This is an optimization exercise on Yosys and OpenROAD, whose aim is small area, a short achievable clock period and few clock cycles, not a production implementation.
At most, simulation tests tie the RTL to the original design; equivalence was not proved.
The series may have gaps, and a smaller design here may also do less where the tests do not look.
The RTL of run 2 was laid out without a check of its function.

`flow/constraint.sdc`:
```
create_clock -name core_clock -period 44.0 [get_ports {clk_p_i}]
set_input_delay 8.8000 -clock core_clock [delete_from_list [all_inputs] [get_ports {clk_p_i}]]
set_output_delay 8.8000 -clock core_clock [all_outputs]
set_load 0.01 [all_outputs]
```
`flow/run.sh`:
```
#!/bin/bash
# synth_recipe.tcl (not shown) runs the flow's synth.tcl, then flattens the netlist and writes it again
# the make line also repeats each setting of config.mk as NAME=value (left out here)
make -C /OpenROAD-flow-scripts/flow DESIGN_CONFIG=/design/flow/config.mk WORK_HOME=/design/flow/orfs CLKGATE_MAP_FILE= SYNTH_SCRIPT=/design/flow/synth_recipe.tcl finish
```
`flow/design.v`:
```
module over(a, b, result);
	parameter WIDTH = 12;
	parameter MSB   = WIDTH-1;
	parameter neg 	= {1'b1, {(WIDTH-1){1'b0}}};
	parameter pos 	= {1'b0, {(WIDTH-1){1'b1}}};
	input signed [WIDTH-1:0] a, b;
	output reg signed [WIDTH-1:0] result;
	reg signed [WIDTH-1:0] temp;
	reg overflow, underflow;
	reg extra;
	always @* begin
		{extra, temp} = {a[MSB], a} + {b[MSB], b};
		overflow  = ({extra, temp[MSB]} == 2'b01) ? 1'b1 : 1'b0;
		underflow = ({extra, temp[MSB]} == 2'b10) ? 1'b1 : 1'b0;
		result = 	(overflow) 	? pos : 
					(underflow)	? neg : temp;
	end
endmodule
module Siso(
						 clk_i,
						 reset_n_i,
						 read_en_i,
						 sys_i,
						 enc_i,
						 ext_i,
						 data_o,
						 finish
	);
	parameter data_size  	= 12;                             
	parameter input_size 	= 5;                                 
	parameter extend_size	= 7;                                 
	parameter block_size 	= 21;                                
	parameter neg_inf    	= {1'b1, {(data_size-1){1'b0}}};     
	parameter LLR_size	 	= extend_size*data_size;
	parameter READ_DATA  	= 3'b000;
	parameter BRANCH     	= 3'b001;
	parameter FORWARD    	= 3'b010;
	parameter BACKWARD   	= 3'b011;
	parameter LLR_COMPUTE	= 3'b100;
	input                       clk_i;
	input                       reset_n_i;
	input                       read_en_i;
	input  signed  [28-1:0]     sys_i;
	input  signed  [28-1:0]     enc_i;
	input  signed  [LLR_size-1:0]     ext_i;
	output signed  [LLR_size-1:0]     data_o;
	output                      finish;
	reg					[2:0]						state, state_nxt;
	reg                         done, done_nxt;
	assign finish = done;
	reg signed  [3:0]	        sys                 	[0:extend_size-1];
	reg signed  [3:0]	        sys_nxt                 [0:extend_size-1];
	reg signed  [3:0]	        enc                 	[0:extend_size-1];
	reg signed  [3:0]	        enc_nxt             	[0:extend_size-1];
	reg signed  [data_size-1:0]	ext                 	[0:extend_size-1];
	reg signed  [data_size-1:0]	ext_nxt             	[0:extend_size-1];
	reg signed	[3:0]	        sys_neg               	[0:extend_size-1];
	reg signed	[3:0]	        enc_neg              	[0:extend_size-1];
	reg signed	[data_size-1:0]	ext_neg                 [0:extend_size-1];
	reg signed	[data_size-1:0]	sys_enc                 [0:extend_size-1] [0:3];
	reg signed	[data_size-1:0]	branch_metrics 			[0:extend_size-1] [0:3] [0:3];   
	reg signed	[data_size-1:0]	branch_metrics_nxt		[0:extend_size-1] [0:3] [0:3];   
	reg signed	[data_size-1:0]	forward_metrics 		[0:extend_size  ] [0:3];
	reg signed	[data_size-1:0]	forward_metrics_prev 	[0:extend_size  ] [0:3];
	reg signed	[data_size-1:0]	backward_metrics 		[0:extend_size  ] [0:3];
	reg signed	[data_size-1:0]	backward_metrics_prev	[0:extend_size  ] [0:3];
	reg signed	[data_size-1:0]	LLR             		[0:extend_size-1];
	reg signed	[data_size-1:0]	LLR_nxt             	[0:extend_size-1];
	wire signed	[data_size-1:0]	branch_sum				[0:extend_size-1] [0:3];
	wire signed	[data_size-1:0]	forward_sum				[0:extend_size-1] [0:7];
	wire signed	[data_size-1:0]	backward_sum			[0:extend_size-1] [0:7];
	wire signed	[data_size-1:0]	LLR_sum					[0:extend_size-1] [0:7];
	reg signed  [data_size-1:0] negative            [0:extend_size-1][0:3];    
	reg signed  [data_size-1:0] positive            [0:extend_size-1][0:3];  
	reg signed  [data_size-1:0] max_negative		[0:extend_size-1];
	reg signed  [data_size-1:0] max_negative_neg	[0:extend_size-1];
	reg signed  [data_size-1:0] max_positive		[0:extend_size-1];
	reg signed  [data_size-1:0] temp_positive_1		[0:extend_size-1];
	reg signed  [data_size-1:0] temp_positive_2		[0:extend_size-1];
	reg signed  [data_size-1:0] temp_negative_1		[0:extend_size-1];
	reg signed  [data_size-1:0] temp_negative_2		[0:extend_size-1];
	wire signed [data_size-1:0] LLR_result			[0:extend_size-1];
	integer i, k, n; 
	assign data_o = {LLR[0], LLR[1], LLR[2], LLR[3], LLR[4], LLR[5], LLR[6]};
	always@(*) begin
		for(n=0;n<extend_size;n=n+1) begin
			sys_neg[n] = ~sys[n] + 1;
			enc_neg[n] = ~enc[n] + 1;
			ext_neg[n] = ~ext[n] + 1;
			max_negative_neg[n] = ~max_negative[n] + 1;
			sys_enc[n][0] = sys[n] + enc[n];
			sys_enc[n][1] = sys[n] - enc[n];
			sys_enc[n][2] = -sys[n] + enc[n];
			sys_enc[n][3] = -sys[n] - enc[n];
		end
	end
	genvar j, l, m;
	generate
		for(l=1;l<=extend_size;l=l+1) begin
			over f0(.a(forward_metrics[l-1][0]), .b(branch_metrics[l-1][0][0]), .result(forward_sum[l-1][0]) );
			over f1(.a(forward_metrics[l-1][1]), .b(branch_metrics[l-1][1][0]), .result(forward_sum[l-1][1]) );
			over f2(.a(forward_metrics[l-1][2]), .b(branch_metrics[l-1][2][1]), .result(forward_sum[l-1][2]) );
			over f3(.a(forward_metrics[l-1][3]), .b(branch_metrics[l-1][3][1]), .result(forward_sum[l-1][3]) );
			over f4(.a(forward_metrics[l-1][0]), .b(branch_metrics[l-1][0][2]), .result(forward_sum[l-1][4]) );
			over f5(.a(forward_metrics[l-1][1]), .b(branch_metrics[l-1][1][2]), .result(forward_sum[l-1][5]) );
			over f6(.a(forward_metrics[l-1][2]), .b(branch_metrics[l-1][2][3]), .result(forward_sum[l-1][6]) );
			over f7(.a(forward_metrics[l-1][3]), .b(branch_metrics[l-1][3][3]), .result(forward_sum[l-1][7]) );
			over b0(.a(backward_metrics[l-1][0]), .b(branch_metrics[extend_size-l][0][0]), .result(backward_sum[l-1][0]) );
			over b1(.a(backward_metrics[l-1][2]), .b(branch_metrics[extend_size-l][0][2]), .result(backward_sum[l-1][1]) );
			over b2(.a(backward_metrics[l-1][0]), .b(branch_metrics[extend_size-l][1][0]), .result(backward_sum[l-1][2]) );
			over b3(.a(backward_metrics[l-1][2]), .b(branch_metrics[extend_size-l][1][2]), .result(backward_sum[l-1][3]) );
			over b4(.a(backward_metrics[l-1][1]), .b(branch_metrics[extend_size-l][2][1]), .result(backward_sum[l-1][4]) );
			over b5(.a(backward_metrics[l-1][3]), .b(branch_metrics[extend_size-l][2][3]), .result(backward_sum[l-1][5]) );
			over b6(.a(backward_metrics[l-1][1]), .b(branch_metrics[extend_size-l][3][1]), .result(backward_sum[l-1][6]) );
			over b7(.a(backward_metrics[l-1][3]), .b(branch_metrics[extend_size-l][3][3]), .result(backward_sum[l-1][7]) );
		end
		for(m=0;m<extend_size;m=m+1) begin
			over LLR0(.a(forward_sum[m][0]), .b(backward_metrics[extend_size-m-1][0]), .result(LLR_sum[m][0]) );
			over LLR1(.a(forward_sum[m][5]), .b(backward_metrics[extend_size-m-1][2]), .result(LLR_sum[m][1]) );
			over LLR2(.a(forward_sum[m][2]), .b(backward_metrics[extend_size-m-1][1]), .result(LLR_sum[m][2]) );
			over LLR3(.a(forward_sum[m][7]), .b(backward_metrics[extend_size-m-1][3]), .result(LLR_sum[m][3]) );
			over LLR4(.a(forward_sum[m][4]), .b(backward_metrics[extend_size-m-1][2]), .result(LLR_sum[m][4]) );
			over LLR5(.a(forward_sum[m][1]), .b(backward_metrics[extend_size-m-1][0]), .result(LLR_sum[m][5]) );
			over LLR6(.a(forward_sum[m][6]), .b(backward_metrics[extend_size-m-1][3]), .result(LLR_sum[m][6]) );
			over LLR7(.a(forward_sum[m][3]), .b(backward_metrics[extend_size-m-1][1]), .result(LLR_sum[m][7]) );
			over LLRk(.a(max_positive[m]), .b(max_negative_neg[m]), .result(LLR_result[m]) );
			over Branch0(.a(sys_enc[m][3]), .b(ext_neg[m]), .result(branch_sum[m][0]) );
			over Branch1(.a(sys_enc[m][0]), .b(ext[m]), 	.result(branch_sum[m][1]) );
			over Branch2(.a(sys_enc[m][1]), .b(ext[m]), 	.result(branch_sum[m][2]) );
			over Branch3(.a(sys_enc[m][2]), .b(ext_neg[m]), .result(branch_sum[m][3]) );
		end
	endgenerate
	always @(*) begin
		for(k=0;k<extend_size;k=k+1) begin
			max_negative[k] = {data_size{1'b0}};
			max_positive[k] = {data_size{1'b0}};
			temp_positive_1[k] = {data_size{1'b0}};
			temp_positive_2[k] = {data_size{1'b0}};
			temp_negative_1[k] = {data_size{1'b0}};
			temp_negative_2[k] = {data_size{1'b0}};
			for(n=0;n<4;n=n+1) begin
				negative[k][n] = {data_size{1'b0}};
				positive[k][n] = {data_size{1'b0}};
			end
			sys_nxt[k] = 0;
			enc_nxt[k] = 0;
			ext_nxt[k] = 0;
			branch_metrics_nxt[k][0][0] = branch_metrics[k][0][0];
			branch_metrics_nxt[k][0][2] = branch_metrics[k][0][2];
			branch_metrics_nxt[k][1][0] = branch_metrics[k][1][0];
			branch_metrics_nxt[k][1][2] = branch_metrics[k][1][2];
			branch_metrics_nxt[k][2][1] = branch_metrics[k][2][1];
			branch_metrics_nxt[k][2][3] = branch_metrics[k][2][3];
			branch_metrics_nxt[k][3][1] = branch_metrics[k][3][1];
			branch_metrics_nxt[k][3][3] = branch_metrics[k][3][3];
			forward_metrics[k+1][0] = forward_metrics_prev[k+1][0];
			forward_metrics[k+1][1] = forward_metrics_prev[k+1][1];
			forward_metrics[k+1][2] = forward_metrics_prev[k+1][2];
			forward_metrics[k+1][3] = forward_metrics_prev[k+1][3];
			backward_metrics[k+1][0] = backward_metrics_prev[k+1][0];
			backward_metrics[k+1][1] = backward_metrics_prev[k+1][1];
			backward_metrics[k+1][2] = backward_metrics_prev[k+1][2];
			backward_metrics[k+1][3] = backward_metrics_prev[k+1][3];
			LLR_nxt[k] = LLR[k];
		end
		forward_metrics[0][0] = 0;
		forward_metrics[0][1] = neg_inf;
		forward_metrics[0][2] = neg_inf;
		forward_metrics[0][3] = neg_inf;
		backward_metrics[0][0] = 0;
		backward_metrics[0][1] = neg_inf;
		backward_metrics[0][2] = neg_inf;
		backward_metrics[0][3] = neg_inf;
		done_nxt = 0;
		state_nxt = 3'b0;
		case(state)
			READ_DATA: begin
				if(read_en_i == 1) begin
					sys_nxt[6] = sys_i[3:0];
					sys_nxt[5] = sys_i[7:4];
					sys_nxt[4] = sys_i[11:8];
					sys_nxt[3] = sys_i[15:12];
					sys_nxt[2] = sys_i[19:16];
					sys_nxt[1] = sys_i[23:20];
					sys_nxt[0] = sys_i[27:24];
					enc_nxt[6] = enc_i[3:0];
					enc_nxt[5] = enc_i[7:4];
					enc_nxt[4] = enc_i[11:8];
					enc_nxt[3] = enc_i[15:12];
					enc_nxt[2] = enc_i[19:16];
					enc_nxt[1] = enc_i[23:20];
					enc_nxt[0] = enc_i[27:24];
					ext_nxt[6] = ext_i[LLR_size-1 - 6*data_size -: data_size];
					ext_nxt[5] = ext_i[LLR_size-1 - 5*data_size -: data_size];
					ext_nxt[4] = ext_i[LLR_size-1 - 4*data_size -: data_size];
					ext_nxt[3] = ext_i[LLR_size-1 - 3*data_size -: data_size];
					ext_nxt[2] = ext_i[LLR_size-1 - 2*data_size -: data_size];
					ext_nxt[1] = ext_i[LLR_size-1 - data_size -: data_size];
					ext_nxt[0] = ext_i[LLR_size-1 -: data_size];
					state_nxt = BRANCH;
				end
				else begin
					state_nxt = READ_DATA;
				end
			end
			BRANCH: begin
				for(k=0;k<extend_size;k=k+1) begin
					branch_metrics_nxt[k][0][0] = branch_sum[k][0];  
					branch_metrics_nxt[k][0][2] = branch_sum[k][1];  
					branch_metrics_nxt[k][1][0] = branch_sum[k][2];  
					branch_metrics_nxt[k][1][2] = branch_sum[k][3];  
					branch_metrics_nxt[k][2][1] = branch_sum[k][0];  
					branch_metrics_nxt[k][2][3] = branch_sum[k][1];  
					branch_metrics_nxt[k][3][1] = branch_sum[k][2];  
					branch_metrics_nxt[k][3][3] = branch_sum[k][3];  
				end
				state_nxt = FORWARD;
			end
			FORWARD: begin
				forward_metrics[0][0] = 0;
				forward_metrics[0][1] = neg_inf;
				forward_metrics[0][2] = neg_inf;
				forward_metrics[0][3] = neg_inf;
				for(k=1;k<=extend_size;k=k+1) begin
					forward_metrics[k][0] = (forward_sum[k-1][0] > forward_sum[k-1][1]) ? forward_sum[k-1][0] : forward_sum[k-1][1];
					forward_metrics[k][1] = (forward_sum[k-1][2] > forward_sum[k-1][3]) ? forward_sum[k-1][2] : forward_sum[k-1][3];
					forward_metrics[k][2] = (forward_sum[k-1][4] > forward_sum[k-1][5]) ? forward_sum[k-1][4] : forward_sum[k-1][5];
					forward_metrics[k][3] = (forward_sum[k-1][6] > forward_sum[k-1][7]) ? forward_sum[k-1][6] : forward_sum[k-1][7];
				end
				state_nxt = BACKWARD;
			end
			BACKWARD: begin
				backward_metrics[0][0] = 0;             
				backward_metrics[0][1] = neg_inf;       
				backward_metrics[0][2] = neg_inf;       
				backward_metrics[0][3] = neg_inf;       
				for(k=1;k<=extend_size;k=k+1) begin     
					backward_metrics[k][0] = (backward_sum[k-1][0] > backward_sum[k-1][1]) ? backward_sum[k-1][0] : backward_sum[k-1][1];
					backward_metrics[k][1] = (backward_sum[k-1][2] > backward_sum[k-1][3]) ? backward_sum[k-1][2] : backward_sum[k-1][3];
					backward_metrics[k][2] = (backward_sum[k-1][4] > backward_sum[k-1][5]) ? backward_sum[k-1][4] : backward_sum[k-1][5];
					backward_metrics[k][3] = (backward_sum[k-1][6] > backward_sum[k-1][7]) ? backward_sum[k-1][6] : backward_sum[k-1][7];
				end
				state_nxt = LLR_COMPUTE;
			end
			LLR_COMPUTE: begin
				for(k=0;k<extend_size;k=k+1) begin
					negative[k][0] = LLR_sum[k][0];
					negative[k][1] = LLR_sum[k][1];
					negative[k][2] = LLR_sum[k][2];
					negative[k][3] = LLR_sum[k][3];
					positive[k][0] = LLR_sum[k][4];
					positive[k][1] = LLR_sum[k][5];
					positive[k][2] = LLR_sum[k][6];
					positive[k][3] = LLR_sum[k][7];
					temp_positive_1[k] = (positive[k][0]>positive[k][1]) ? positive[k][0] : positive[k][1];
					temp_positive_2[k] = (positive[k][2]>positive[k][3]) ? positive[k][2] : positive[k][3];
					max_positive[k] = (temp_positive_1[k]>temp_positive_2[k]) ? temp_positive_1[k] : temp_positive_2[k];
					temp_negative_1[k] = (negative[k][0]>negative[k][1]) ? negative[k][0] : negative[k][1];
					temp_negative_2[k] = (negative[k][2]>negative[k][3]) ? negative[k][2] : negative[k][3];
					max_negative[k] = (temp_negative_1[k]>temp_negative_2[k]) ? temp_negative_1[k] : temp_negative_2[k];
					LLR_nxt[k] = LLR_result[k];
				end
				state_nxt = READ_DATA;
				done_nxt  = 1;
			end
		endcase
	end
		always@(posedge clk_i or negedge reset_n_i)
		begin
			if (reset_n_i == 1'b0)begin  
				state <= READ_DATA;
				done  <= 0;
				for(k=0;k<extend_size;k=k+1) begin
					sys[k] <= 0;
					enc[k] <= 0;
					ext[k] <= 0;
					branch_metrics[k][0][0] <= 0;
					branch_metrics[k][0][2] <= 0;
					branch_metrics[k][1][0] <= 0;
					branch_metrics[k][1][2] <= 0;
					branch_metrics[k][2][1] <= 0;
					branch_metrics[k][2][3] <= 0;
					branch_metrics[k][3][1] <= 0;
					branch_metrics[k][3][3] <= 0;
					forward_metrics_prev[k+1][0] <= 0;
					forward_metrics_prev[k+1][1] <= 0;
					forward_metrics_prev[k+1][2] <= 0;
					forward_metrics_prev[k+1][3] <= 0;
					backward_metrics_prev[k+1][0] <= 0;
					backward_metrics_prev[k+1][1] <= 0;
					backward_metrics_prev[k+1][2] <= 0;
					backward_metrics_prev[k+1][3] <= 0;
					LLR[k] <= 0;
				end
			end
			else begin 
				state <= state_nxt;
				done  <= done_nxt;
				for(k=0;k<extend_size;k=k+1) begin
					sys[k] <= sys_nxt[k];
					enc[k] <= enc_nxt[k];
					ext[k] <= ext_nxt[k];
					branch_metrics[k][0][0] <= branch_metrics_nxt[k][0][0];
					branch_metrics[k][0][2] <= branch_metrics_nxt[k][0][2];
					branch_metrics[k][1][0] <= branch_metrics_nxt[k][1][0];
					branch_metrics[k][1][2] <= branch_metrics_nxt[k][1][2];
					branch_metrics[k][2][1] <= branch_metrics_nxt[k][2][1];
					branch_metrics[k][2][3] <= branch_metrics_nxt[k][2][3];
					branch_metrics[k][3][1] <= branch_metrics_nxt[k][3][1];
					branch_metrics[k][3][3] <= branch_metrics_nxt[k][3][3];
					forward_metrics_prev[k+1][0] <= forward_metrics[k+1][0];
					forward_metrics_prev[k+1][1] <= forward_metrics[k+1][1];
					forward_metrics_prev[k+1][2] <= forward_metrics[k+1][2];
					forward_metrics_prev[k+1][3] <= forward_metrics[k+1][3];
					backward_metrics_prev[k+1][0] <= backward_metrics[k+1][0];
					backward_metrics_prev[k+1][1] <= backward_metrics[k+1][1];
					backward_metrics_prev[k+1][2] <= backward_metrics[k+1][2];
					backward_metrics_prev[k+1][3] <= backward_metrics[k+1][3];
					LLR[k] <= LLR_nxt[k];
				end
			end
		end
endmodule
module over1(a, b, result);
	parameter WIDTH = 12;
	parameter MSB   = WIDTH-1;
	parameter neg 	= {1'b1, {(WIDTH-1){1'b0}}};
	parameter pos 	= {1'b0, {(WIDTH-1){1'b1}}};
	input signed [WIDTH-1:0] a, b;
	output reg signed [WIDTH-1:0] result;
	reg signed [WIDTH-1:0] temp;
	reg overflow, underflow;
	reg extra;
    reg signed [WIDTH-1:0] b_com;
	always @* begin
        b_com = ~b + 1;
		{extra, temp} = {a[MSB], a} + {b_com[MSB], b_com};
		overflow  = ({extra, temp[MSB]} == 2'b01) ? 1'b1 : 1'b0;
		underflow = ({extra, temp[MSB]} == 2'b10) ? 1'b1 : 1'b0;
		result = 	(overflow) 	? pos : 
					(underflow)	? neg : temp;
	end
endmodule
module Deco(
             clk_p_i,
             reset_n_i,
             data_i,
             data_o,
             start_i,
             done_o
);
    parameter MAX_ITER          = 10;
    parameter data_size         = 12;
    parameter input_size        = 5;
    parameter extend_size       = 7;                     
    parameter block_size        = 21;                    
    parameter LLR_size          = extend_size*data_size; 
    parameter S_READ            = 2'd0;
    parameter S_DEC1            = 2'd1;
    parameter S_DEC2            = 2'd2;
    parameter S_ITER_FINISH     = 2'd3;
    input                       clk_p_i;
    input                       reset_n_i;
    input   [block_size-1:0]    data_i;        
    output  [input_size-1:0]    data_o;
    input                       start_i;
    output                      done_o;
    reg     [input_size-1:0]                    out_reg; 
    reg     [input_size-1:0]                    LLR1_reg;
    reg     [input_size-1:0]                    LLR2_reg;
    wire    signed [27:0]                       vec0_1D;
    wire    signed [27:0]                       vec1_1D;
    wire    signed [LLR_size-1:0]               vec2_1D;
    wire    signed [LLR_size-1:0]               ext_i;
    reg     signed [27:0]                       sys_reg;
    reg     signed [27:0]                       enc_reg;
    reg     signed [LLR_size-1:0]               ext_reg;
    reg     signed [27:0]                       sys_reg_nxt;
    reg     signed [27:0]                       enc_reg_nxt;
    reg     signed [LLR_size-1:0]               ext_reg_nxt;
    wire    signed [data_size-1:0]              ext_out     [0:input_size-1];
    wire    signed [data_size-1:0]              ext1_out    [0:input_size-1];
    wire    signed [LLR_size-1:0]               siso1_o;
    reg     signed [3:0]                        vec0        [0:extend_size-1];
    reg     signed [3:0]                        vec1        [0:extend_size-1];
    reg     signed [3:0]                        vec2        [0:extend_size-1];
    reg     signed [extend_size-1:0]            vec0_reg;
    reg     signed [extend_size-1:0]            vec1_reg;
    reg     signed [extend_size-1:0]            vec2_reg;
    reg     signed [data_size-1:0]              temp_LLR        [0:extend_size-1];
    reg     signed [data_size-1:0]              temp_LLR_nxt    [0:extend_size-1];
    reg     signed [data_size-1:0]              temp_LLR1       [0:extend_size-1];
    reg     signed [data_size-1:0]              temp_LLR1_nxt   [0:extend_size-1];
    reg     [3:0]               state;
    reg     [3:0]               state_nxt;
    reg     [2:0]               read_counter;     
    reg     [2:0]               read_counter_nxt; 
    reg     [5:0]               iter_counter;
    reg     [5:0]               iter_counter_nxt;
    reg                         dec1_begin;
    reg                         dec1_begin_nxt;
    wire                        dec1_finish;
    reg                         start_reg;
    reg                         done;
    reg                         done_nxt; 
    wire   signed  [LLR_size-1:0]        middle1;
    wire   signed  [LLR_size-1:0]        middle2;
    wire   signed  [LLR_size-1:0]        middle3;
    wire   signed  [LLR_size-1:0]        middle4;
    Siso siso1(
      .clk_i(clk_p_i),
      .reset_n_i(reset_n_i),
      .read_en_i(dec1_begin),
      .sys_i(vec0_1D),
      .enc_i(vec1_1D),
      .ext_i(vec2_1D),
      .data_o(siso1_o),
      .finish(dec1_finish)
    );  
    over1 M111(.a(siso1_o[LLR_size-1 -: data_size]),  .b(temp_LLR[0]),  .result(middle1[LLR_size-1 -: data_size]));
    over1 M121(.a(middle1[LLR_size-1 -: data_size]),  .b({{(data_size-4){vec0[0][3]}}, vec0[0]}),  .result(middle2[LLR_size-1 -: data_size]));
    over1 M131(.a(middle2[LLR_size-1 -: data_size]),  .b({{(data_size-4){vec0[0][3]}}, vec0[0]}),  .result(ext_out[0]));
    over1 M211(.a(siso1_o[LLR_size-1 - 4*data_size -: data_size]),  .b(temp_LLR[4]),  .result(middle1[LLR_size-1 - data_size -: data_size]));
    over1 M221(.a(middle1[LLR_size-1 - data_size -: data_size]),  .b({{(data_size-4){vec0[4][3]}}, vec0[4]}),  .result(middle2[LLR_size-1 - data_size -: data_size]));
    over1 M231(.a(middle2[LLR_size-1 - data_size -: data_size]),  .b({{(data_size-4){vec0[4][3]}}, vec0[4]}),  .result(ext_out[1]));
    over1 M311(.a(siso1_o[LLR_size-1 - 2*data_size -: data_size]),  .b(temp_LLR[2]),  .result(middle1[LLR_size-1 - 2*data_size -: data_size]));
    over1 M321(.a(middle1[LLR_size-1 - 2*data_size -: data_size]),  .b({{(data_size-4){vec0[2][3]}}, vec0[2]}),  .result(middle2[LLR_size-1 - 2*data_size -: data_size]));
    over1 M331(.a(middle2[LLR_size-1 - 2*data_size -: data_size]),  .b({{(data_size-4){vec0[2][3]}}, vec0[2]}),  .result(ext_out[2]));
    over1 M411(.a(siso1_o[LLR_size-1 - data_size -: data_size]),  .b(temp_LLR[1]),  .result(middle1[LLR_size-1 - 3*data_size -: data_size]));
    over1 M421(.a(middle1[LLR_size-1 - 3*data_size -: data_size]),  .b({{(data_size-4){vec0[1][3]}}, vec0[1]}),  .result(middle2[LLR_size-1 - 3*data_size -: data_size]));
    over1 M431(.a(middle2[LLR_size-1 - 3*data_size -: data_size]),  .b({{(data_size-4){vec0[1][3]}}, vec0[1]}),  .result(ext_out[3]));
    over1 M511(.a(siso1_o[LLR_size-1 - 3*data_size -: data_size]),  .b(temp_LLR[3]),  .result(middle1[LLR_size-1 - 4*data_size -: data_size]));
    over1 M521(.a(middle1[LLR_size-1 - 4*data_size -: data_size]),  .b({{(data_size-4){vec0[3][3]}}, vec0[3]}),  .result(middle2[LLR_size-1 - 4*data_size -: data_size]));
    over1 M531(.a(middle2[LLR_size-1 - 4*data_size -: data_size]),  .b({{(data_size-4){vec0[3][3]}}, vec0[3]}),  .result(ext_out[4]));
    over1 M112(.a(siso1_o[LLR_size-1 -: data_size]),  .b(temp_LLR1[0]), .result(middle3[LLR_size-1 -: data_size]));
    over1 M122(.a(middle3[LLR_size-1 -: data_size]),  .b({{(data_size-4){vec0[0][3]}}, vec0[0]}),  .result(middle4[LLR_size-1 -: data_size]));
    over1 M132(.a(middle4[LLR_size-1 -: data_size]),  .b({{(data_size-4){vec0[0][3]}}, vec0[0]}),  .result(ext1_out[0]));
    over1 M212(.a(siso1_o[LLR_size-1 - 3*data_size -: data_size]),  .b(temp_LLR1[3]), .result(middle3[LLR_size-1 - data_size -: data_size]));
    over1 M222(.a(middle3[LLR_size-1 - data_size -: data_size]),  .b({{(data_size-4){vec0[1][3]}}, vec0[1]}),  .result(middle4[LLR_size-1 - data_size -: data_size]));
    over1 M232(.a(middle4[LLR_size-1 - data_size -: data_size]),  .b({{(data_size-4){vec0[1][3]}}, vec0[1]}),  .result(ext1_out[1]));
    over1 M312(.a(siso1_o[LLR_size-1 - 2*data_size -: data_size]),  .b(temp_LLR1[2]), .result(middle3[LLR_size-1 - 2*data_size -: data_size]));
    over1 M322(.a(middle3[LLR_size-1 - 2*data_size -: data_size]),  .b({{(data_size-4){vec0[2][3]}}, vec0[2]}),  .result(middle4[LLR_size-1 - 2*data_size -: data_size]));
    over1 M332(.a(middle4[LLR_size-1 - 2*data_size -: data_size]),  .b({{(data_size-4){vec0[2][3]}}, vec0[2]}),  .result(ext1_out[2]));
    over1 M412(.a(siso1_o[LLR_size-1 - 4*data_size -: data_size]),  .b(temp_LLR1[4]), .result(middle3[LLR_size-1 - 3*data_size -: data_size]));
    over1 M422(.a(middle3[LLR_size-1 - 3*data_size -: data_size]),  .b({{(data_size-4){vec0[3][3]}}, vec0[3]}),  .result(middle4[LLR_size-1 - 3*data_size -: data_size]));
    over1 M432(.a(middle4[LLR_size-1 - 3*data_size -: data_size]),  .b({{(data_size-4){vec0[3][3]}}, vec0[3]}),  .result(ext1_out[3]));
    over1 M512(.a(siso1_o[LLR_size-1 - data_size -: data_size]),  .b(temp_LLR1[1]), .result(middle3[LLR_size-1 - 4*data_size -: data_size]));
    over1 M522(.a(middle3[LLR_size-1 - 4*data_size -: data_size]),  .b({{(data_size-4){vec0[4][3]}}, vec0[4]}),  .result(middle4[LLR_size-1 - 4*data_size -: data_size]));
    over1 M532(.a(middle4[LLR_size-1 - 4*data_size -: data_size]),  .b({{(data_size-4){vec0[4][3]}}, vec0[4]}),  .result(ext1_out[4]));
    assign done_o = done;
    assign vec0_1D = sys_reg;
    assign vec1_1D = enc_reg;
    assign vec2_1D = ext_reg;
    assign data_o = out_reg;
    integer i;
    reg                         vec_we;
    reg                         out_we;
    reg     [input_size-1:0]    out_nxt;
    always @(*) begin
        for(i=0;i<extend_size;i=i+1) begin
            temp_LLR_nxt[i] = temp_LLR[i];
            temp_LLR1_nxt[i] = temp_LLR1[i];
        end
        vec_we = 1'b0;
        out_we = 1'b0;
        out_nxt = out_reg;
        LLR1_reg = {input_size{1'b0}};
        LLR2_reg = {input_size{1'b0}};
        sys_reg_nxt = sys_reg;
        enc_reg_nxt = enc_reg;
        ext_reg_nxt = ext_reg;
        state_nxt = state;
        read_counter_nxt = read_counter;
        iter_counter_nxt = iter_counter;
        dec1_begin_nxt = dec1_begin;
        done_nxt = done;
        case(state) 
            S_READ: begin
                done_nxt = 0;
                if(start_reg == 1) begin
                    if(read_counter < 4) begin
                        vec_we = 1'b1;
                        read_counter_nxt = read_counter + 1;
                        dec1_begin_nxt = 0;
                        state_nxt = S_READ;
                        iter_counter_nxt = iter_counter;
                    end
                    else begin
                        sys_reg_nxt = {vec0[0][3:0], vec0[1][3:0], vec0[2][3:0], vec0[3][3:0], vec0[4][3:0], vec0[5][3:0], vec0[6][3:0]};
                        enc_reg_nxt = {vec1[0][3:0], vec1[1][3:0], vec1[2][3:0], vec1[3][3:0], vec1[4][3:0], vec1[5][3:0], vec1[6][3:0]};
                        ext_reg_nxt = {temp_LLR[0], temp_LLR[1], temp_LLR[2], temp_LLR[3], temp_LLR[4], temp_LLR[5], temp_LLR[6]};
                        read_counter_nxt = 0;
                        dec1_begin_nxt = 1;
                        state_nxt = S_DEC1;
                    end
                end
                else begin
                    read_counter_nxt = 0;
                    dec1_begin_nxt = 0;
                    state_nxt = S_READ;
                    iter_counter_nxt = iter_counter;
                end
            end 
            S_DEC1: begin
                if(dec1_finish == 1) begin
                    sys_reg_nxt  = {vec0[0][3:0], vec0[4][3:0], vec0[2][3:0], vec0[1][3:0], vec0[3][3:0], 4'b0, 4'b0};
                    enc_reg_nxt  = {vec2[0][3:0], vec2[1][3:0], vec2[2][3:0], vec2[3][3:0], vec2[4][3:0], vec2[5][3:0], vec2[6][3:0]};
                    temp_LLR1_nxt[0] = ext_out[0];
                    temp_LLR1_nxt[1] = ext_out[1];
                    temp_LLR1_nxt[2] = ext_out[2];
                    temp_LLR1_nxt[3] = ext_out[3];
                    temp_LLR1_nxt[4] = ext_out[4];
                    temp_LLR1_nxt[5] = {(data_size){1'b0}};
                    temp_LLR1_nxt[6] = {(data_size){1'b0}};
                    ext_reg_nxt  = {temp_LLR1_nxt[0], temp_LLR1_nxt[1], temp_LLR1_nxt[2], temp_LLR1_nxt[3], temp_LLR1_nxt[4], temp_LLR1_nxt[5], temp_LLR1_nxt[6]};
                    read_counter_nxt = 0;
                    dec1_begin_nxt = 1;
                    state_nxt = S_DEC2;
                    iter_counter_nxt = iter_counter;
                end
                else begin
                    read_counter_nxt = 0;
                    dec1_begin_nxt = 0;
                    state_nxt = S_DEC1;
                    iter_counter_nxt = iter_counter;
                end
            end
            S_DEC2: begin
                if(dec1_finish == 1) begin
                    sys_reg_nxt = {vec0[0][3:0], vec0[1][3:0], vec0[2][3:0], vec0[3][3:0], vec0[4][3:0], vec0[5][3:0], vec0[6][3:0]};
                    enc_reg_nxt = {vec1[0][3:0], vec1[1][3:0], vec1[2][3:0], vec1[3][3:0], vec1[4][3:0], vec1[5][3:0], vec1[6][3:0]};
                    temp_LLR_nxt[0] = ext1_out[0];
                    temp_LLR_nxt[1] = ext1_out[1];
                    temp_LLR_nxt[2] = ext1_out[2];
                    temp_LLR_nxt[3] = ext1_out[3];
                    temp_LLR_nxt[4] = ext1_out[4];
                    temp_LLR_nxt[5] = {(data_size){1'b0}};
                    temp_LLR_nxt[6] = {(data_size){1'b0}};
                    ext_reg_nxt  = {temp_LLR_nxt[0], temp_LLR_nxt[1], temp_LLR_nxt[2], temp_LLR_nxt[3], temp_LLR_nxt[4], temp_LLR_nxt[5], temp_LLR_nxt[6]};
                    read_counter_nxt = 0;
                    LLR1_reg[4] = temp_LLR1_nxt[0][data_size-1] == 1 ? 0 : 1;
                    LLR1_reg[3] = temp_LLR1_nxt[3][data_size-1] == 1 ? 0 : 1;
                    LLR1_reg[2] = temp_LLR1_nxt[2][data_size-1] == 1 ? 0 : 1;
                    LLR1_reg[1] = temp_LLR1_nxt[4][data_size-1] == 1 ? 0 : 1;
                    LLR1_reg[0] = temp_LLR1_nxt[1][data_size-1] == 1 ? 0 : 1;
                    LLR2_reg[4] = temp_LLR_nxt[0][data_size-1] == 1 ? 0 : 1;
                    LLR2_reg[3] = temp_LLR_nxt[1][data_size-1] == 1 ? 0 : 1;
                    LLR2_reg[2] = temp_LLR_nxt[2][data_size-1] == 1 ? 0 : 1;
                    LLR2_reg[1] = temp_LLR_nxt[3][data_size-1] == 1 ? 0 : 1;
                    LLR2_reg[0] = temp_LLR_nxt[4][data_size-1] == 1 ? 0 : 1;
                    if(LLR1_reg == LLR2_reg) begin
                        state_nxt = S_ITER_FINISH;
                        dec1_begin_nxt = 0;
                        iter_counter_nxt = 0;
                        out_we = 1'b1;
                        out_nxt = LLR2_reg;
                    end
                    else begin
                        if(iter_counter != MAX_ITER-1) begin
                            state_nxt = S_DEC1;
                            dec1_begin_nxt = 1;
                            iter_counter_nxt = iter_counter + 1;
                        end
                        else begin
                            state_nxt = S_ITER_FINISH;
                            dec1_begin_nxt = 0;
                            iter_counter_nxt = 0;
                            out_we = 1'b1;
                            out_nxt[4] = temp_LLR_nxt[0][data_size-1] == 1 ? 0 : 1;
                            out_nxt[3] = temp_LLR_nxt[1][data_size-1] == 1 ? 0 : 1;
                            out_nxt[2] = temp_LLR_nxt[2][data_size-1] == 1 ? 0 : 1;
                            out_nxt[1] = temp_LLR_nxt[3][data_size-1] == 1 ? 0 : 1;
                            out_nxt[0] = temp_LLR_nxt[4][data_size-1] == 1 ? 0 : 1;
                        end
                    end
                end
                else begin
                    read_counter_nxt = 0;
                    dec1_begin_nxt = 0;
                    state_nxt = S_DEC2;
                    iter_counter_nxt = iter_counter;
                end
            end
            S_ITER_FINISH: begin
                read_counter_nxt = 0;
                dec1_begin_nxt = 0;
                state_nxt = S_READ;
                iter_counter_nxt = 0;
                done_nxt = 1;
                for (i=0;i<extend_size;i=i+1) begin
                    temp_LLR_nxt[i] = {data_size{1'b0}};
                    temp_LLR1_nxt[i] = {data_size{1'b0}};
                end
            end
            default: begin
                state_nxt = state;
            end
        endcase
    end
    always@(posedge clk_p_i or negedge reset_n_i) begin
        if (reset_n_i == 1'b0) begin  
            state <= S_READ;
            done  <= 0;
            vec0_reg <= 7'b0;
            vec1_reg <= 7'b0;
            vec2_reg <= 7'b0;
            sys_reg  <= 27'b0;
            enc_reg  <= 27'b0;
            ext_reg  <= {LLR_size{1'b0}};
            for (i=0;i<extend_size;i=i+1) begin
                temp_LLR[i] <= {data_size{1'b0}};
                temp_LLR1[i] <= {data_size{1'b0}};
            end
            iter_counter <= 0;
            read_counter <= 0;
            dec1_begin <= 0;
            start_reg <= 0;
        end
        else begin 
            state <= state_nxt;
            done  <= done_nxt;
            vec0_reg <= data_i[20:14];
            vec1_reg <= data_i[13:7];
            vec2_reg <= data_i[6:0];
            sys_reg  <= sys_reg_nxt;
            enc_reg  <= enc_reg_nxt;
            ext_reg  <= ext_reg_nxt;
            for (i=0;i<extend_size;i=i+1) begin
                temp_LLR[i] <= temp_LLR_nxt[i];
                temp_LLR1[i] <= temp_LLR1_nxt[i];
            end
            iter_counter <= iter_counter_nxt;
            read_counter <= read_counter_nxt;
            dec1_begin <= dec1_begin_nxt;
            start_reg <= start_i;
        end
	end
    always@(posedge clk_p_i or negedge reset_n_i) begin
        if (reset_n_i == 1'b0) begin
            out_reg <= {input_size{1'b0}};
            for (i=0;i<extend_size;i=i+1) begin
                vec0[i] <= 4'b0;
                vec1[i] <= 4'b0;
                vec2[i] <= 4'b0;
            end
        end
        else begin
            if (out_we)
                out_reg <= out_nxt;
            if (vec_we) begin
                for (i=0;i<extend_size;i=i+1) begin
                    vec0[i][read_counter[1:0]] <= vec0_reg[6-i];
                    vec1[i][read_counter[1:0]] <= vec1_reg[6-i];
                    vec2[i][read_counter[1:0]] <= vec2_reg[6-i];
                end
            end
        end
	end
endmodule
```
`flow/config.mk`:
```
export PLATFORM = sky130hd
export DESIGN_NAME = Deco
export DESIGN_NICKNAME = Deco
export VERILOG_FILES = /design/flow/design.v
export SDC_FILE = /design/flow/constraint.sdc
export NUM_CORES = 4
export LEC_CHECK = 0
export CAP_MARGIN = 20
export CORE_MARGIN = 2
export CORE_UTILIZATION = 40
export SLEW_MARGIN = 20
```
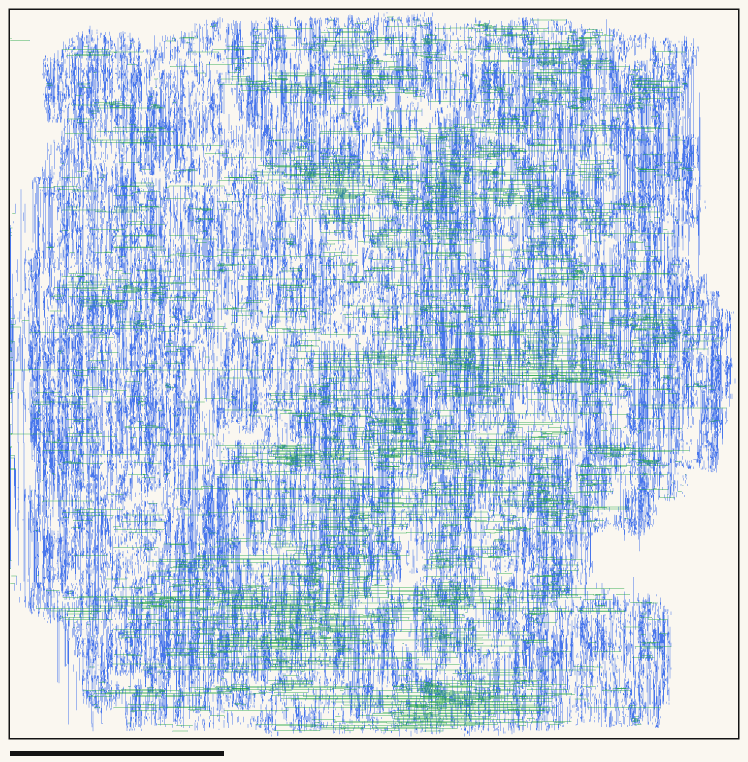
run_1/layers.png
The bar under the picture is 200 um long. Only two layers are drawn.
Key: M3 = green [wire length 71.0 mm]; M2 = blue [wire length 297 mm]

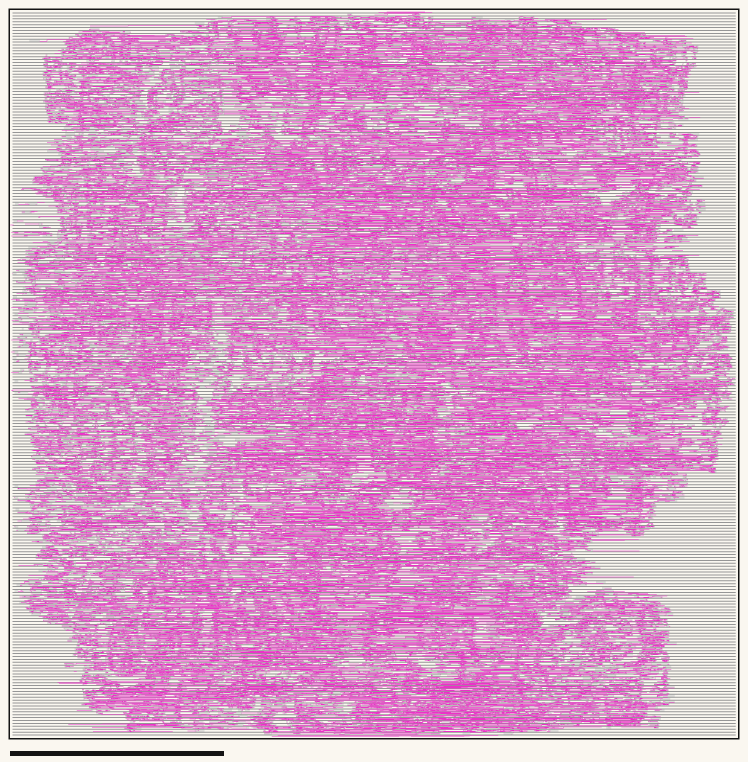
run_1/m1.png
The bar under the picture is 200 um long. Supply wires on this layer in gray. Cells faint in the background.
The wires run mostly horizontal. The longest straight run is 206 um. The layer holds 48% of the routed length. The layer carries 367 mm of wire.

==> results.py, run 1 <==
metrics = {
    "run": {
        "drv_cap": 0,
    },
    "drt": {
        "antenna_left": 0,
        "drt-vias-per-instance": 5.86,
        "vias": 171000,
        "routed_wl_mm": 760,
        "drt_first_pass_iters": 6,
    },
    "place": {
        "placed_area_um2": 193000,
        "port_buffers": 29,
        "hpwl_mm": 637,
    },
    "floorplanning": {
        "ios": 30,
        "core_um2": 456000,
    },
    "worst_setup_path": {
        "end_kind": "register",
        "worst_path_largest_cell_delay_ps": 500,
        "cp_top_family": "compound AO/OA/AOI/OAI gates",
        "cp_max_fo": 19,
        "worstSetupPathType": "register to register",
    },
    "global_routing": {
        "antenna_found_initial": 107,
        "grt_usage": 0.318,
        "grt_max_degree": 134,
        "grt_overflow_total": 0,
        "grt_pass1_wl_mm": 1090,
    },
    "sta": {
        "hold_viol": 0,
        "setup_viol": 0,
        "fmax_mhz": 24.5,
        "fin_ws_ps": 3110,
    },
    "finish": {
        "layout-drive-gt1-share": 0.0661,
        "largest_register_ffs": 334,
        "final_nets": 26300,
    },
    "clocking": {
        "cts_buffers": 185,
        "clkSinkCount": 1354,
    },
    "synthesis": {
        "synth.yosys.seq_area_share": 0.185,
        "synth_nets": 26200,
        "syn_area_per_cell_um2": 8.01,
        "synth_ff_type": "dfrtp_1",
        "yosysTopAreaCell": "ha_1",
    },
    "outcome": {
        "status": "finished clean",
    },
}
Testbench counts for the RTL of run 1, summed over its fixed seeds: cycles 14,068.
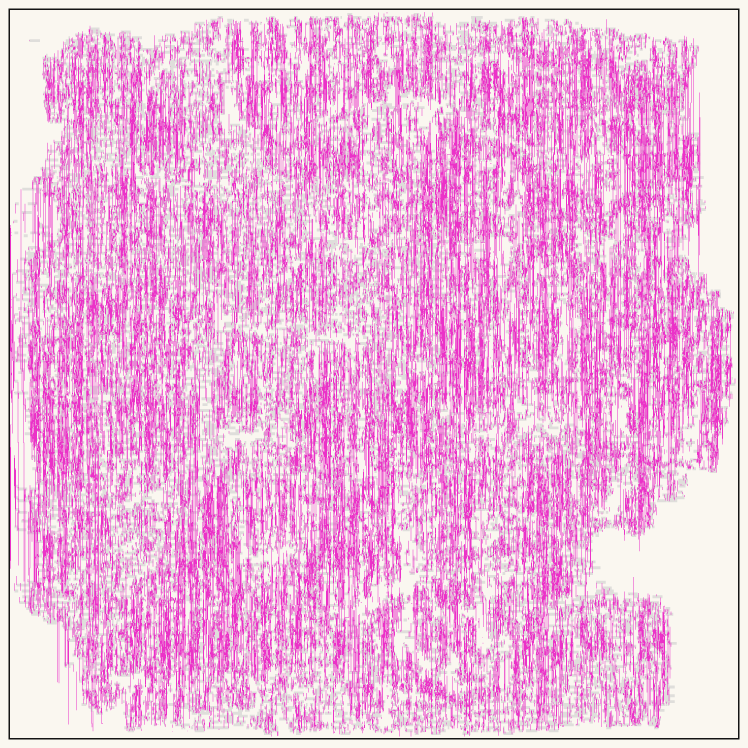
run_1/m2.png
Cells faint in the background.
The wires run mostly vertical. 21578 nets have wire on it. The longest straight run is 194 um. The layer carries 297 mm of wire. The layer holds 39% of the routed length.

run 1: area by class of cell:
class / count / area [um2] / share of cell area
well taps: 6000 / 7510 / 0.0374
clock inverters: 108 / 1450 / 0.00720
diodes: 31 / 77.6 / 0.000386
inverters: 2018 / 7580 / 0.0377
clock buffers: 234 / 5130 / 0.0255
repair buffers: 659 / 5110 / 0.0254
multi-input cells: 18700 / 140000 / 0.698
flip-flops and latches: 1354 / 33900 / 0.169
run 1: tightest hold or removal path, delay by kind of cell (launching register included):
kind             cells  cell delay [ps]
flip-flops           1              330
AND/OR/NAND/NOR      2               90
run 1: path summary, 6_finish.rpt:
path                                           endpoint  slack [ps]                    startpoint  cells past startpoint
setup reg to reg                        siso1.LLR[0][8]        3110  siso1.branch_metrics[98][11]                    217
max in group asynchronous  siso1.branch_metrics[100][7]       31060                     reset_n_i                      7
hold reg to reg                              sys_reg[4]         460                    sys_reg[4]                      2
min in group asynchronous              temp_LLR1[0][10]        7740                     reset_n_i                      1
hold / removal                               sys_reg[4]         460                    sys_reg[4]                      2
setup / recovery                        siso1.LLR[0][8]        3110  siso1.branch_metrics[98][11]                    217
run 1: cells in the mapped netlist, types with 102 or more instances:
master	n
mux2i_1	346
ha_1	3043
nor2b_1	530
a22o_1	104
or3_1	116
fa_1	310
nor3_1	308
and2_1	240
dfrtp_1	1354
a21oi_1	2216
xnor2_1	1308
nor2_1	1723
xor2_1	469
o221ai_1	182
o21bai_1	492
nand3_1	241
clkbuf_1	670
o21ai_0	1596
o21a_1	631
a31oi_1	156
mux2_2	102
inv_1	2003
nand4_1	170
nand2b_1	291
o31ai_1	237
a21boi_0	120
nand2_1	1757
a21o_1	669
run 1: logic make-up (layout without fill, tap and decap cells):
group,after synthesis,count (layout),share of synthesized area
mux,453,454,0.0257
other cells,0,31,0
fa+ha+maj,3448,3448,0.247
xor+xnor,1778,1778,0.0852
buf+inv,2741,3019,0.0564
flops,1354,1354,0.185
compound gates,7298,7298,0.253
simple gates,5750,5750,0.147
run 1: what timing repair did:
| item | in CTS | in global routing |
|---|---|---|
| buffers inserted | 0 | 17 |
| gates cloned | 0 | 1 |
| resized for setup | 8 | 241 |
| setup endpoints to repair | 12 | 12 |
| hold buffers | 0 | 0 |
| pin swaps | 0 | 12 |
run 1: per-layer routing:
metal,vias up,GRT usage,part of all wire
li1,81200,-,-
met2,6359,0.445,0.39
met1,82200,0.486,0.48
met3,933,0.0607,0.093
met5,-,0,0.00032
met4,32,0.0899,0.032
run 1: placed cells by master, fill, tap and decap left out, types with 302 or more instances in the layout:
cell,count
ha_1,3040
a21oi_1,2172
inv_1,2002
nand2_1,1737
nor2_1,1693
o21ai_0,1571
dfrtp_1,1354
xnor2_1,1306
a21o_1,669
o21a_1,631
buf_4,623
nor2b_1,528
o21bai_1,492
xor2_1,468
mux2i_1,329
fa_1,310
nor3_1,302
--- run 2 (changed files replaced; the others as in run 1) ---
==> flow/design.v <==
module SatAdd(a, b, y);
    input  signed [11:0] a, b;
    output signed [11:0] y;
    wire   signed [12:0] s = a + b;
    assign y = (s[12:11] == 2'b01) ? 12'sh7ff :
               (s[12:11] == 2'b10) ? 12'sh800 : s[11:0];
endmodule
module Clamp13(s, y);
    input  signed [12:0] s;
    output signed [11:0] y;
    assign y = (s[12:11] == 2'b01) ? 12'sh7ff :
               (s[12:11] == 2'b10) ? 12'sh800 : s[11:0];
endmodule
module Gamma(s, e, x, g0, g1, g2, g3);
    input  signed [3:0]  s, e;
    input  signed [11:0] x;
    output signed [11:0] g0, g1, g2, g3;
    wire signed [11:0] se = s, ee = e;
    wire signed [11:0] xn = ~x + 12'd1;
    SatAdd a0(-se - ee, xn, g0);
    SatAdd a1( se + ee, x,  g1);
    SatAdd a2( se - ee, x,  g2);
    SatAdd a3(-se + ee, xn, g3);
endmodule
module AcsF(a0, a1, a2, a3, g0, g1, g2, g3, n0, n1, n2, n3,
            f0, f1, f2, f3, f4, f5, f6, f7);
    input  signed [11:0] a0, a1, a2, a3, g0, g1, g2, g3;
    output signed [11:0] n0, n1, n2, n3;
    output signed [11:0] f0, f1, f2, f3, f4, f5, f6, f7;
    wire signed [12:0] s0 = a0 + g0, s1 = a1 + g2, s2 = a2 + g0, s3 = a3 + g2;
    wire signed [12:0] s4 = a0 + g1, s5 = a1 + g3, s6 = a2 + g1, s7 = a3 + g3;
    Clamp13 c0(s0, f0); Clamp13 c1(s1, f1); Clamp13 c2(s2, f2); Clamp13 c3(s3, f3);
    Clamp13 c4(s4, f4); Clamp13 c5(s5, f5); Clamp13 c6(s6, f6); Clamp13 c7(s7, f7);
    Clamp13 m0(s0 > s1 ? s0 : s1, n0);
    Clamp13 m1(s2 > s3 ? s2 : s3, n1);
    Clamp13 m2(s4 > s5 ? s4 : s5, n2);
    Clamp13 m3(s6 > s7 ? s6 : s7, n3);
endmodule
module AcsB(b0, b1, b2, b3, g0, g1, g2, g3, n0, n1, n2, n3);
    input  signed [11:0] b0, b1, b2, b3, g0, g1, g2, g3;
    output signed [11:0] n0, n1, n2, n3;
    wire signed [12:0] s0 = b0 + g0, s1 = b2 + g1, s2 = b0 + g2, s3 = b2 + g3;
    wire signed [12:0] s4 = b1 + g0, s5 = b3 + g1, s6 = b1 + g2, s7 = b3 + g3;
    Clamp13 m0(s0 > s1 ? s0 : s1, n0);
    Clamp13 m1(s2 > s3 ? s2 : s3, n1);
    Clamp13 m2(s4 > s5 ? s4 : s5, n2);
    Clamp13 m3(s6 > s7 ? s6 : s7, n3);
endmodule
module LlrMax(f0, f1, f2, f3, f4, f5, f6, f7, b0, b1, b2, b3, mp, mn);
    input  signed [11:0] f0, f1, f2, f3, f4, f5, f6, f7, b0, b1, b2, b3;
    output signed [11:0] mp, mn;
    wire signed [12:0] n0 = f0 + b0, n1 = f5 + b2, n2 = f2 + b1, n3 = f7 + b3;
    wire signed [12:0] p0 = f4 + b2, p1 = f1 + b0, p2 = f6 + b3, p3 = f3 + b1;
    wire signed [12:0] n01 = n0 > n1 ? n0 : n1, n23 = n2 > n3 ? n2 : n3;
    wire signed [12:0] p01 = p0 > p1 ? p0 : p1, p23 = p2 > p3 ? p2 : p3;
    Clamp13 cn(n01 > n23 ? n01 : n23, mn);
    Clamp13 cp(p01 > p23 ? p01 : p23, mp);
endmodule
module LlrExt(mp, mn, x, s, ext);
    input  signed [11:0] mp, mn, x;
    input  signed [3:0]  s;
    output signed [11:0] ext;
    wire signed [11:0] mnn = ~mn + 12'd1;
    wire signed [11:0] xn  = ~x + 12'd1;
    wire signed [11:0] llr, t;
    wire signed [12:0] u = t - $signed({s, 1'b0});
    SatAdd a0(mp, mnn, llr);
    SatAdd a1(llr, xn, t);
    Clamp13 c0(u, ext);
endmodule
module Deco(
             clk_p_i,
             reset_n_i,
             data_i,
             data_o,
             start_i,
             done_o
);
    input           clk_p_i;
    input           reset_n_i;
    input   [20:0]  data_i;
    output  [4:0]   data_o;
    input           start_i;
    output          done_o;
    localparam signed [11:0] NINF = 12'sh800;
    reg  signed [3:0]  vr [0:20];           
    reg  [1:0]         rc;                  
    reg                busy, dec, done;
    reg  [2:0]         ph;
    reg  [3:0]         iter;
    reg  [4:0]         out_reg;
    reg  signed [11:0] EA [0:4];            
    reg  signed [11:0] EB [0:4];            
    reg  signed [11:0] al [0:3];            
    reg  signed [11:0] be [0:3];            
    reg  signed [11:0] b3s [0:3];           
    reg  signed [11:0] fs1r [0:7];          
    reg  signed [11:0] mpP, mnP, mpQ, mnQ;  
    reg  [2:0]         tPm, tQm;            
    reg                tPd, tQd;            
    reg                tPv, tQv;            
    assign data_o = out_reg;
    assign done_o = done;
    function signed [3:0] sysv(input d, input [2:0] m);
        begin
            case (m)
                3'd0: sysv = vr[0];
                3'd1: sysv = d ? vr[4] : vr[1];
                3'd2: sysv = vr[2];
                3'd3: sysv = d ? vr[1] : vr[3];
                default: sysv = d ? vr[3] : vr[4];
            endcase
        end
    endfunction
    function signed [3:0] encv(input d, input [2:0] m);
        begin
            case (m)
                3'd0: encv = d ? vr[14] : vr[7];
                3'd1: encv = d ? vr[15] : vr[8];
                3'd2: encv = d ? vr[16] : vr[9];
                3'd3: encv = d ? vr[17] : vr[10];
                default: encv = d ? vr[18] : vr[11];
            endcase
        end
    endfunction
    function signed [11:0] extv(input d, input [2:0] m);
        begin
            case (m)
                3'd0: extv = d ? EB[0] : EA[0];
                3'd1: extv = d ? EB[1] : EA[1];
                3'd2: extv = d ? EB[2] : EA[2];
                3'd3: extv = d ? EB[3] : EA[3];
                default: extv = d ? EB[4] : EA[4];
            endcase
        end
    endfunction
    function signed [11:0] cN(input signed [11:0] g);
        cN = g[11] ? NINF : {1'b1, g[10:0]};
    endfunction
    function signed [11:0] smax(input signed [11:0] a, input signed [11:0] b);
        smax = (a > b) ? a : b;
    endfunction
    wire signed [5:0] A5 = vr[5] + vr[12], B5 = vr[5] - vr[12];
    wire signed [5:0] A6 = vr[6] + vr[13], B6 = vr[6] - vr[13];
    wire signed [6:0] t1_0 = -A6 - A5, t1_1 = B5 - A6, t1_2 = B6 - A5, t1_3 = B6 + B5;
    wire signed [6:0] t2_0 = -(vr[19] + vr[20]);
    wire signed [11:0] b2_0 = dec ? t2_0 : t1_0;
    wire signed [11:0] b2_1 = dec ? t2_0 : t1_1;
    wire signed [11:0] b2_2 = dec ? t2_0 : t1_2;
    wire signed [11:0] b2_3 = dec ? t2_0 : t1_3;
    wire [2:0] stF = ph - 3'd1;             
    wire [2:0] stB = 3'd5 - ph;             
    wire signed [11:0] gF0, gF1, gF2, gF3, gB0, gB1, gB2, gB3, gZ0, gZ1, gZ2, gZ3;
    Gamma uGF(sysv(dec, stF), encv(dec, stF), extv(dec, stF), gF0, gF1, gF2, gF3);
    Gamma uGB(sysv(dec, stB), encv(dec, stB), extv(dec, stB), gB0, gB1, gB2, gB3);
    Gamma uGZ(vr[0], dec ? vr[14] : vr[7], dec ? EB[0] : EA[0], gZ0, gZ1, gZ2, gZ3);
    wire signed [11:0] a1_0 = smax(gZ0, cN(gZ2));
    wire signed [11:0] a1_1 = smax(cN(gZ0), cN(gZ2));
    wire signed [11:0] a1_2 = smax(gZ1, cN(gZ3));
    wire signed [11:0] a1_3 = smax(cN(gZ1), cN(gZ3));
    wire fa1 = (ph == 3'd2);
    wire signed [11:0] aN0, aN1, aN2, aN3;
    wire signed [11:0] f0, f1, f2, f3, f4, f5, f6, f7;
    AcsF uF(fa1 ? a1_0 : al[0], fa1 ? a1_1 : al[1], fa1 ? a1_2 : al[2], fa1 ? a1_3 : al[3],
            gF0, gF1, gF2, gF3, aN0, aN1, aN2, aN3, f0, f1, f2, f3, f4, f5, f6, f7);
    wire fb2 = (ph == 3'd1);
    wire signed [11:0] bN0, bN1, bN2, bN3;
    AcsB uB(fb2 ? b2_0 : be[0], fb2 ? b2_1 : be[1], fb2 ? b2_2 : be[2], fb2 ? b2_3 : be[3],
            gB0, gB1, gB2, gB3, bN0, bN1, bN2, bN3);
    wire signed [11:0] pb0 = (ph == 3'd3) ? be[0] : (ph == 3'd4) ? b3s[0] : b2_0;
    wire signed [11:0] pb1 = (ph == 3'd3) ? be[1] : (ph == 3'd4) ? b3s[1] : b2_1;
    wire signed [11:0] pb2 = (ph == 3'd3) ? be[2] : (ph == 3'd4) ? b3s[2] : b2_2;
    wire signed [11:0] pb3 = (ph == 3'd3) ? be[3] : (ph == 3'd4) ? b3s[3] : b2_3;
    wire signed [11:0] mpPn, mnPn;
    LlrMax uP(f0, f1, f2, f3, f4, f5, f6, f7, pb0, pb1, pb2, pb3, mpPn, mnPn);
    wire q0 = (ph == 3'd5);
    wire signed [11:0] mpQn, mnQn;
    LlrMax uQ(q0 ? gZ0 : fs1r[0], q0 ? cN(gZ2) : fs1r[1], q0 ? cN(gZ0) : fs1r[2], q0 ? cN(gZ2) : fs1r[3],
              q0 ? gZ1 : fs1r[4], q0 ? cN(gZ3) : fs1r[5], q0 ? cN(gZ1) : fs1r[6], q0 ? cN(gZ3) : fs1r[7],
              be[0], be[1], be[2], be[3], mpQn, mnQn);
    wire signed [11:0] xP, xQ;
    LlrExt uXP(mpP, mnP, extv(tPd, tPm), sysv(tPd, tPm), xP);
    LlrExt uXQ(mpQ, mnQ, extv(tQd, tQm), sysv(tQd, tQm), xQ);
    function [2:0] dst(input d, input [2:0] m);
        begin
            if (!d)
                case (m) 3'd0: dst = 3'd0; 3'd1: dst = 3'd3; 3'd2: dst = 3'd2; 3'd3: dst = 3'd4; default: dst = 3'd1; endcase
            else
                case (m) 3'd0: dst = 3'd0; 3'd1: dst = 3'd4; 3'd2: dst = 3'd2; 3'd3: dst = 3'd1; default: dst = 3'd3; endcase
        end
    endfunction
    wire [2:0] dP = dst(tPd, tPm), dQ = dst(tQd, tQm);
    reg signed [11:0] EAn [0:4];
    reg signed [11:0] EBn [0:4];
    integer i;
    always @(*) begin
        for (i = 0; i < 5; i = i + 1) begin
            EAn[i] = EA[i];
            EBn[i] = EB[i];
            if (tPv && dP == i) begin if (tPd) EAn[i] = xP; else EBn[i] = xP; end
            if (tQv && dQ == i) begin if (tQd) EAn[i] = xQ; else EBn[i] = xQ; end
        end
    end
    wire fin = busy && tPv && tPd && (tPm == 3'd4);
    wire [4:0] h2 = {~EAn[0][11], ~EAn[1][11], ~EAn[2][11], ~EAn[3][11], ~EAn[4][11]};
    wire [4:0] h1 = {~EB[0][11], ~EB[3][11], ~EB[2][11], ~EB[4][11], ~EB[1][11]};
    wire stop = fin && ((h1 == h2) || (iter == 4'd9));
    always @(posedge clk_p_i or negedge reset_n_i) begin
        if (!reset_n_i) begin
            rc <= 2'd0; busy <= 1'b0; dec <= 1'b0; ph <= 3'd1; iter <= 4'd0;
            done <= 1'b0; out_reg <= 5'd0; tPv <= 1'b0; tQv <= 1'b0;
        end else begin
            done <= stop;
            if (stop) out_reg <= h2;
            tPv <= busy && (ph == 3'd3 || ph == 3'd4 || ph == 3'd5);
            tQv <= busy && (ph == 3'd4 || ph == 3'd5);
            if (!busy) begin
                ph <= 3'd1; dec <= 1'b0; iter <= 4'd0;
                if (start_i) begin
                    rc <= rc + 2'd1;
                    if (rc == 2'd3) busy <= 1'b1;
                end else
                    rc <= 2'd0;
            end else begin
                rc <= 2'd0;
                if (ph == 3'd5) begin ph <= 3'd1; dec <= ~dec; end
                else ph <= ph + 3'd1;
                if (fin) iter <= iter + 4'd1;
                if (stop) busy <= 1'b0;
            end
        end
    end
    always @(posedge clk_p_i) begin
        tPm <= ph - 3'd1;                   
        tPd <= dec;
        tQm <= 3'd5 - ph;                   
        tQd <= dec;
        mpP <= mpPn; mnP <= mnPn;
        mpQ <= mpQn; mnQ <= mnQn;
        if (!busy && start_i && rc != 2'd3 || !busy && start_i && rc == 2'd3) begin
            for (i = 0; i < 21; i = i + 1)
                vr[i] <= {data_i[20 - i], vr[i][3:1]};
        end
        for (i = 0; i < 5; i = i + 1) begin
            EA[i] <= busy ? EAn[i] : 12'sd0;
            EB[i] <= EBn[i];
        end
        if (ph == 3'd2 || ph == 3'd3 || ph == 3'd4) begin
            al[0] <= aN0; al[1] <= aN1; al[2] <= aN2; al[3] <= aN3;
        end
        if (ph != 3'd5) begin
            be[0] <= bN0; be[1] <= bN1; be[2] <= bN2; be[3] <= bN3;
        end
        if (ph == 3'd1) begin
            b3s[0] <= bN0; b3s[1] <= bN1; b3s[2] <= bN2; b3s[3] <= bN3;
        end
        if (ph == 3'd2) begin
            fs1r[0] <= f0; fs1r[1] <= f1; fs1r[2] <= f2; fs1r[3] <= f3;
            fs1r[4] <= f4; fs1r[5] <= f5; fs1r[6] <= f6; fs1r[7] <= f7;
        end
    end
endmodule
==> run 2 against run 1 <==
Net effect: critical path depth shrank 148; sequential share of layout area up 1.8 points; global-route usage grew 0.85 points; utilization down 0.63 points; clock skew decreased by 61 ps.
==> results.py, run 2 <==
metrics = {
    "outcome": {
        "status": "finished clean",
    },
    "finish": {
        "layout-drive-gt1-share": 0.0528,
        "final_cell_mix": "ha_1, a21oi_1, inv_1, nand2_1, nor2_1",
        "final_nets": 9721,
    },
    "place": {
        "port_buffers": 29,
    },
    "clocking": {
        "ctsResizeCount": 0,
        "cts_setup_buffers": 0,
    },
    "synthesis": {
        "synth_ff_type": "edfxtp_1",
        "synthSimpleGateAreaFrac": 0.137,
        "syn_area_per_cell_um2": 8.23,
        "synth_compound_area_frac": 0.239,
        "synthMuxAreaShare": 0.0459,
        "synth.yosys.seq_area_share": 0.202,
    },
    "worst_setup_path": {
        "worst_path_largest_cell_delay_ps": 850,
    },
    "global_routing": {
        "grt_usage": 0.326,
        "grt_overflow_total": 0,
    },
    "drt": {
        "vias": 66900,
        "routed_wl_mm": 303,
        "drt_first_pass_iters": 6,
    },
    "sta": {
        "fmax_mhz": 53.6,
    },
    "floorplanning": {
        "core_um2": 176000,
    },
}
## run 2: worst max-delay path: cells and delay by family, from the launching register on
| kind | cells | cell delay, ps |
|---|---|---|
| compound gates | 37 | 10190 |
| fa+ha+maj | 11 | 3570 |
| simple gates | 13 | 1730 |
| buf+inv | 5 | 970 |
| mux | 2 | 940 |
| flops | 1 | 850 |
| xor+xnor | 1 | 180 |
## run 2: routing by layer
layer | part of all wire | global-route usage
met1 | 0.40 | 0.406
met3 | 0.095 | 0.0743
met5 | 0.00019 | 0
met4 | 0.082 | 0.229
met2 | 0.43 | 0.499
## run 2: metrics by stage
| step | setup WS (ps) | instances | utilization |
|---|---|---|---|
| 2_1_floorplan | 26830 | 8608 | - |
| 3_3_place_gp | 25890 | 10800 | 0.421 |
| 3_5_place_dp | 25620 | 10800 | 0.421 |
| 4_1_cts | 25570 | 10900 | 0.434 |
| 5_1_grt | 23770 | 10900 | 0.434 |
| 6_report | 25340 | 10900 | 0.434 |
## run 2: layout make-up
class / count / area [um2]
antenna: 13 / 32.5
clock buffer: 84 / 1800
clock inverter: 40 / 410
fill: 17600 / 99600
inverter: 721 / 2710
multi-input combinational: 7052 / 52800
sequential: 517 / 14300
tap: 2340 / 2930
timing repair buffer: 182 / 1440
## run 2: path summary, 6_finish.rpt
| kind | slack, ps | endpoint | depth (start not counted) | start |
|---|---|---|---|---|
| max | 25340 | mpP[6] | 69 | dec |
| min | 440 | rc[0] | 1 | rc[0] |
| max reg2reg | 25340 | mpP[6] | 69 | dec |
| min reg2reg | 440 | rc[0] | 1 | rc[0] |
| max in group asynchronous | 35500 | dec | 1 | reset_n_i |
| min in group asynchronous | 8080 | iter[2] | 1 | reset_n_i |
## run 2: cell families (layout without fill, tap and decap cells)
kind of cell / Yosys count / in the layout
compound gates: 2688 / 2688
simple gates: 2099 / 2099
fa+ha+maj: 1341 / 1341
buf+inv: 1039 / 1027
xor+xnor: 612 / 612
flops: 517 / 517
mux: 312 / 312
other cells: 0 / 13
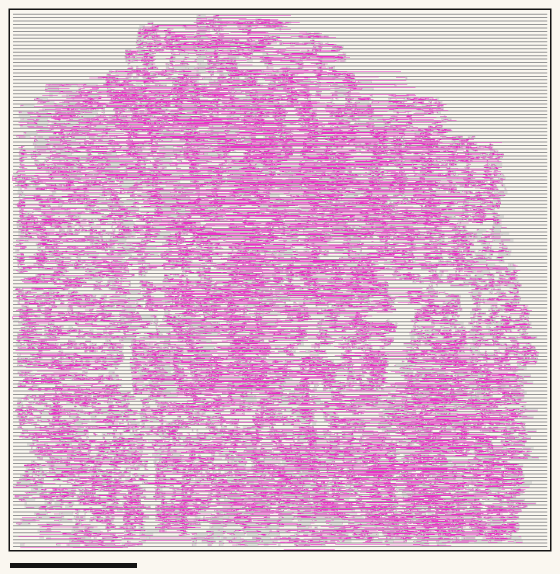
run_2/m1.png
The bar under the picture is 100 um long. Supply wires on this layer in gray. Cells faint in the background.
9341 nets have wire on it. The wires run mostly horizontal. The layer holds 40% of the routed length. The layer carries 120 mm of wire. The longest straight run is 120 um.

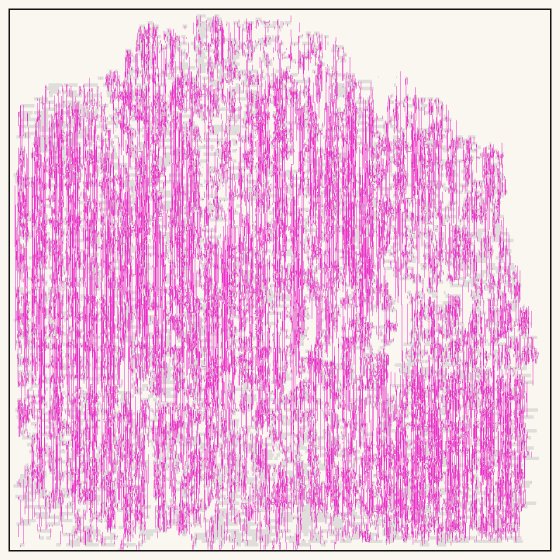
run_2/m2.png
Cells faint in the background.
8193 nets have wire on it. The layer holds 43% of the routed length. The wires run mostly vertical. The longest straight run is 134 um. The layer carries 129 mm of wire.

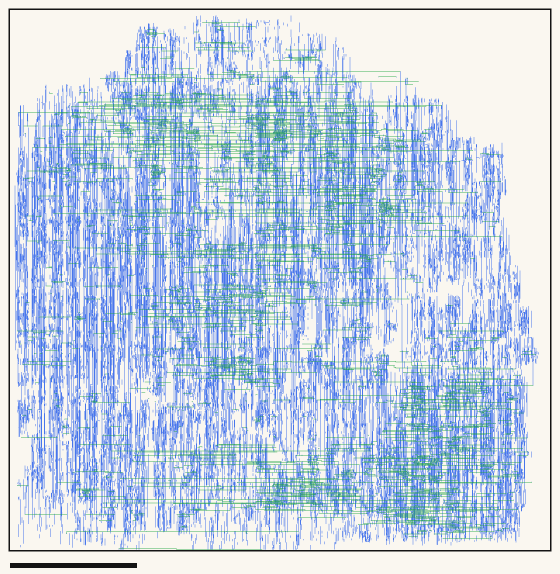
run_2/layers.png
The bar under the picture is 100 um long. Only two layers are drawn.
Key: M2 = blue [wire length 129 mm]; M3 = green [wire length 28.8 mm]

--- run 3 (changed files replaced; the others as in run 2) ---
removed: flow/run.sh
==> flow/design.v <==
module Clamp13(s, y);
    input  signed [12:0] s;
    output signed [11:0] y;
    assign y = (s[12:11] == 2'b01) ? 12'sh7ff :
               (s[12:11] == 2'b10) ? 12'sh800 : s[11:0];
endmodule
module SatAdd(a, b, y);
    input  signed [11:0] a, b;
    output signed [11:0] y;
    wire   signed [12:0] s = a + b;
    Clamp13 c(s, y);
endmodule
module SatAddS(x, k, y);
    input  signed [11:0] x;
    input  signed [5:0]  k;
    output signed [11:0] y;
    wire [5:0] lo = {1'b0, x[4:0]} + {1'b0, k[4:0]};
    wire [6:0] xh = x[11:5];
    wire [6:0] xi = xh + 7'd1;
    wire [6:0] xd = xh - 7'd1;
    wire up = lo[5] & ~k[5];
    wire dn = ~lo[5] & k[5];
    wire pov = up & (xh == 7'b0111111);
    wire nov = dn & (xh == 7'b1000000);
    wire [6:0] yh = up ? xi : dn ? xd : xh;
    assign y = pov ? 12'sh7ff : nov ? 12'sh800 : {yh, lo[4:0]};
endmodule
module Gamma(A, B, x, g0, g1, g2, g3);
    input  signed [5:0]  A, B;
    input  signed [11:0] x;
    output signed [11:0] g0, g1, g2, g3;
    wire signed [11:0] xc = ~x;
    wire signed [11:0] y0, y3;
    SatAddS u1(x, A, g1);
    SatAddS u2(x, B, g2);
    SatAddS u0(xc, 6'sd1 - A, y0);
    SatAddS u3(xc, 6'sd1 - B, y3);
    wire xmin = (x == 12'sh800);
    wire signed [11:0] n0 = A[5] ? {1'b1, 6'b0, -A[4:0]} : 12'sh800;
    wire signed [11:0] n3 = B[5] ? {1'b1, 6'b0, -B[4:0]} : 12'sh800;
    assign g0 = xmin ? n0 : y0;
    assign g3 = xmin ? n3 : y3;
endmodule
module AcsF(a0, a1, a2, a3, g0, g1, g2, g3, n0, n1, n2, n3,
            f0, f1, f2, f3, f4, f5, f6, f7);
    input  signed [11:0] a0, a1, a2, a3, g0, g1, g2, g3;
    output signed [11:0] n0, n1, n2, n3;
    output signed [11:0] f0, f1, f2, f3, f4, f5, f6, f7;
    wire signed [12:0] s0 = a0 + g0, s1 = a1 + g2, s2 = a2 + g0, s3 = a3 + g2;
    wire signed [12:0] s4 = a0 + g1, s5 = a1 + g3, s6 = a2 + g1, s7 = a3 + g3;
    Clamp13 c0(s0, f0); Clamp13 c1(s1, f1); Clamp13 c2(s2, f2); Clamp13 c3(s3, f3);
    Clamp13 c4(s4, f4); Clamp13 c5(s5, f5); Clamp13 c6(s6, f6); Clamp13 c7(s7, f7);
    Clamp13 m0(s0 > s1 ? s0 : s1, n0);
    Clamp13 m1(s2 > s3 ? s2 : s3, n1);
    Clamp13 m2(s4 > s5 ? s4 : s5, n2);
    Clamp13 m3(s6 > s7 ? s6 : s7, n3);
endmodule
module FwdSums(a0, a1, a2, a3, g0, g1, g2, g3, f0, f1, f2, f3, f4, f5, f6, f7);
    input  signed [11:0] a0, a1, a2, a3, g0, g1, g2, g3;
    output signed [11:0] f0, f1, f2, f3, f4, f5, f6, f7;
    SatAdd u0(a0, g0, f0); SatAdd u1(a1, g2, f1); SatAdd u2(a2, g0, f2); SatAdd u3(a3, g2, f3);
    SatAdd u4(a0, g1, f4); SatAdd u5(a1, g3, f5); SatAdd u6(a2, g1, f6); SatAdd u7(a3, g3, f7);
endmodule
module AcsB(b0, b1, b2, b3, g0, g1, g2, g3, n0, n1, n2, n3);
    input  signed [11:0] b0, b1, b2, b3, g0, g1, g2, g3;
    output signed [11:0] n0, n1, n2, n3;
    wire signed [12:0] s0 = b0 + g0, s1 = b2 + g1, s2 = b0 + g2, s3 = b2 + g3;
    wire signed [12:0] s4 = b1 + g0, s5 = b3 + g1, s6 = b1 + g2, s7 = b3 + g3;
    Clamp13 m0(s0 > s1 ? s0 : s1, n0);
    Clamp13 m1(s2 > s3 ? s2 : s3, n1);
    Clamp13 m2(s4 > s5 ? s4 : s5, n2);
    Clamp13 m3(s6 > s7 ? s6 : s7, n3);
endmodule
module LlrMax(f0, f1, f2, f3, f4, f5, f6, f7, b0, b1, b2, b3, mp, mn);
    input  signed [11:0] f0, f1, f2, f3, f4, f5, f6, f7, b0, b1, b2, b3;
    output signed [11:0] mp, mn;
    wire signed [12:0] n0 = f0 + b0, n1 = f5 + b2, n2 = f2 + b1, n3 = f7 + b3;
    wire signed [12:0] p0 = f4 + b2, p1 = f1 + b0, p2 = f6 + b3, p3 = f3 + b1;
    wire signed [12:0] n01 = n0 > n1 ? n0 : n1, n23 = n2 > n3 ? n2 : n3;
    wire signed [12:0] p01 = p0 > p1 ? p0 : p1, p23 = p2 > p3 ? p2 : p3;
    Clamp13 cn(n01 > n23 ? n01 : n23, mn);
    Clamp13 cp(p01 > p23 ? p01 : p23, mp);
endmodule
module ExtPrep(x, s, wx, d, wd);
    input  signed [11:0] x;
    input  signed [3:0]  s;
    output signed [11:0] wx;
    output signed [5:0]  d;
    output signed [12:0] wd;
    assign wx = ~x + 12'd1;
    assign d  = -{s[3], s, 1'b0};
    assign wd = wx + d;
endmodule
module LlrExt(mp, mn, wx, d, wd, ext);
    input  signed [11:0] mp, mn, wx;
    input  signed [5:0]  d;
    input  signed [12:0] wd;
    output signed [11:0] ext;
    wire signed [12:0] df = mp - mn;
    wire signed [11:0] lc, cn;
    Clamp13 c0(df, lc);
    assign cn = mp[11] ? 12'sh800 : {1'b1, mp[10:0]};
    wire signed [11:0] llr = (mn == 12'sh800) ? cn : lc;
    wire signed [12:0] u = llr + wx;
    wire signed [13:0] y = llr + wd;
    wire signed [11:0] yc = (y > 14'sd2047) ? 12'sh7ff : (y < -14'sd2048) ? 12'sh800 : y[11:0];
    wire signed [11:0] khi = d[5] ? 12'sh7ff + d : 12'sh7ff;
    wire signed [11:0] klo = d[5] ? 12'sh800 : 12'sh800 + d;
    assign ext = (u[12:11] == 2'b01) ? khi : (u[12:11] == 2'b10) ? klo : yc;
endmodule
module Deco(
             clk_p_i,
             reset_n_i,
             data_i,
             data_o,
             start_i,
             done_o
);
    input           clk_p_i;
    input           reset_n_i;
    input   [20:0]  data_i;
    output  [4:0]   data_o;
    input           start_i;
    output          done_o;
    localparam signed [11:0] NINF = 12'sh800;
    reg  signed [3:0]  vr [0:20];           
    reg  [1:0]         rc;                  
    reg                busy, done;
    reg                d1, d2;              
    reg                p1, p2, p3, p4, p5;  
    reg  [3:0]         iter;
    reg  [4:0]         out_reg;
    reg  [4:0]         h1r;                 
    reg  signed [11:0] EC [0:4];            
    reg  signed [11:0] EN2;                 
    reg  signed [11:0] xFr, xBr;            
    reg  signed [5:0]  AZr, BZr;            
    reg  signed [5:0]  AFr, BFr, ABr, BBr;  
    reg                fst;                 
    reg  signed [11:0] GF0, GF1, GF2, GF3;  
    reg  signed [11:0] GZ0, GZ1, GZ2, GZ3;  
    reg  signed [11:0] al [0:3];            
    reg  signed [11:0] be [0:3];            
    reg  signed [11:0] b3s [0:3];           
    reg  signed [11:0] fs1r [0:7];          
    reg  signed [11:0] mpP, mnP, mpQ, mnQ;  
    reg  signed [11:0] wxP, wxQ;            
    reg  signed [5:0]  dP, dQ;
    reg  signed [12:0] wdP, wdQ;
    reg                tP2, tP3, tP4, tQ1, tQ0;  
    assign data_o = out_reg;
    assign done_o = done;
    wire signed [3:0] sy0 = vr[0];
    wire signed [3:0] sy1 = d2 ? vr[4] : vr[1];
    wire signed [3:0] sy2 = vr[2];
    wire signed [3:0] sy3 = d2 ? vr[1] : vr[3];
    wire signed [3:0] sy4 = d2 ? vr[3] : vr[4];
    wire signed [3:0] en0 = d2 ? vr[14] : vr[7];
    wire signed [3:0] en1 = d2 ? vr[15] : vr[8];
    wire signed [3:0] en2 = d2 ? vr[16] : vr[9];
    wire signed [3:0] en3 = d2 ? vr[17] : vr[10];
    wire signed [3:0] en4 = d2 ? vr[18] : vr[11];
    function signed [11:0] cN(input signed [11:0] g);
        cN = g[11] ? NINF : {1'b1, g[10:0]};
    endfunction
    wire signed [5:0] A5 = vr[5] + vr[12], B5 = vr[5] - vr[12];
    wire signed [5:0] A6 = vr[6] + vr[13], B6 = vr[6] - vr[13];
    wire signed [6:0] t1_0 = -A6 - A5, t1_1 = B5 - A6, t1_2 = B6 - A5, t1_3 = B6 + B5;
    wire signed [6:0] t2_0 = -(vr[19] + vr[20]);
    wire signed [11:0] b2_0 = d2 ? t2_0 : t1_0;
    wire signed [11:0] b2_1 = d2 ? t2_0 : t1_1;
    wire signed [11:0] b2_2 = d2 ? t2_0 : t1_2;
    wire signed [11:0] b2_3 = d2 ? t2_0 : t1_3;
    function signed [11:0] ops(input n2, input [2:0] m);
        reg signed [5:0] s, e;
        begin
            case (m)
                3'd1: begin s = n2 ? vr[4] : vr[1]; e = n2 ? vr[15] : vr[8];  end
                3'd2: begin s = vr[2];              e = n2 ? vr[16] : vr[9];  end
                3'd3: begin s = n2 ? vr[1] : vr[3]; e = n2 ? vr[17] : vr[10]; end
                default: begin s = n2 ? vr[3] : vr[4]; e = n2 ? vr[18] : vr[11]; end
            endcase
            ops = {s + e, s - e};
        end
    endfunction
    wire signed [11:0] opF = fst ? ops(1'b0, 3'd2) : {AFr, BFr};
    wire signed [11:0] opB = fst ? ops(1'b0, 3'd4) : {ABr, BBr};
    wire signed [5:0]  AF = opF[11:6], BF = opF[5:0], AB = opB[11:6], BB = opB[5:0];
    wire signed [11:0] gF0, gF1, gF2, gF3, gB0, gB1, gB2, gB3, gZ0, gZ1, gZ2, gZ3;
    Gamma uGF(AF, BF, xFr, gF0, gF1, gF2, gF3);
    Gamma uGB(AB, BB, xBr, gB0, gB1, gB2, gB3);
    Gamma uGZ(AZr, BZr, EC[0], gZ0, gZ1, gZ2, gZ3);
    wire signed [12:0] x0 = EC[0];
    wire signed [12:0] s0 = sy0;
    wire c0 = x0 < 13'sd1024 - s0;          
    wire c2 = (x0 > -13'sd1024 - s0) || (EC[0] == NINF);  
    wire c1 = x0 < -s0;                     
    wire c3 = x0 > -s0;                     
    wire signed [11:0] a1_0 = c0 ? gZ0 : cN(gZ2);
    wire signed [11:0] a1_1 = cN(c1 ? gZ0 : gZ2);
    wire signed [11:0] a1_2 = c2 ? gZ1 : cN(gZ3);
    wire signed [11:0] a1_3 = cN(c3 ? gZ1 : gZ3);
    wire signed [11:0] aN0, aN1, aN2, aN3;
    wire signed [11:0] f0, f1, f2, f3, f4, f5, f6, f7;
    AcsF uF(p2 ? a1_0 : al[0], p2 ? a1_1 : al[1], p2 ? a1_2 : al[2], p2 ? a1_3 : al[3],
            p2 ? gF0 : GF0, p2 ? gF1 : GF1, p2 ? gF2 : GF2, p2 ? gF3 : GF3,
            aN0, aN1, aN2, aN3, f0, f1, f2, f3, f4, f5, f6, f7);
    wire signed [11:0] bN0, bN1, bN2, bN3;
    AcsB uB(p1 ? b2_0 : be[0], p1 ? b2_1 : be[1], p1 ? b2_2 : be[2], p1 ? b2_3 : be[3],
            gB0, gB1, gB2, gB3, bN0, bN1, bN2, bN3);
    wire signed [11:0] pb0 = p3 ? be[0] : p4 ? b3s[0] : b2_0;
    wire signed [11:0] pb1 = p3 ? be[1] : p4 ? b3s[1] : b2_1;
    wire signed [11:0] pb2 = p3 ? be[2] : p4 ? b3s[2] : b2_2;
    wire signed [11:0] pb3 = p3 ? be[3] : p4 ? b3s[3] : b2_3;
    wire signed [11:0] e0, e1, e2, e3, e4, e5, e6, e7;
    FwdSums uPF(al[0], al[1], al[2], al[3], GF0, GF1, GF2, GF3, e0, e1, e2, e3, e4, e5, e6, e7);
    wire signed [11:0] mpPn, mnPn;
    LlrMax uP(e0, e1, e2, e3, e4, e5, e6, e7, pb0, pb1, pb2, pb3, mpPn, mnPn);
    wire signed [11:0] mpQn, mnQn;
    LlrMax uQ(p5 ? GZ0 : fs1r[0], p5 ? cN(GZ2) : fs1r[1], p5 ? cN(GZ0) : fs1r[2], p5 ? cN(GZ2) : fs1r[3],
              p5 ? GZ1 : fs1r[4], p5 ? cN(GZ3) : fs1r[5], p5 ? cN(GZ1) : fs1r[6], p5 ? cN(GZ3) : fs1r[7],
              be[0], be[1], be[2], be[3], mpQn, mnQn);
    wire signed [11:0] wxPn, wxQn;
    wire signed [5:0]  dPn, dQn;
    wire signed [12:0] wdPn, wdQn;
    ExtPrep uEP(p3 ? EC[2] : p4 ? EC[3] : EC[4], p3 ? sy2 : p4 ? sy3 : sy4, wxPn, dPn, wdPn);
    ExtPrep uEQ(p4 ? EC[1] : EC[0], p4 ? sy1 : sy0, wxQn, dQn, wdQn);
    wire signed [11:0] xP, xQ;
    LlrExt uXP(mpP, mnP, wxP, dP, wdP, xP);
    LlrExt uXQ(mpQ, mnQ, wxQ, dQ, wdQ, xQ);
    reg signed [11:0] ECn [0:4];
    integer i;
    always @(*) begin
        for (i = 0; i < 5; i = i + 1) ECn[i] = EC[i];
        if (tP3) begin if (d1) ECn[4] = xP; else ECn[1] = xP; end
        if (tQ1) begin if (d1) ECn[3] = xQ; else ECn[4] = xQ; end
        if (p5) ECn[2] = EN2;
        if (tP4) begin if (d2) ECn[1] = xP; else ECn[3] = xP; end
        if (tQ0) ECn[0] = xQ;
    end
    wire fin = busy && tP4 && d1;
    wire [4:0] h2 = {~ECn[0][11], ~ECn[1][11], ~ECn[2][11], ~ECn[3][11], ~ECn[4][11]};
    wire stop = fin && ((h1r == h2) || (iter == 4'd9));
    always @(posedge clk_p_i or negedge reset_n_i) begin
        if (!reset_n_i) begin
            rc <= 2'd0; busy <= 1'b0; d1 <= 1'b1; d2 <= 1'b0;
            p1 <= 1'b1; p2 <= 1'b0; p3 <= 1'b0; p4 <= 1'b0; p5 <= 1'b0;
            iter <= 4'd0; done <= 1'b0; out_reg <= 5'd0; fst <= 1'b0;
            tP2 <= 1'b0; tP3 <= 1'b0; tP4 <= 1'b0; tQ1 <= 1'b0; tQ0 <= 1'b0;
        end else begin
            done <= stop;
            if (stop) out_reg <= h2;
            fst <= !busy && start_i && (rc == 2'd3);
            tP2 <= busy && p3; tP3 <= busy && p4; tP4 <= busy && p5;
            tQ1 <= busy && p4; tQ0 <= busy && p5;
            if (!busy) begin
                p1 <= 1'b1; p2 <= 1'b0; p3 <= 1'b0; p4 <= 1'b0; p5 <= 1'b0;
                d1 <= 1'b1; d2 <= 1'b0; iter <= 4'd0;
                if (start_i) begin
                    rc <= rc + 2'd1;
                    if (rc == 2'd3) busy <= 1'b1;
                end else
                    rc <= 2'd0;
            end else begin
                rc <= 2'd0;
                p1 <= p5; p2 <= p1; p3 <= p2; p4 <= p3; p5 <= p4;
                if (p5) begin d1 <= ~d1; d2 <= ~d2; end
                if (fin) iter <= iter + 4'd1;
                if (stop) busy <= 1'b0;
            end
        end
    end
    always @(posedge clk_p_i) begin
        mpP <= mpPn; mnP <= mnPn; wxP <= wxPn; dP <= dPn; wdP <= wdPn;
        mpQ <= mpQn; mnQ <= mnQn; wxQ <= wxQn; dQ <= dQn; wdQ <= wdQn;
        if (!busy) begin
            for (i = 0; i < 21; i = i + 1)
                vr[i] <= {data_i[20 - i], vr[i][3:1]};
        end
        for (i = 0; i < 5; i = i + 1)
            EC[i] <= busy ? ECn[i] : 12'sd0;
        if (tP2) EN2 <= xP;
        if (d2 && p5) h1r <= {~EC[0][11], ~EC[3][11], ~EC[2][11], ~EC[4][11], ~EC[1][11]};
        xFr <= !busy ? 12'sd0 : p5 ? ECn[2] : p1 ? ECn[1] : p2 ? EC[3] : EC[4];
        xBr <= !busy ? 12'sd0 : p5 ? ECn[4] : p1 ? ECn[3] : p2 ? EC[2] : EC[1];
        if (p1) begin AZr <= sy0 + en0; BZr <= sy0 - en0; end
        {AFr, BFr} <= p5 ? ops(d1, 3'd2) : p1 ? ops(d2, 3'd1) : p2 ? ops(d2, 3'd3) : ops(d2, 3'd4);
        {ABr, BBr} <= p5 ? ops(d1, 3'd4) : p1 ? ops(d2, 3'd3) : p2 ? ops(d2, 3'd2) : ops(d2, 3'd1);
        if (p2) begin GZ0 <= gZ0; GZ1 <= gZ1; GZ2 <= gZ2; GZ3 <= gZ3; end
        if (!p2 && !p5) begin
            GF0 <= gF0; GF1 <= gF1; GF2 <= gF2; GF3 <= gF3;
        end
        al[0] <= aN0; al[1] <= aN1; al[2] <= aN2; al[3] <= aN3;
        be[0] <= bN0; be[1] <= bN1; be[2] <= bN2; be[3] <= bN3;
        if (p1) begin
            b3s[0] <= bN0; b3s[1] <= bN1; b3s[2] <= bN2; b3s[3] <= bN3;
        end
        if (p2) begin
            fs1r[0] <= f0; fs1r[1] <= f1; fs1r[2] <= f2; fs1r[3] <= f3;
            fs1r[4] <= f4; fs1r[5] <= f5; fs1r[6] <= f6; fs1r[7] <= f7;
        end
    end
endmodule
==> flow/flow/run.sh <==
#!/bin/bash
set -euo pipefail
bash standard.sh SETUP_SLACK_MARGIN=33.8 "BUFFER_PORTS_ARGS=-buffer_cell sky130_fd_sc_hd__buf_2" finish > standard.log 2>&1
==> flow/standard.sh <==
#!/bin/bash
# synth_recipe.tcl (not shown) runs the flow's synth.tcl, then flattens the netlist and writes it again
# the make line also repeats each setting of config.mk as NAME=value (left out here)
make -C /OpenROAD-flow-scripts/flow DESIGN_CONFIG=/design/flow/config.mk WORK_HOME=/design/flow/orfs CLKGATE_MAP_FILE= SYNTH_SCRIPT=/design/flow/synth_recipe.tcl "${@:-finish}"
==> flow/config.mk <==
export PLATFORM = sky130hd
export DESIGN_NAME = Deco
export DESIGN_NICKNAME = Deco
export VERILOG_FILES = /design/flow/design.v
export SDC_FILE = /design/flow/constraint.sdc
export NUM_CORES = 4
export LEC_CHECK = 0
export CAP_MARGIN = 20
export CORE_MARGIN = 2
export CORE_UTILIZATION = 65
export PLACE_DENSITY = 0.75
export SLEW_MARGIN = 20
==> run 3 against run 2 <==
Net effect: via count is 0.74% higher; critical path type is now register to primary output; clock skew up 4.3 ps; global-route usage increased by 14 points; cell area shrank 0.20%; routed wire length is 9.4% lower; highest routed layer unchanged; still clean; cell count is 8.6% lower; die area fell by 37%.
==> results.py, run 3 <==
metrics = {
    "outcome": {
        "status": "finished clean",
    },
    "finish": {
        "largest_register": "fs1r",
        "finish.instance_area_um2": 76300,
        "layout-drive-gt1-share": 0.0654,
        "final_cell_mix": "ha_1, inv_1, nor2_1, a21oi_1, o21ai_0",
        "final_nets": 9603,
    },
    "worst_setup_path": {
        "arrival_ps": 1200,
        "worst_setup_path_start_kind": "register",
        "worstSetupPathType": "register to primary output",
        "worst_path_largest_cell_delay_ps": 370,
        "critPathBufInv": 1,
        "cp_max_fo": 2,
        "required_ps": 35200,
        "worstPathCellList": "buf_2",
        "cp_top_family": "flip-flops",
    },
    "drt": {
        "antenna_left": 0,
        "drt_first_pass_iters": 8,
        "vias": 67400,
        "routed_wl_mm": 275,
        "drc": 0,
        "drt-vias-per-instance": 6.73,
    },
    "synthesis": {
        "synth.most_common_cell": "ha_1",
        "synth_compound_area_frac": 0.211,
        "synth.yosys.seq_area_share": 0.239,
        "synth_ff_type": "edfxtp_1",
        "synthMuxAreaShare": 0.0588,
        "synth_edf_count": 350,
        "syn_area_per_cell_um2": 8.43,
        "synthSimpleGateAreaFrac": 0.136,
        "syn_area_um2": 71900,
        "synth_seq_cells": 676,
    },
    "clocking": {
        "cts_tree": "built",
        "clk_pin_slew_ps": 60,
    },
    "sta": {
        "setup_viol": 0,
        "drv_slew": 0,
        "period_minus_slack_ps": 10000,
        "fmax_mhz": 100,
    },
    "global_routing": {
        "grt-busiest-layer": "met2",
        "grt_pass1_wl_mm": 394,
        "grt_overflow_total": 0,
        "grt_usage": 0.469,
        "globalRouteMet3Util": 0.168,
        "grtUsageMet2": 0.681,
        "use_met1": 0.582,
    },
    "place": {
        "hpwl_mm": 226,
        "port_buffers": 29,
    },
    "floorplanning": {
        "die_h_um": 337,
        "fp-row-count": 122,
        "core_um2": 110000,
    },
    "run": {
        "drv_cap": 0,
    },
}
Testbench counts for the RTL of run 3, summed over its fixed seeds: cycles 11,298.
==> run 3: cell count changes after synthesis, moves of 44 or more <==
cell / previous run / this run
mux2_2: 63 / 177
fa_1: 134 / 85
nand2_1: 665 / 472
o21a_1: 161 / 117
o22ai_1: 154 / 35
o21bai_1: 122 / 70
a21boi_0: 40 / 86
nor2_1: 617 / 750
dfxtp_1: 114 / 304
a21oi_1: 793 / 677
inv_1: 708 / 821
a31oi_1: 41 / 97
a21o_1: 245 / 179
==> run 3: timing repair <==
| action | 4_1_cts | 5_1_grt |
|---|---|---|
| setup endpoints to repair | 0 | 66 |
| gates resized for setup | 0 | 26 |
| buffers inserted | 0 | 9 |
==> run 3: cell type report <==
type,instances,area [um2]
repair buffers,127,872
diodes,16,40.0
clock inverters,35,400
well taps,1488,1860
clock buffers,104,2130
flip-flops and latches,676,17200
multi-input cells,6732,50700
fillers,8767,33900
inverters,826,3110
==> run 3: path summary, 6_finish.rpt <==
check	start	to	slack [ps]	cells past startpoint
worst max-delay path	out_reg[3]	data_o[3]	34000	1
worst min register to register	vr[8][3]	vr[8][2]	450	0
worst max register to register	vr[2][1]	al[3][1]	34230	36
max in group asynchronous	reset_n_i	p2	35440	1
min in group asynchronous	reset_n_i	out_reg[0]	8120	1
worst min-delay path	vr[8][3]	vr[8][2]	450	0
==> run 3: through the flow <==
step | utilization | hold slack, ps | worst slack [ps] | cells
floorplan | - | 409 | 34360 | 8524
global placement | 0.667 | 418 | 34220 | 9834
detailed placement | 0.667 | 431 | 33960 | 9835
CTS | 0.690 | 449 | 33980 | 9974
global route | 0.692 | 459 | 33700 | 9988
finish | 0.692 | 451 | 34000 | 10000
==> run 3: metal layers <==
metal	vias up	routed length [um]
met5	-	355
met4	26	22500
met3	1032	37700
met2	4375	111000
met1	31500	103000
li1	30500	-
==> run 3: cell families (layout without fill, tap and decap cells) <==
family / after synthesis / count (layout)
other: 0 / 16
AND/OR/NAND/NOR: 2090 / 2090
flip-flops: 676 / 676
AO/OA/AOI/OAI: 2386 / 2386
adder cells (fa/ha/maj): 1301 / 1301
buffers and inverters: 1116 / 1092
XOR/XNOR: 557 / 557
multiplexers: 398 / 398
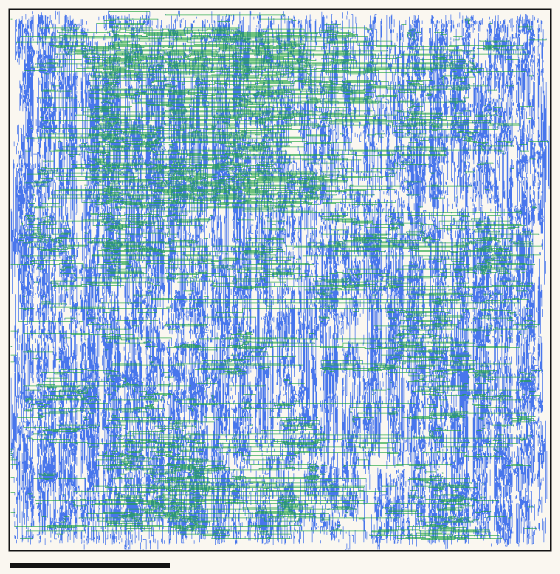
run_3/layers.png
The bar under the picture is 100 um long. Only two layers are drawn.
Key: M2 = blue [wire length 111 mm]; M3 = green [wire length 37.7 mm]

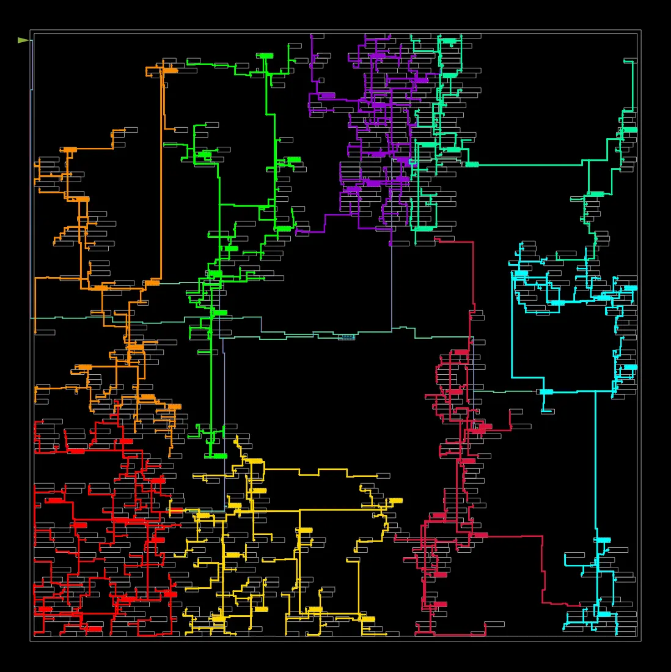
run_3/cts.png
Root Driver: clkbuf_16
depth of the CTS H-tree: 3
seq_cells: 676
total CTS buffers: 76
CTS Sinks: 676

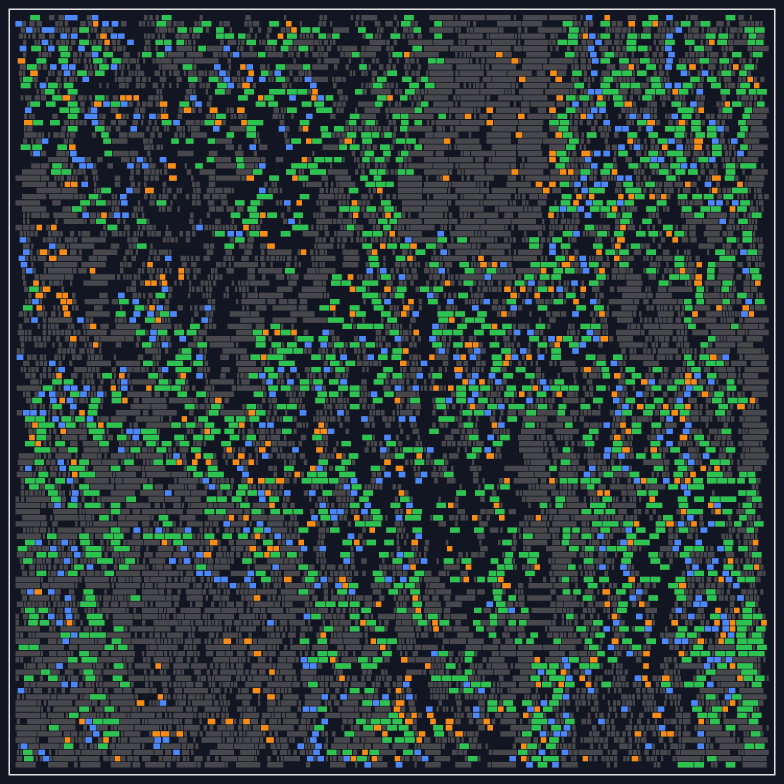
run_3/gates.png
Key: non-inverting ao/oa cells = orange [cells 448, where spread over the die]; fa/ha/maj cells = green [cells 1301, where spread over the die]; xor and xnor cells = blue [cells 557, where spread over the die]

## Run 4: what changed since run 3
==> flow/run.sh (new file) <==
#!/bin/bash
# synth_recipe.tcl (not shown) runs the flow's synth.tcl, then flattens the netlist and writes it again
# the make line also repeats each setting of config.mk as NAME=value (left out here)
make -C /OpenROAD-flow-scripts/flow DESIGN_CONFIG=/design/flow/config.mk WORK_HOME=/design/flow/orfs CLKGATE_MAP_FILE= SYNTH_SCRIPT=/design/flow/synth_recipe.tcl finish
removed: flow/flow/run.sh
removed: flow/standard.sh
==> run 4 against run 3 <==
Net effect: first-iteration DRC count down 7.0%; via count fell by 0.62%; synthesized cell count unchanged; die area stayed put; worst setup slack worse by 410 ps.
==> results.py, run 4 <==
metrics = {
    "outcome": {
        "status": "finished clean",
    },
    "clocking": {
        "cts_setup_buffers": 0,
        "cts_tree": "built",
        "ctsResizeCount": 0,
        "clock-root-buffer": "clkbuf_16",
        "cts_buffers": 76,
        "clkSinkCount": 676,
    },
    "worst_setup_path": {
        "r2r_setup_slack_ps": 33650,
        "worst_setup_path_start_kind": "register",
        "worstPathCellList": "clkdlybuf4s50_1",
        "r2r_start": "vr[5][0]",
        "worst_path_largest_cell_delay_ps": 550,
        "cp_top_family": "buffers and inverters",
    },
    "finish": {
        "final_cell_mix": "ha_1, inv_1, nor2_1, a21oi_1, o21ai_0",
        "layout-drive-gt1-share": 0.0605,
        "largest_register": "fs1r",
        "final.fill_count": 8892,
        "final_nets": 9595,
    },
    "synthesis": {
        "synth.most_common_cell": "ha_1",
        "syn_area_um2": 71900,
    },
    "sta": {
        "hold_ws_ps": 448,
        "fmax_mhz": 96.1,
        "drv_slew": 0,
    },
    "run": {
        "drv_cap": 0,
    },
    "hold_path": {
        "hold_end": "vr[20][1]",
        "min_from": "vr[20][2]",
    },
    "place": {
        "hpwl_mm": 223,
    },
    "drt": {
        "drc": 0,
        "routed_wl_mm": 271,
        "drt_first_pass_iters": 9,
    },
    "floorplanning": {
        "die_h_um": 337,
    },
}
==> run 4: cell counts after synthesis <==
Identical to the previous run, type by type.
==> run 4: worst reg2reg max path: cells and delay by family, from the launching register on <==
family / cells / cell delay, ps
buffers and inverters: 2 / 160
adder cells (fa/ha/maj): 6 / 2070
flip-flops: 1 / 390
AO/OA/AOI/OAI: 19 / 5110
AND/OR/NAND/NOR: 5 / 1130
multiplexers: 3 / 960
XOR/XNOR: 2 / 330
==> run 4: area by class of cell <==
cell class | instances | area share
inverter | 826 | 0.0406
tap | 1488 | 0.0244
sequential | 676 | 0.225
multi-input combinational | 6732 | 0.662
antenna | 13 | 0.000426
clock inverter | 35 | 0.00537
clock buffer | 107 | 0.0297
timing repair buffer | 119 | 0.0128
==> run 4: kinds of logic after synthesis <==
family | count (synthesis) | share of synthesized area
DFF | 676 | 0.239
buffers and inverters | 1116 | 0.0584
adders and majority gates | 1301 | 0.230
and+or+nand+nor | 2090 | 0.136
AOI/OAI and AO/OA | 2386 | 0.211
muxes | 398 | 0.0588
xor gates and xnor gates | 557 | 0.0679
==> run 4: through the flow <==
step                area [um2]  instances
detailed placement       73700       9839
global placement         73700       9839
global route             76400       9983
floorplan                71900       8524
CTS                      76400       9981
finish                   76400       9996
==> run 4: worst max-delay path by stage <==
stage	cells after the start	slack [ps]	start	end
finish	1	33590	out_reg[0]	data_o[0]
global route	41	33090	al[0][0]	mpP[3]
CTS	1	33560	out_reg[0]	data_o[0]
detailed placement	1	33910	reset_n_i	p2
global placement	1	33930	reset_n_i	p3
floorplan	24	34360	p2	al[1][2]
==> run 4: per-layer routing <==
| metal | wire, um | vias up | part of all wire | GRT usage |
|---|---|---|---|---|
| li1 | - | 30400 | - | - |
| met4 | 22500 | 26 | 0.083 | 0.315 |
| met1 | 103000 | 31400 | 0.38 | 0.583 |
| met2 | 109000 | 4078 | 0.40 | 0.669 |
| met3 | 36100 | 1032 | 0.13 | 0.162 |
| met5 | 268 | - | 0.00099 | 0 |
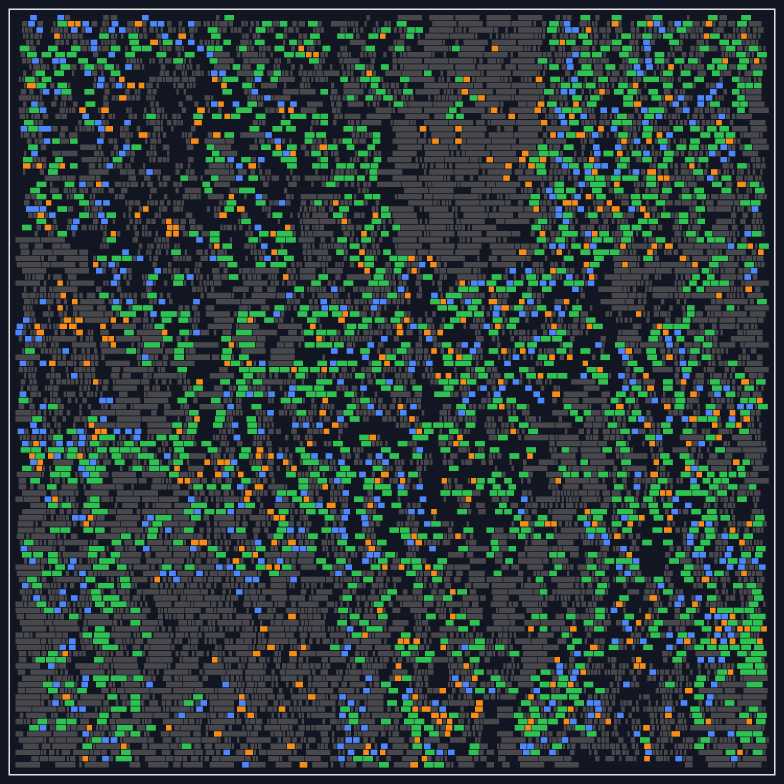
run_4/gates.png
Key: non-inverting ao/oa cells = orange [cells 448, where spread over the die]; xor and xnor cells = blue [cells 557, where spread over the die]; fa/ha/maj cells = green [cells 1301, where spread over the die]

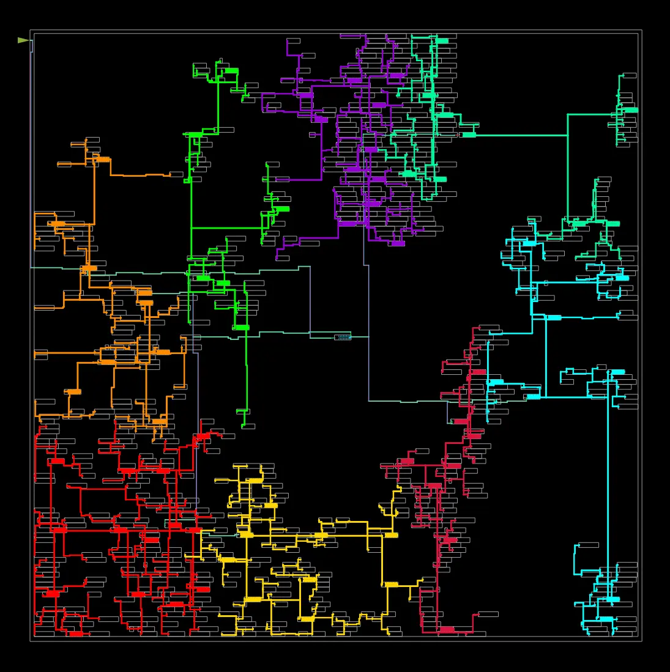
run_4/cts.png

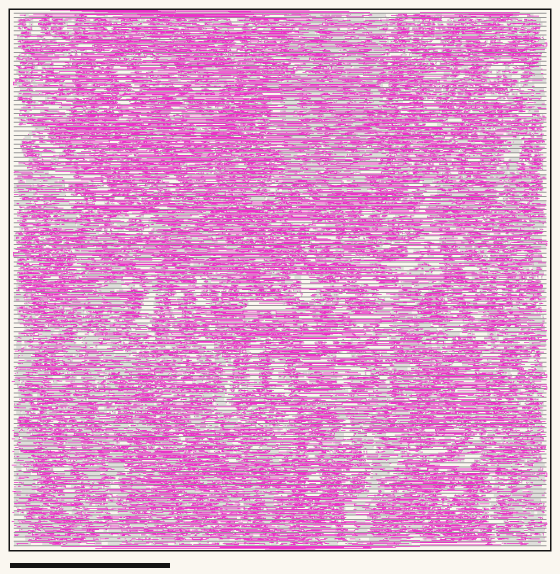
run_4/m1.png
The bar under the picture is 100 um long. Supply wires on this layer in gray. Cells faint in the background.
The layer holds 38% of the routed length. The longest straight run is 207 um.

## Run 5: what changed since run 4
--- a/flow/design.v
+++ b/flow/design.v
@@ -81,6 +81,49 @@
     Clamp13 cn(n01 > n23 ? n01 : n23, mn);
     Clamp13 cp(p01 > p23 ? p01 : p23, mp);
 endmodule
+module RGt(a, b, gt);
+    input  [12:0] a, b;
+    output        gt;
+    wire   [13:0] c;
+    assign c[0] = 1'b1;
+    genvar k;
+    generate for (k = 0; k < 13; k = k + 1) begin : g
+        assign c[k+1] = (b[k] & ~a[k]) | (b[k] & c[k]) | (~a[k] & c[k]);
+    end endgenerate
+    assign gt = b[12] ^ ~a[12] ^ c[13];      
+endmodule
+module RAdd(a, b, s);
+    parameter W = 13;
+    input  [W-1:0] a, b;
+    output [W-1:0] s;
+    wire   [W:0]   c;
+    assign c[0] = 1'b0;
+    genvar k;
+    generate for (k = 0; k < W; k = k + 1) begin : g
+        assign s[k]   = a[k] ^ b[k] ^ c[k];
+        assign c[k+1] = (a[k] & b[k]) | (a[k] & c[k]) | (b[k] & c[k]);
+    end endgenerate
+endmodule
+module LlrMaxR(f0, f1, f2, f3, f4, f5, f6, f7, b0, b1, b2, b3, mp, mn);
+    input  signed [11:0] f0, f1, f2, f3, f4, f5, f6, f7, b0, b1, b2, b3;
+    output signed [11:0] mp, mn;
+    wire signed [12:0] n0, n1, n2, n3, p0, p1, p2, p3;
+    RAdd #(13) s0({f0[11], f0}, {b0[11], b0}, n0);
+    RAdd #(13) s1({f5[11], f5}, {b2[11], b2}, n1);
+    RAdd #(13) s2({f2[11], f2}, {b1[11], b1}, n2);
+    RAdd #(13) s3({f7[11], f7}, {b3[11], b3}, n3);
+    RAdd #(13) s4({f4[11], f4}, {b2[11], b2}, p0);
+    RAdd #(13) s5({f1[11], f1}, {b0[11], b0}, p1);
+    RAdd #(13) s6({f6[11], f6}, {b3[11], b3}, p2);
+    RAdd #(13) s7({f3[11], f3}, {b1[11], b1}, p3);
+    wire g0, g1, g2, g3, g4, g5;
+    RGt c0(n0, n1, g0); RGt c1(n2, n3, g1); RGt c2(p0, p1, g2); RGt c3(p2, p3, g3);
+    wire signed [12:0] n01 = g0 ? n0 : n1, n23 = g1 ? n2 : n3;
+    wire signed [12:0] p01 = g2 ? p0 : p1, p23 = g3 ? p2 : p3;
+    RGt c4(n01, n23, g4); RGt c5(p01, p23, g5);
+    Clamp13 cn(g4 ? n01 : n23, mn);
+    Clamp13 cp(g5 ? p01 : p23, mp);
+endmodule
 module ExtPrep(x, s, wx, d, wd);
     input  signed [11:0] x;
     input  signed [3:0]  s;
@@ -132,21 +175,18 @@
     reg  [4:0]         out_reg;
     reg  [4:0]         h1r;                 
     reg  signed [11:0] EC [0:4];            
-    reg  signed [11:0] EN2;                 
     reg  signed [11:0] xFr, xBr;            
     reg  signed [5:0]  AZr, BZr;            
     reg  signed [5:0]  AFr, BFr, ABr, BBr;  
     reg                fst;                 
     reg  signed [11:0] GF0, GF1, GF2, GF3;  
-    reg  signed [11:0] GZ0, GZ1, GZ2, GZ3;  
     reg  signed [11:0] al [0:3];            
     reg  signed [11:0] be [0:3];            
     reg  signed [11:0] b3s [0:3];           
     reg  signed [11:0] fs1r [0:7];          
     reg  signed [11:0] mpP, mnP, mpQ, mnQ;  
-    reg  signed [11:0] wxP, wxQ;            
-    reg  signed [5:0]  dP, dQ;
-    reg  signed [12:0] wdP, wdQ;
+    reg  signed [11:0] xPr, xQr;            
+    reg  signed [3:0]  sPr, sQr;            
     reg                tP2, tP3, tP4, tQ1, tQ0;  
     assign data_o = out_reg;
     assign done_o = done;
@@ -217,14 +257,13 @@
     wire signed [11:0] mpPn, mnPn;
     LlrMax uP(e0, e1, e2, e3, e4, e5, e6, e7, pb0, pb1, pb2, pb3, mpPn, mnPn);
     wire signed [11:0] mpQn, mnQn;
-    LlrMax uQ(p5 ? GZ0 : fs1r[0], p5 ? cN(GZ2) : fs1r[1], p5 ? cN(GZ0) : fs1r[2], p5 ? cN(GZ2) : fs1r[3],
-              p5 ? GZ1 : fs1r[4], p5 ? cN(GZ3) : fs1r[5], p5 ? cN(GZ1) : fs1r[6], p5 ? cN(GZ3) : fs1r[7],
-              be[0], be[1], be[2], be[3], mpQn, mnQn);
-    wire signed [11:0] wxPn, wxQn;
-    wire signed [5:0]  dPn, dQn;
-    wire signed [12:0] wdPn, wdQn;
-    ExtPrep uEP(p3 ? EC[2] : p4 ? EC[3] : EC[4], p3 ? sy2 : p4 ? sy3 : sy4, wxPn, dPn, wdPn);
-    ExtPrep uEQ(p4 ? EC[1] : EC[0], p4 ? sy1 : sy0, wxQn, dQn, wdQn);
+    LlrMaxR uQ(fs1r[0], fs1r[1], fs1r[2], fs1r[3], fs1r[4], fs1r[5], fs1r[6], fs1r[7],
+               be[0], be[1], be[2], be[3], mpQn, mnQn);
+    wire signed [11:0] wxP, wxQ;
+    wire signed [5:0]  dP, dQ;
+    wire signed [12:0] wdP, wdQ;
+    ExtPrep uEP(xPr, sPr, wxP, dP, wdP);
+    ExtPrep uEQ(xQr, sQr, wxQ, dQ, wdQ);
     wire signed [11:0] xP, xQ;
     LlrExt uXP(mpP, mnP, wxP, dP, wdP, xP);
     LlrExt uXQ(mpQ, mnQ, wxQ, dQ, wdQ, xQ);
@@ -234,7 +273,7 @@
         for (i = 0; i < 5; i = i + 1) ECn[i] = EC[i];
         if (tP3) begin if (d1) ECn[4] = xP; else ECn[1] = xP; end
         if (tQ1) begin if (d1) ECn[3] = xQ; else ECn[4] = xQ; end
-        if (p5) ECn[2] = EN2;
+        if (tP2) ECn[2] = xP;
         if (tP4) begin if (d2) ECn[1] = xP; else ECn[3] = xP; end
         if (tQ0) ECn[0] = xQ;
     end
@@ -271,22 +310,23 @@
         end
     end
     always @(posedge clk_p_i) begin
-        mpP <= mpPn; mnP <= mnPn; wxP <= wxPn; dP <= dPn; wdP <= wdPn;
-        mpQ <= mpQn; mnQ <= mnQn; wxQ <= wxQn; dQ <= dQn; wdQ <= wdQn;
+        mpP <= mpPn; mnP <= mnPn; mpQ <= mpQn; mnQ <= mnQn;
+        xPr <= p3 ? EC[2] : p4 ? EC[3] : EC[4];
+        sPr <= p3 ? sy2 : p4 ? sy3 : sy4;
+        xQr <= p4 ? EC[1] : EC[0];
+        sQr <= p4 ? sy1 : sy0;
         if (!busy) begin
             for (i = 0; i < 21; i = i + 1)
                 vr[i] <= {data_i[20 - i], vr[i][3:1]};
         end
         for (i = 0; i < 5; i = i + 1)
             EC[i] <= busy ? ECn[i] : 12'sd0;
-        if (tP2) EN2 <= xP;
-        if (d2 && p5) h1r <= {~EC[0][11], ~EC[3][11], ~EC[2][11], ~EC[4][11], ~EC[1][11]};
+        if (d2 && p2) h1r <= {~EC[0][11], ~EC[3][11], ~EC[2][11], ~EC[4][11], ~EC[1][11]};
         xFr <= !busy ? 12'sd0 : p5 ? ECn[2] : p1 ? ECn[1] : p2 ? EC[3] : EC[4];
         xBr <= !busy ? 12'sd0 : p5 ? ECn[4] : p1 ? ECn[3] : p2 ? EC[2] : EC[1];
         if (p1) begin AZr <= sy0 + en0; BZr <= sy0 - en0; end
         {AFr, BFr} <= p5 ? ops(d1, 3'd2) : p1 ? ops(d2, 3'd1) : p2 ? ops(d2, 3'd3) : ops(d2, 3'd4);
         {ABr, BBr} <= p5 ? ops(d1, 3'd4) : p1 ? ops(d2, 3'd3) : p2 ? ops(d2, 3'd2) : ops(d2, 3'd1);
-        if (p2) begin GZ0 <= gZ0; GZ1 <= gZ1; GZ2 <= gZ2; GZ3 <= gZ3; end
         if (!p2 && !p5) begin
             GF0 <= gF0; GF1 <= gF1; GF2 <= gF2; GF3 <= gF3;
         end
@@ -299,5 +339,9 @@
             fs1r[0] <= f0; fs1r[1] <= f1; fs1r[2] <= f2; fs1r[3] <= f3;
             fs1r[4] <= f4; fs1r[5] <= f5; fs1r[6] <= f6; fs1r[7] <= f7;
         end
+        if (p4) begin    
+            fs1r[0] <= gZ0;     fs1r[1] <= cN(gZ2); fs1r[2] <= cN(gZ0); fs1r[3] <= cN(gZ2);
+            fs1r[4] <= gZ1;     fs1r[5] <= cN(gZ3); fs1r[6] <= cN(gZ1); fs1r[7] <= cN(gZ3);
+        end
     end
 endmodule
==> flow/flow/run.sh (new file) <==
#!/bin/bash
# The standard layout, with faster port buffers: the ports' delays are fixed,
# so their buffers' delay adds straight to the achieved period.
set -euo pipefail
bash standard.sh "BUFFER_PORTS_ARGS=-buffer_cell sky130_fd_sc_hd__buf_2" finish > standard.log 2>&1
==> flow/standard.sh (new file) <==
#!/bin/bash
# synth_recipe.tcl (not shown) runs the flow's synth.tcl, then flattens the netlist and writes it again
# the make line also repeats each setting of config.mk as NAME=value (left out here)
make -C /OpenROAD-flow-scripts/flow DESIGN_CONFIG=/design/flow/config.mk WORK_HOME=/design/flow/orfs CLKGATE_MAP_FILE= SYNTH_SCRIPT=/design/flow/synth_recipe.tcl "${@:-finish}"
--- a/flow/config.mk
+++ b/flow/config.mk
@@ -5,8 +5,9 @@
 export SDC_FILE = /design/flow/constraint.sdc
 export NUM_CORES = 4
 export LEC_CHECK = 0
+export ABC_AREA = 1
 export CAP_MARGIN = 20
 export CORE_MARGIN = 2
-export CORE_UTILIZATION = 65
-export PLACE_DENSITY = 0.75
+export CORE_UTILIZATION = 75
+export PLACE_DENSITY = 0.85
 export SLEW_MARGIN = 20
removed: flow/run.sh
==> run 5 against run 4 <==
Net effect: still clean on timing, DRC and antenna; clock-buffer cell count fell by 25; via count rose by 1.8%; critical path type is now register to register; largest cell class unchanged.
==> results.py, run 5 <==
metrics = {
    "outcome": {
        "status": "finished clean",
    },
    "clocking": {
        "cts_setup_buffers": 0,
        "cts_max_level": 3,
        "clock-root-buffer": "clkbuf_16",
        "clkSinkCount": 590,
        "ctsResizeCount": 0,
        "cts_tree": "built",
        "cts_buffers": 68,
    },
    "worst_setup_path": {
        "worst_setup_path_start_kind": "register",
        "end_kind": "register",
        "r2r_cells": 56,
        "worst_path_largest_cell_delay_ps": 560,
        "r2r_start": "al[1][0]",
        "r2r_setup_slack_ps": 33600,
    },
    "finish": {
        "largest_register": "fs1r",
        "layout-drive-gt1-share": 0.0337,
        "final_nets": 10000,
        "final_cell_mix": "nand2_1, inv_1, o21ai_0, ha_1, a21oi_1",
    },
    "floorplanning": {
        "die_h_um": 298,
    },
    "hold_path": {
        "hold_end": "rc[0]",
        "min_from": "rc[0]",
    },
    "sta": {
        "fin_ws_ps": 33600,
        "drv_slew": 0,
        "period_share": 0.236,
        "tns_ps": 0,
        "fin_skew_ps": 36.7,
        "fmax_mhz": 96.2,
        "period_minus_slack_ps": 10400,
    },
    "synthesis": {
        "synthCells": 9037,
        "syn_area_per_cell_um2": 7.19,
        "yosysTopAreaCell": "ha_1",
        "synth_edf_count": 290,
        "syn_area_um2": 65000,
        "yosys-top-cells-count": "nand2_1, inv_1, o21ai_0",
        "synth.most_common_cell": "nand2_1",
    },
    "run": {
        "drv_cap": 0,
    },
    "drt": {
        "drt_first_pass_iters": 14,
        "routed_wl_mm": 259,
        "drc": 0,
    },
    "place": {
        "hpwl_mm": 206,
        "place_congestion": 1.30,
    },
    "global_routing": {
        "grt_max_degree": 80,
    },
}
Testbench counts for the RTL of run 5, summed over its fixed seeds: cycles 11,298.
==> run 5: critical path: cells and delay by family (launching register included) <==
| family | cells | cell delay [ps] |
|---|---|---|
| compound gates | 23 | 4200 |
| simple gates | 20 | 2750 |
| buf+inv | 5 | 870 |
| fa+ha+maj | 5 | 1580 |
| xor+xnor | 3 | 390 |
| flops | 1 | 510 |
==> run 5: through the flow <==
stage                     hold WS, ps  utilization  instance area (um2)  std cells
after floorplan                   407            -                65000       9037
after global placement            421        0.769                65800       9989
after detailed placement          429        0.770                65800       9989
after CTS                         438        0.796                68100      10100
after global routing              458        0.796                68100      10100
final                             441        0.797                68200      10100
==> run 5: metal layers <==
metal	vias to the layer above	part of all wire	GRT usage
met5	-	0.0015	0.0243
met4	24	0.12	0.514
met3	1873	0.17	0.247
met2	5829	0.39	0.805
met1	30600	0.32	0.647
li1	29800	-	-
==> run 5: worst max path at each step <==
stage,from,to,slack (ps),cells after the start
after floorplan,out_reg[0],data_o[0],34820,0
after global placement,out_reg[3],data_o[3],34710,1
after detailed placement,al[1][0],mnP[6],34330,49
after CTS,out_reg[2],data_o[2],33970,1
after global routing,vr[0][1],al[1][6],33080,44
final,al[1][0],mnP[6],33600,56
==> run 5: cells by family after synthesis <==
logic type | synth area share
and+or+nand+nor | 0.177
muxes | 0.000308
AOI/OAI and AO/OA | 0.204
buffers and inverters | 0.103
DFF | 0.228
xor gates and xnor gates | 0.0589
adders and majority gates | 0.228
==> run 5: layout make-up <==
cell class / instances / area [um2]
repair buffers: 62 / 393
multi-input cells: 6679 / 43500
inverters: 1514 / 5690
fillers: 6024 / 17400
clock inverters: 44 / 472
well taps: 1144 / 1430
diodes: 17 / 42.5
flip-flops and latches: 590 / 14800
clock buffers: 82 / 1810
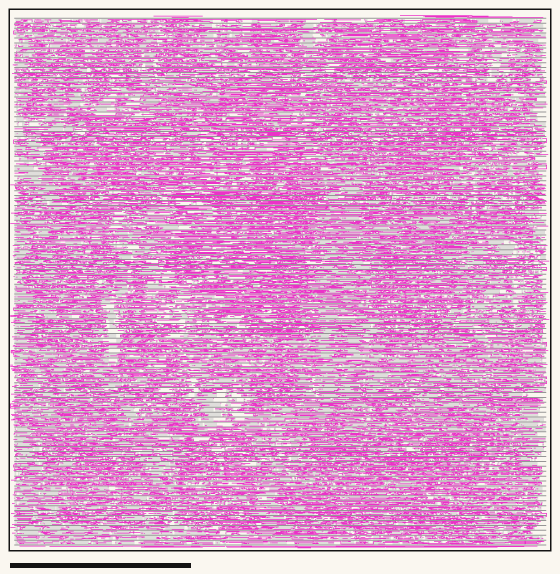
run_5/m1.png
The bar under the picture is 100 um long. Supply wires on this layer in gray. Cells faint in the background.
The layer holds 32% of the routed length. 9661 nets have wire on it. The wires run mostly horizontal.

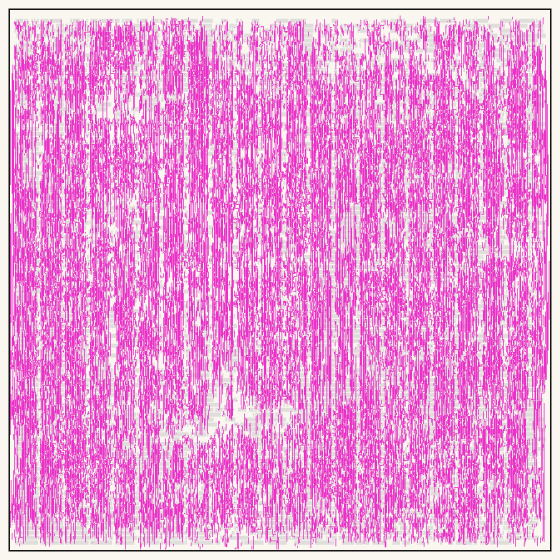
run_5/m2.png
Cells faint in the background.
The layer holds 39% of the routed length. The wires run mostly vertical.

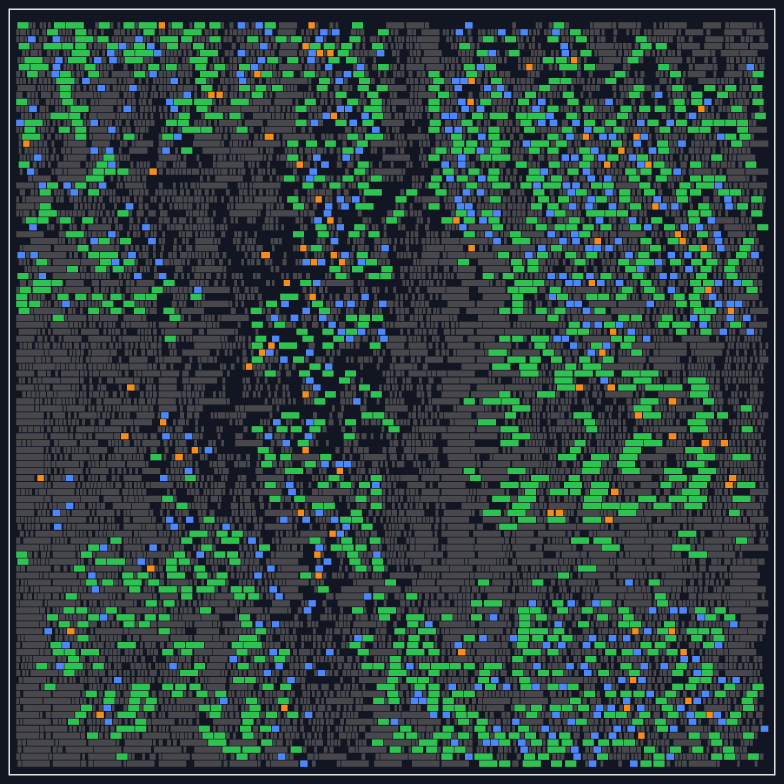
run_5/gates.png
Key: fa/ha/maj cells = green [cells 1071, where spread over the die]; non-inverting ao/oa cells = orange [cells 86, where spread over the die]; xor and xnor cells = blue [cells 437, where spread over the die]

## Run 6: what changed since run 5
==> flow/config.mk (replaced) <==
export PLATFORM = sky130hd
export DESIGN_NAME = Deco
export DESIGN_NICKNAME = Deco
export VERILOG_FILES = /design/flow/design.v
export SDC_FILE = /design/flow/constraint.sdc
export NUM_CORES = 4
export LEC_CHECK = 0
export CAP_MARGIN = 20
export CORE_MARGIN = 2
export CORE_UTILIZATION = 65
export PLACE_DENSITY = 0.75
export SLEW_MARGIN = 20
==> run 6 against run 5 <==
Net effect: still clean on timing, DRC and antenna; cell count shrank 7.9%; worst setup slack got worse by 2100 ps; utilization decreased by 10 points; clock skew up 43 ps; cell area grew 4.3%; register-to-register slack worse by 2100 ps; global-route usage shrank 9.7 points; non-clock buffer count grew 52; area after synthesis is 3.4% higher; critical endpoint is now mpP[6]; highest routed layer unchanged.
==> results.py, run 6 <==
metrics = {
    "outcome": {
        "status": "finished clean",
    },
    "sta": {
        "hold_ws_ps": 449,
        "fmax_mhz": 79.9,
        "period_share": 0.284,
        "tns_ps": 0,
        "drv_slew": 0,
    },
    "floorplanning": {
        "die_h_um": 326,
    },
    "clocking": {
        "clkSinkCount": 590,
        "cts_max_level": 3,
        "cts_setup_buffers": 0,
        "clock-root-buffer": "clkbuf_16",
    },
    "finish": {
        "post-route-util": 0.696,
        "final.fill_count": 8161,
        "final_nets": 8992,
        "final_cell_mix": "inv_1, ha_1, a21oi_1, nor2_1, o21ai_0",
    },
    "worst_setup_path": {
        "worst_path_largest_cell_delay_ps": 930,
        "r2r_cells": 49,
        "worst_setup_path_start_kind": "register",
    },
    "run": {
        "drv_cap": 0,
    },
    "synthesis": {
        "syn_area_per_cell_um2": 8.39,
        "yosys-top-cells-count": "inv_1, ha_1, a21oi_1",
        "syn_area_um2": 67200,
    },
    "drt": {
        "drt_first_pass_iters": 9,
        "drc": 0,
        "routed_wl_mm": 259,
    },
    "place": {
        "dp_cells": 9195,
        "place_congestion": 1.15,
        "hpwl_mm": 214,
    },
    "global_routing": {
        "grt_max_degree": 87,
    },
}
[run 6: cell count changes in the layout (fill, tap and decap cells not counted), sizes merged, moves of 145 or more]
cell,before,now
o21a,27,197
a21o,37,188
xnor2,108,369
mux2,0,168
nand2,1823,440
nor2,504,677
o21ai,979,496
inv,1520,925
mux2i,2,239
nand3,236,91
xor2,329,137
[run 6: cell families after synthesis]
group,after synthesis,share of synthesized area
AOI/OAI and AO/OA,2277,0.215
and+or+nand+nor,1806,0.124
buffers and inverters,1222,0.0692
adders and majority gates,1206,0.241
DFF,590,0.221
xor gates and xnor gates,506,0.0662
muxes,407,0.0641
[run 6: cell type report]
cell class	count	area [um2]	share of cell area
inverter	923	3470	0.0488
timing repair buffer	114	776	0.0109
sequential	590	14800	0.209
clock buffer	81	1810	0.0255
clock inverter	41	613	0.00863
antenna	9	22.5	0.000317
multi-input combinational	6202	47800	0.673
tap	1368	1710	0.0241
[run 6: per-layer routing]
metal / global-route usage / up-vias / part of all wire
li1: - / 28000 / -
met1: 0.591 / 29300 / 0.38
met2: 0.666 / 4006 / 0.40
met3: 0.164 / 902 / 0.14
met4: 0.358 / 24 / 0.090
met5: 0.0146 / - / 0.0016
[run 6: path summary, 6_finish.rpt]
path,start,endpoint
max,GF2[0],mpP[6]
min,rc[0],rc[0]
max reg2reg,GF2[0],mpP[6]
min reg2reg,rc[0],rc[0]
max in group asynchronous,reset_n_i,p2
min in group asynchronous,reset_n_i,rc[0]
[run 6: metrics by stage]
stage	setup WS [ps]	instance area, um2
floorplan	34150	67200
global placement	32640	68600
detailed placement	32080	68600
CTS	32010	71000
global route	30890	71100
finish	31480	71100
[run 6: critical path, delay by kind of cell (launching register included)]
| kind | cells | cell delay, ps |
|---|---|---|
| multiplexers | 2 | 1560 |
| AND/OR/NAND/NOR | 11 | 1670 |
| AO/OA/AOI/OAI | 28 | 6360 |
| adder cells (fa/ha/maj) | 7 | 2310 |
| buffers and inverters | 1 | 100 |
| flip-flops | 1 | 440 |
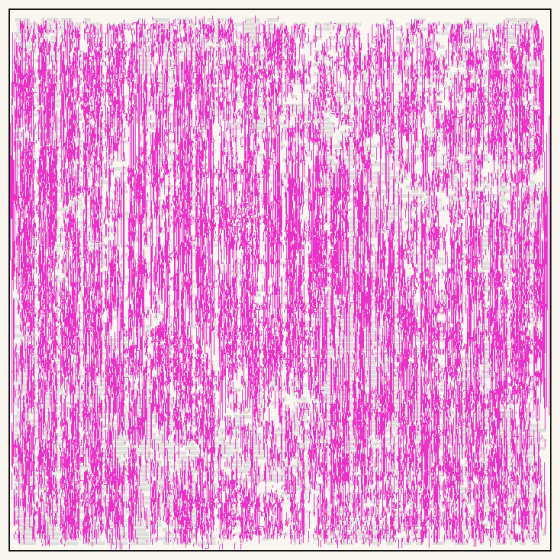
run_6/m2.png
Cells faint in the background.
The layer carries 103 mm of wire. 7722 nets have wire on it. The wires run mostly vertical. The layer holds 40% of the routed length. The longest straight run is 181 um.

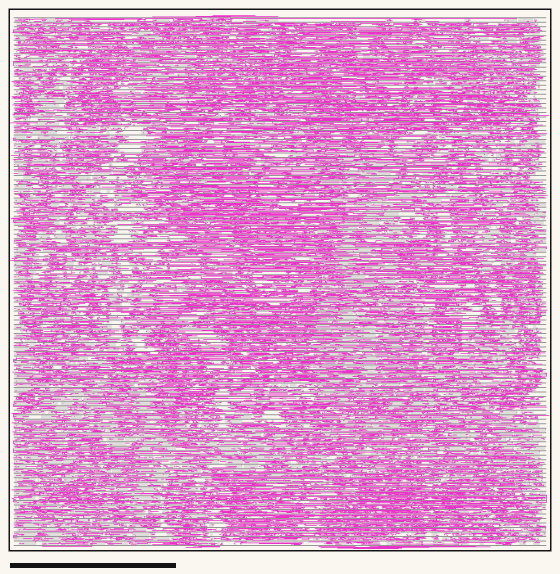
run_6/m1.png
The bar under the picture is 100 um long. Supply wires on this layer in gray. Cells faint in the background.
8686 nets have wire on it. The wires run mostly horizontal. The layer carries 97.1 mm of wire. The layer holds 38% of the routed length.

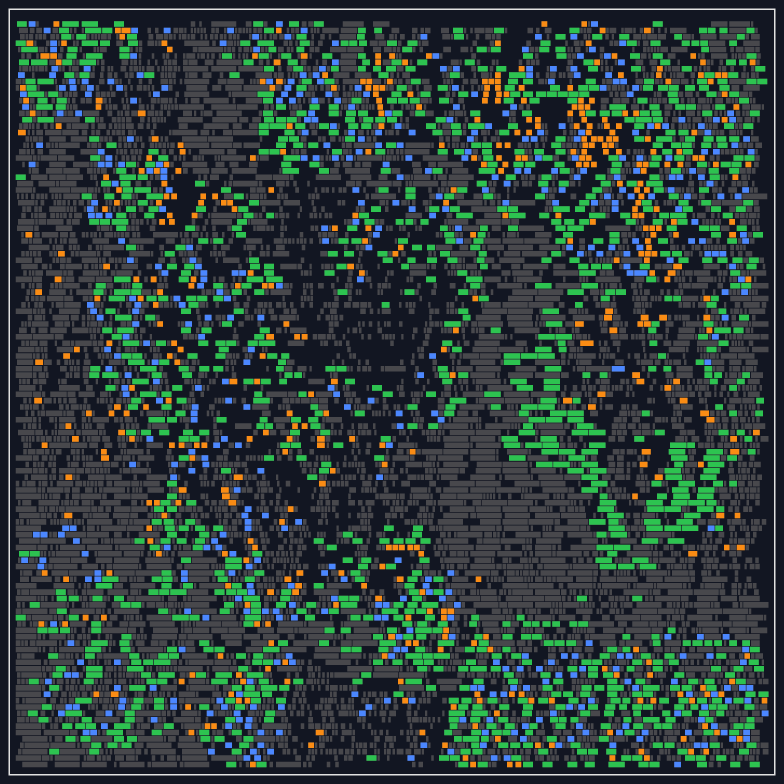
run_6/gates.png
Key: non-inverting ao/oa cells = orange [cells 466, where spread over the die]; fa/ha/maj cells = green [cells 1206, where spread over the die]; xor and xnor cells = blue [cells 506, where spread over the die]

-- re-timing with driven ports --
In the flow no input, the clock included, has a driving cell. The finished layouts below were timed again as built, in two steps.
Step 1 sets driving cells, clkbuf_16 on the clock port and buf_2 on the other inputs (assumed; they add their load-dependent delay and slew).
Step 2 adds t to the input delays and takes it off the output delays; t is the mean of the earliest and latest rising clock arrival at the registers after step 1. Input paths then give back, and output paths get back, about the clock's delay inside the block.
Slacks: ideal ports / drivers / drivers and shift; pairs: ideal ports / drivers.
run	t, ns	setup WS [ns]	hold slack, ns	pins driven straight from the clock port
run 1	1.043	3.111 / 3.111 / 3.111	0.457 / 0.457 / 0.457	1
run 2	0.778	25.344 / 25.344 / 25.344	0.437 / 0.437 / 0.437	1
run 3	0.748	34.004 / 33.925 / 34.226	0.451 / 0.451 / 0.451	1
run 4	0.763	33.590 / 33.511 / 33.651	0.448 / 0.448 / 0.448	1
run 5	0.780	33.601 / 33.601 / 33.601	0.441 / 0.441 / 0.441	1
run 6	0.742	31.482 / 31.482 / 31.482	0.449 / 0.449 / 0.449	1
After both steps setup and hold are still met in every run listed.
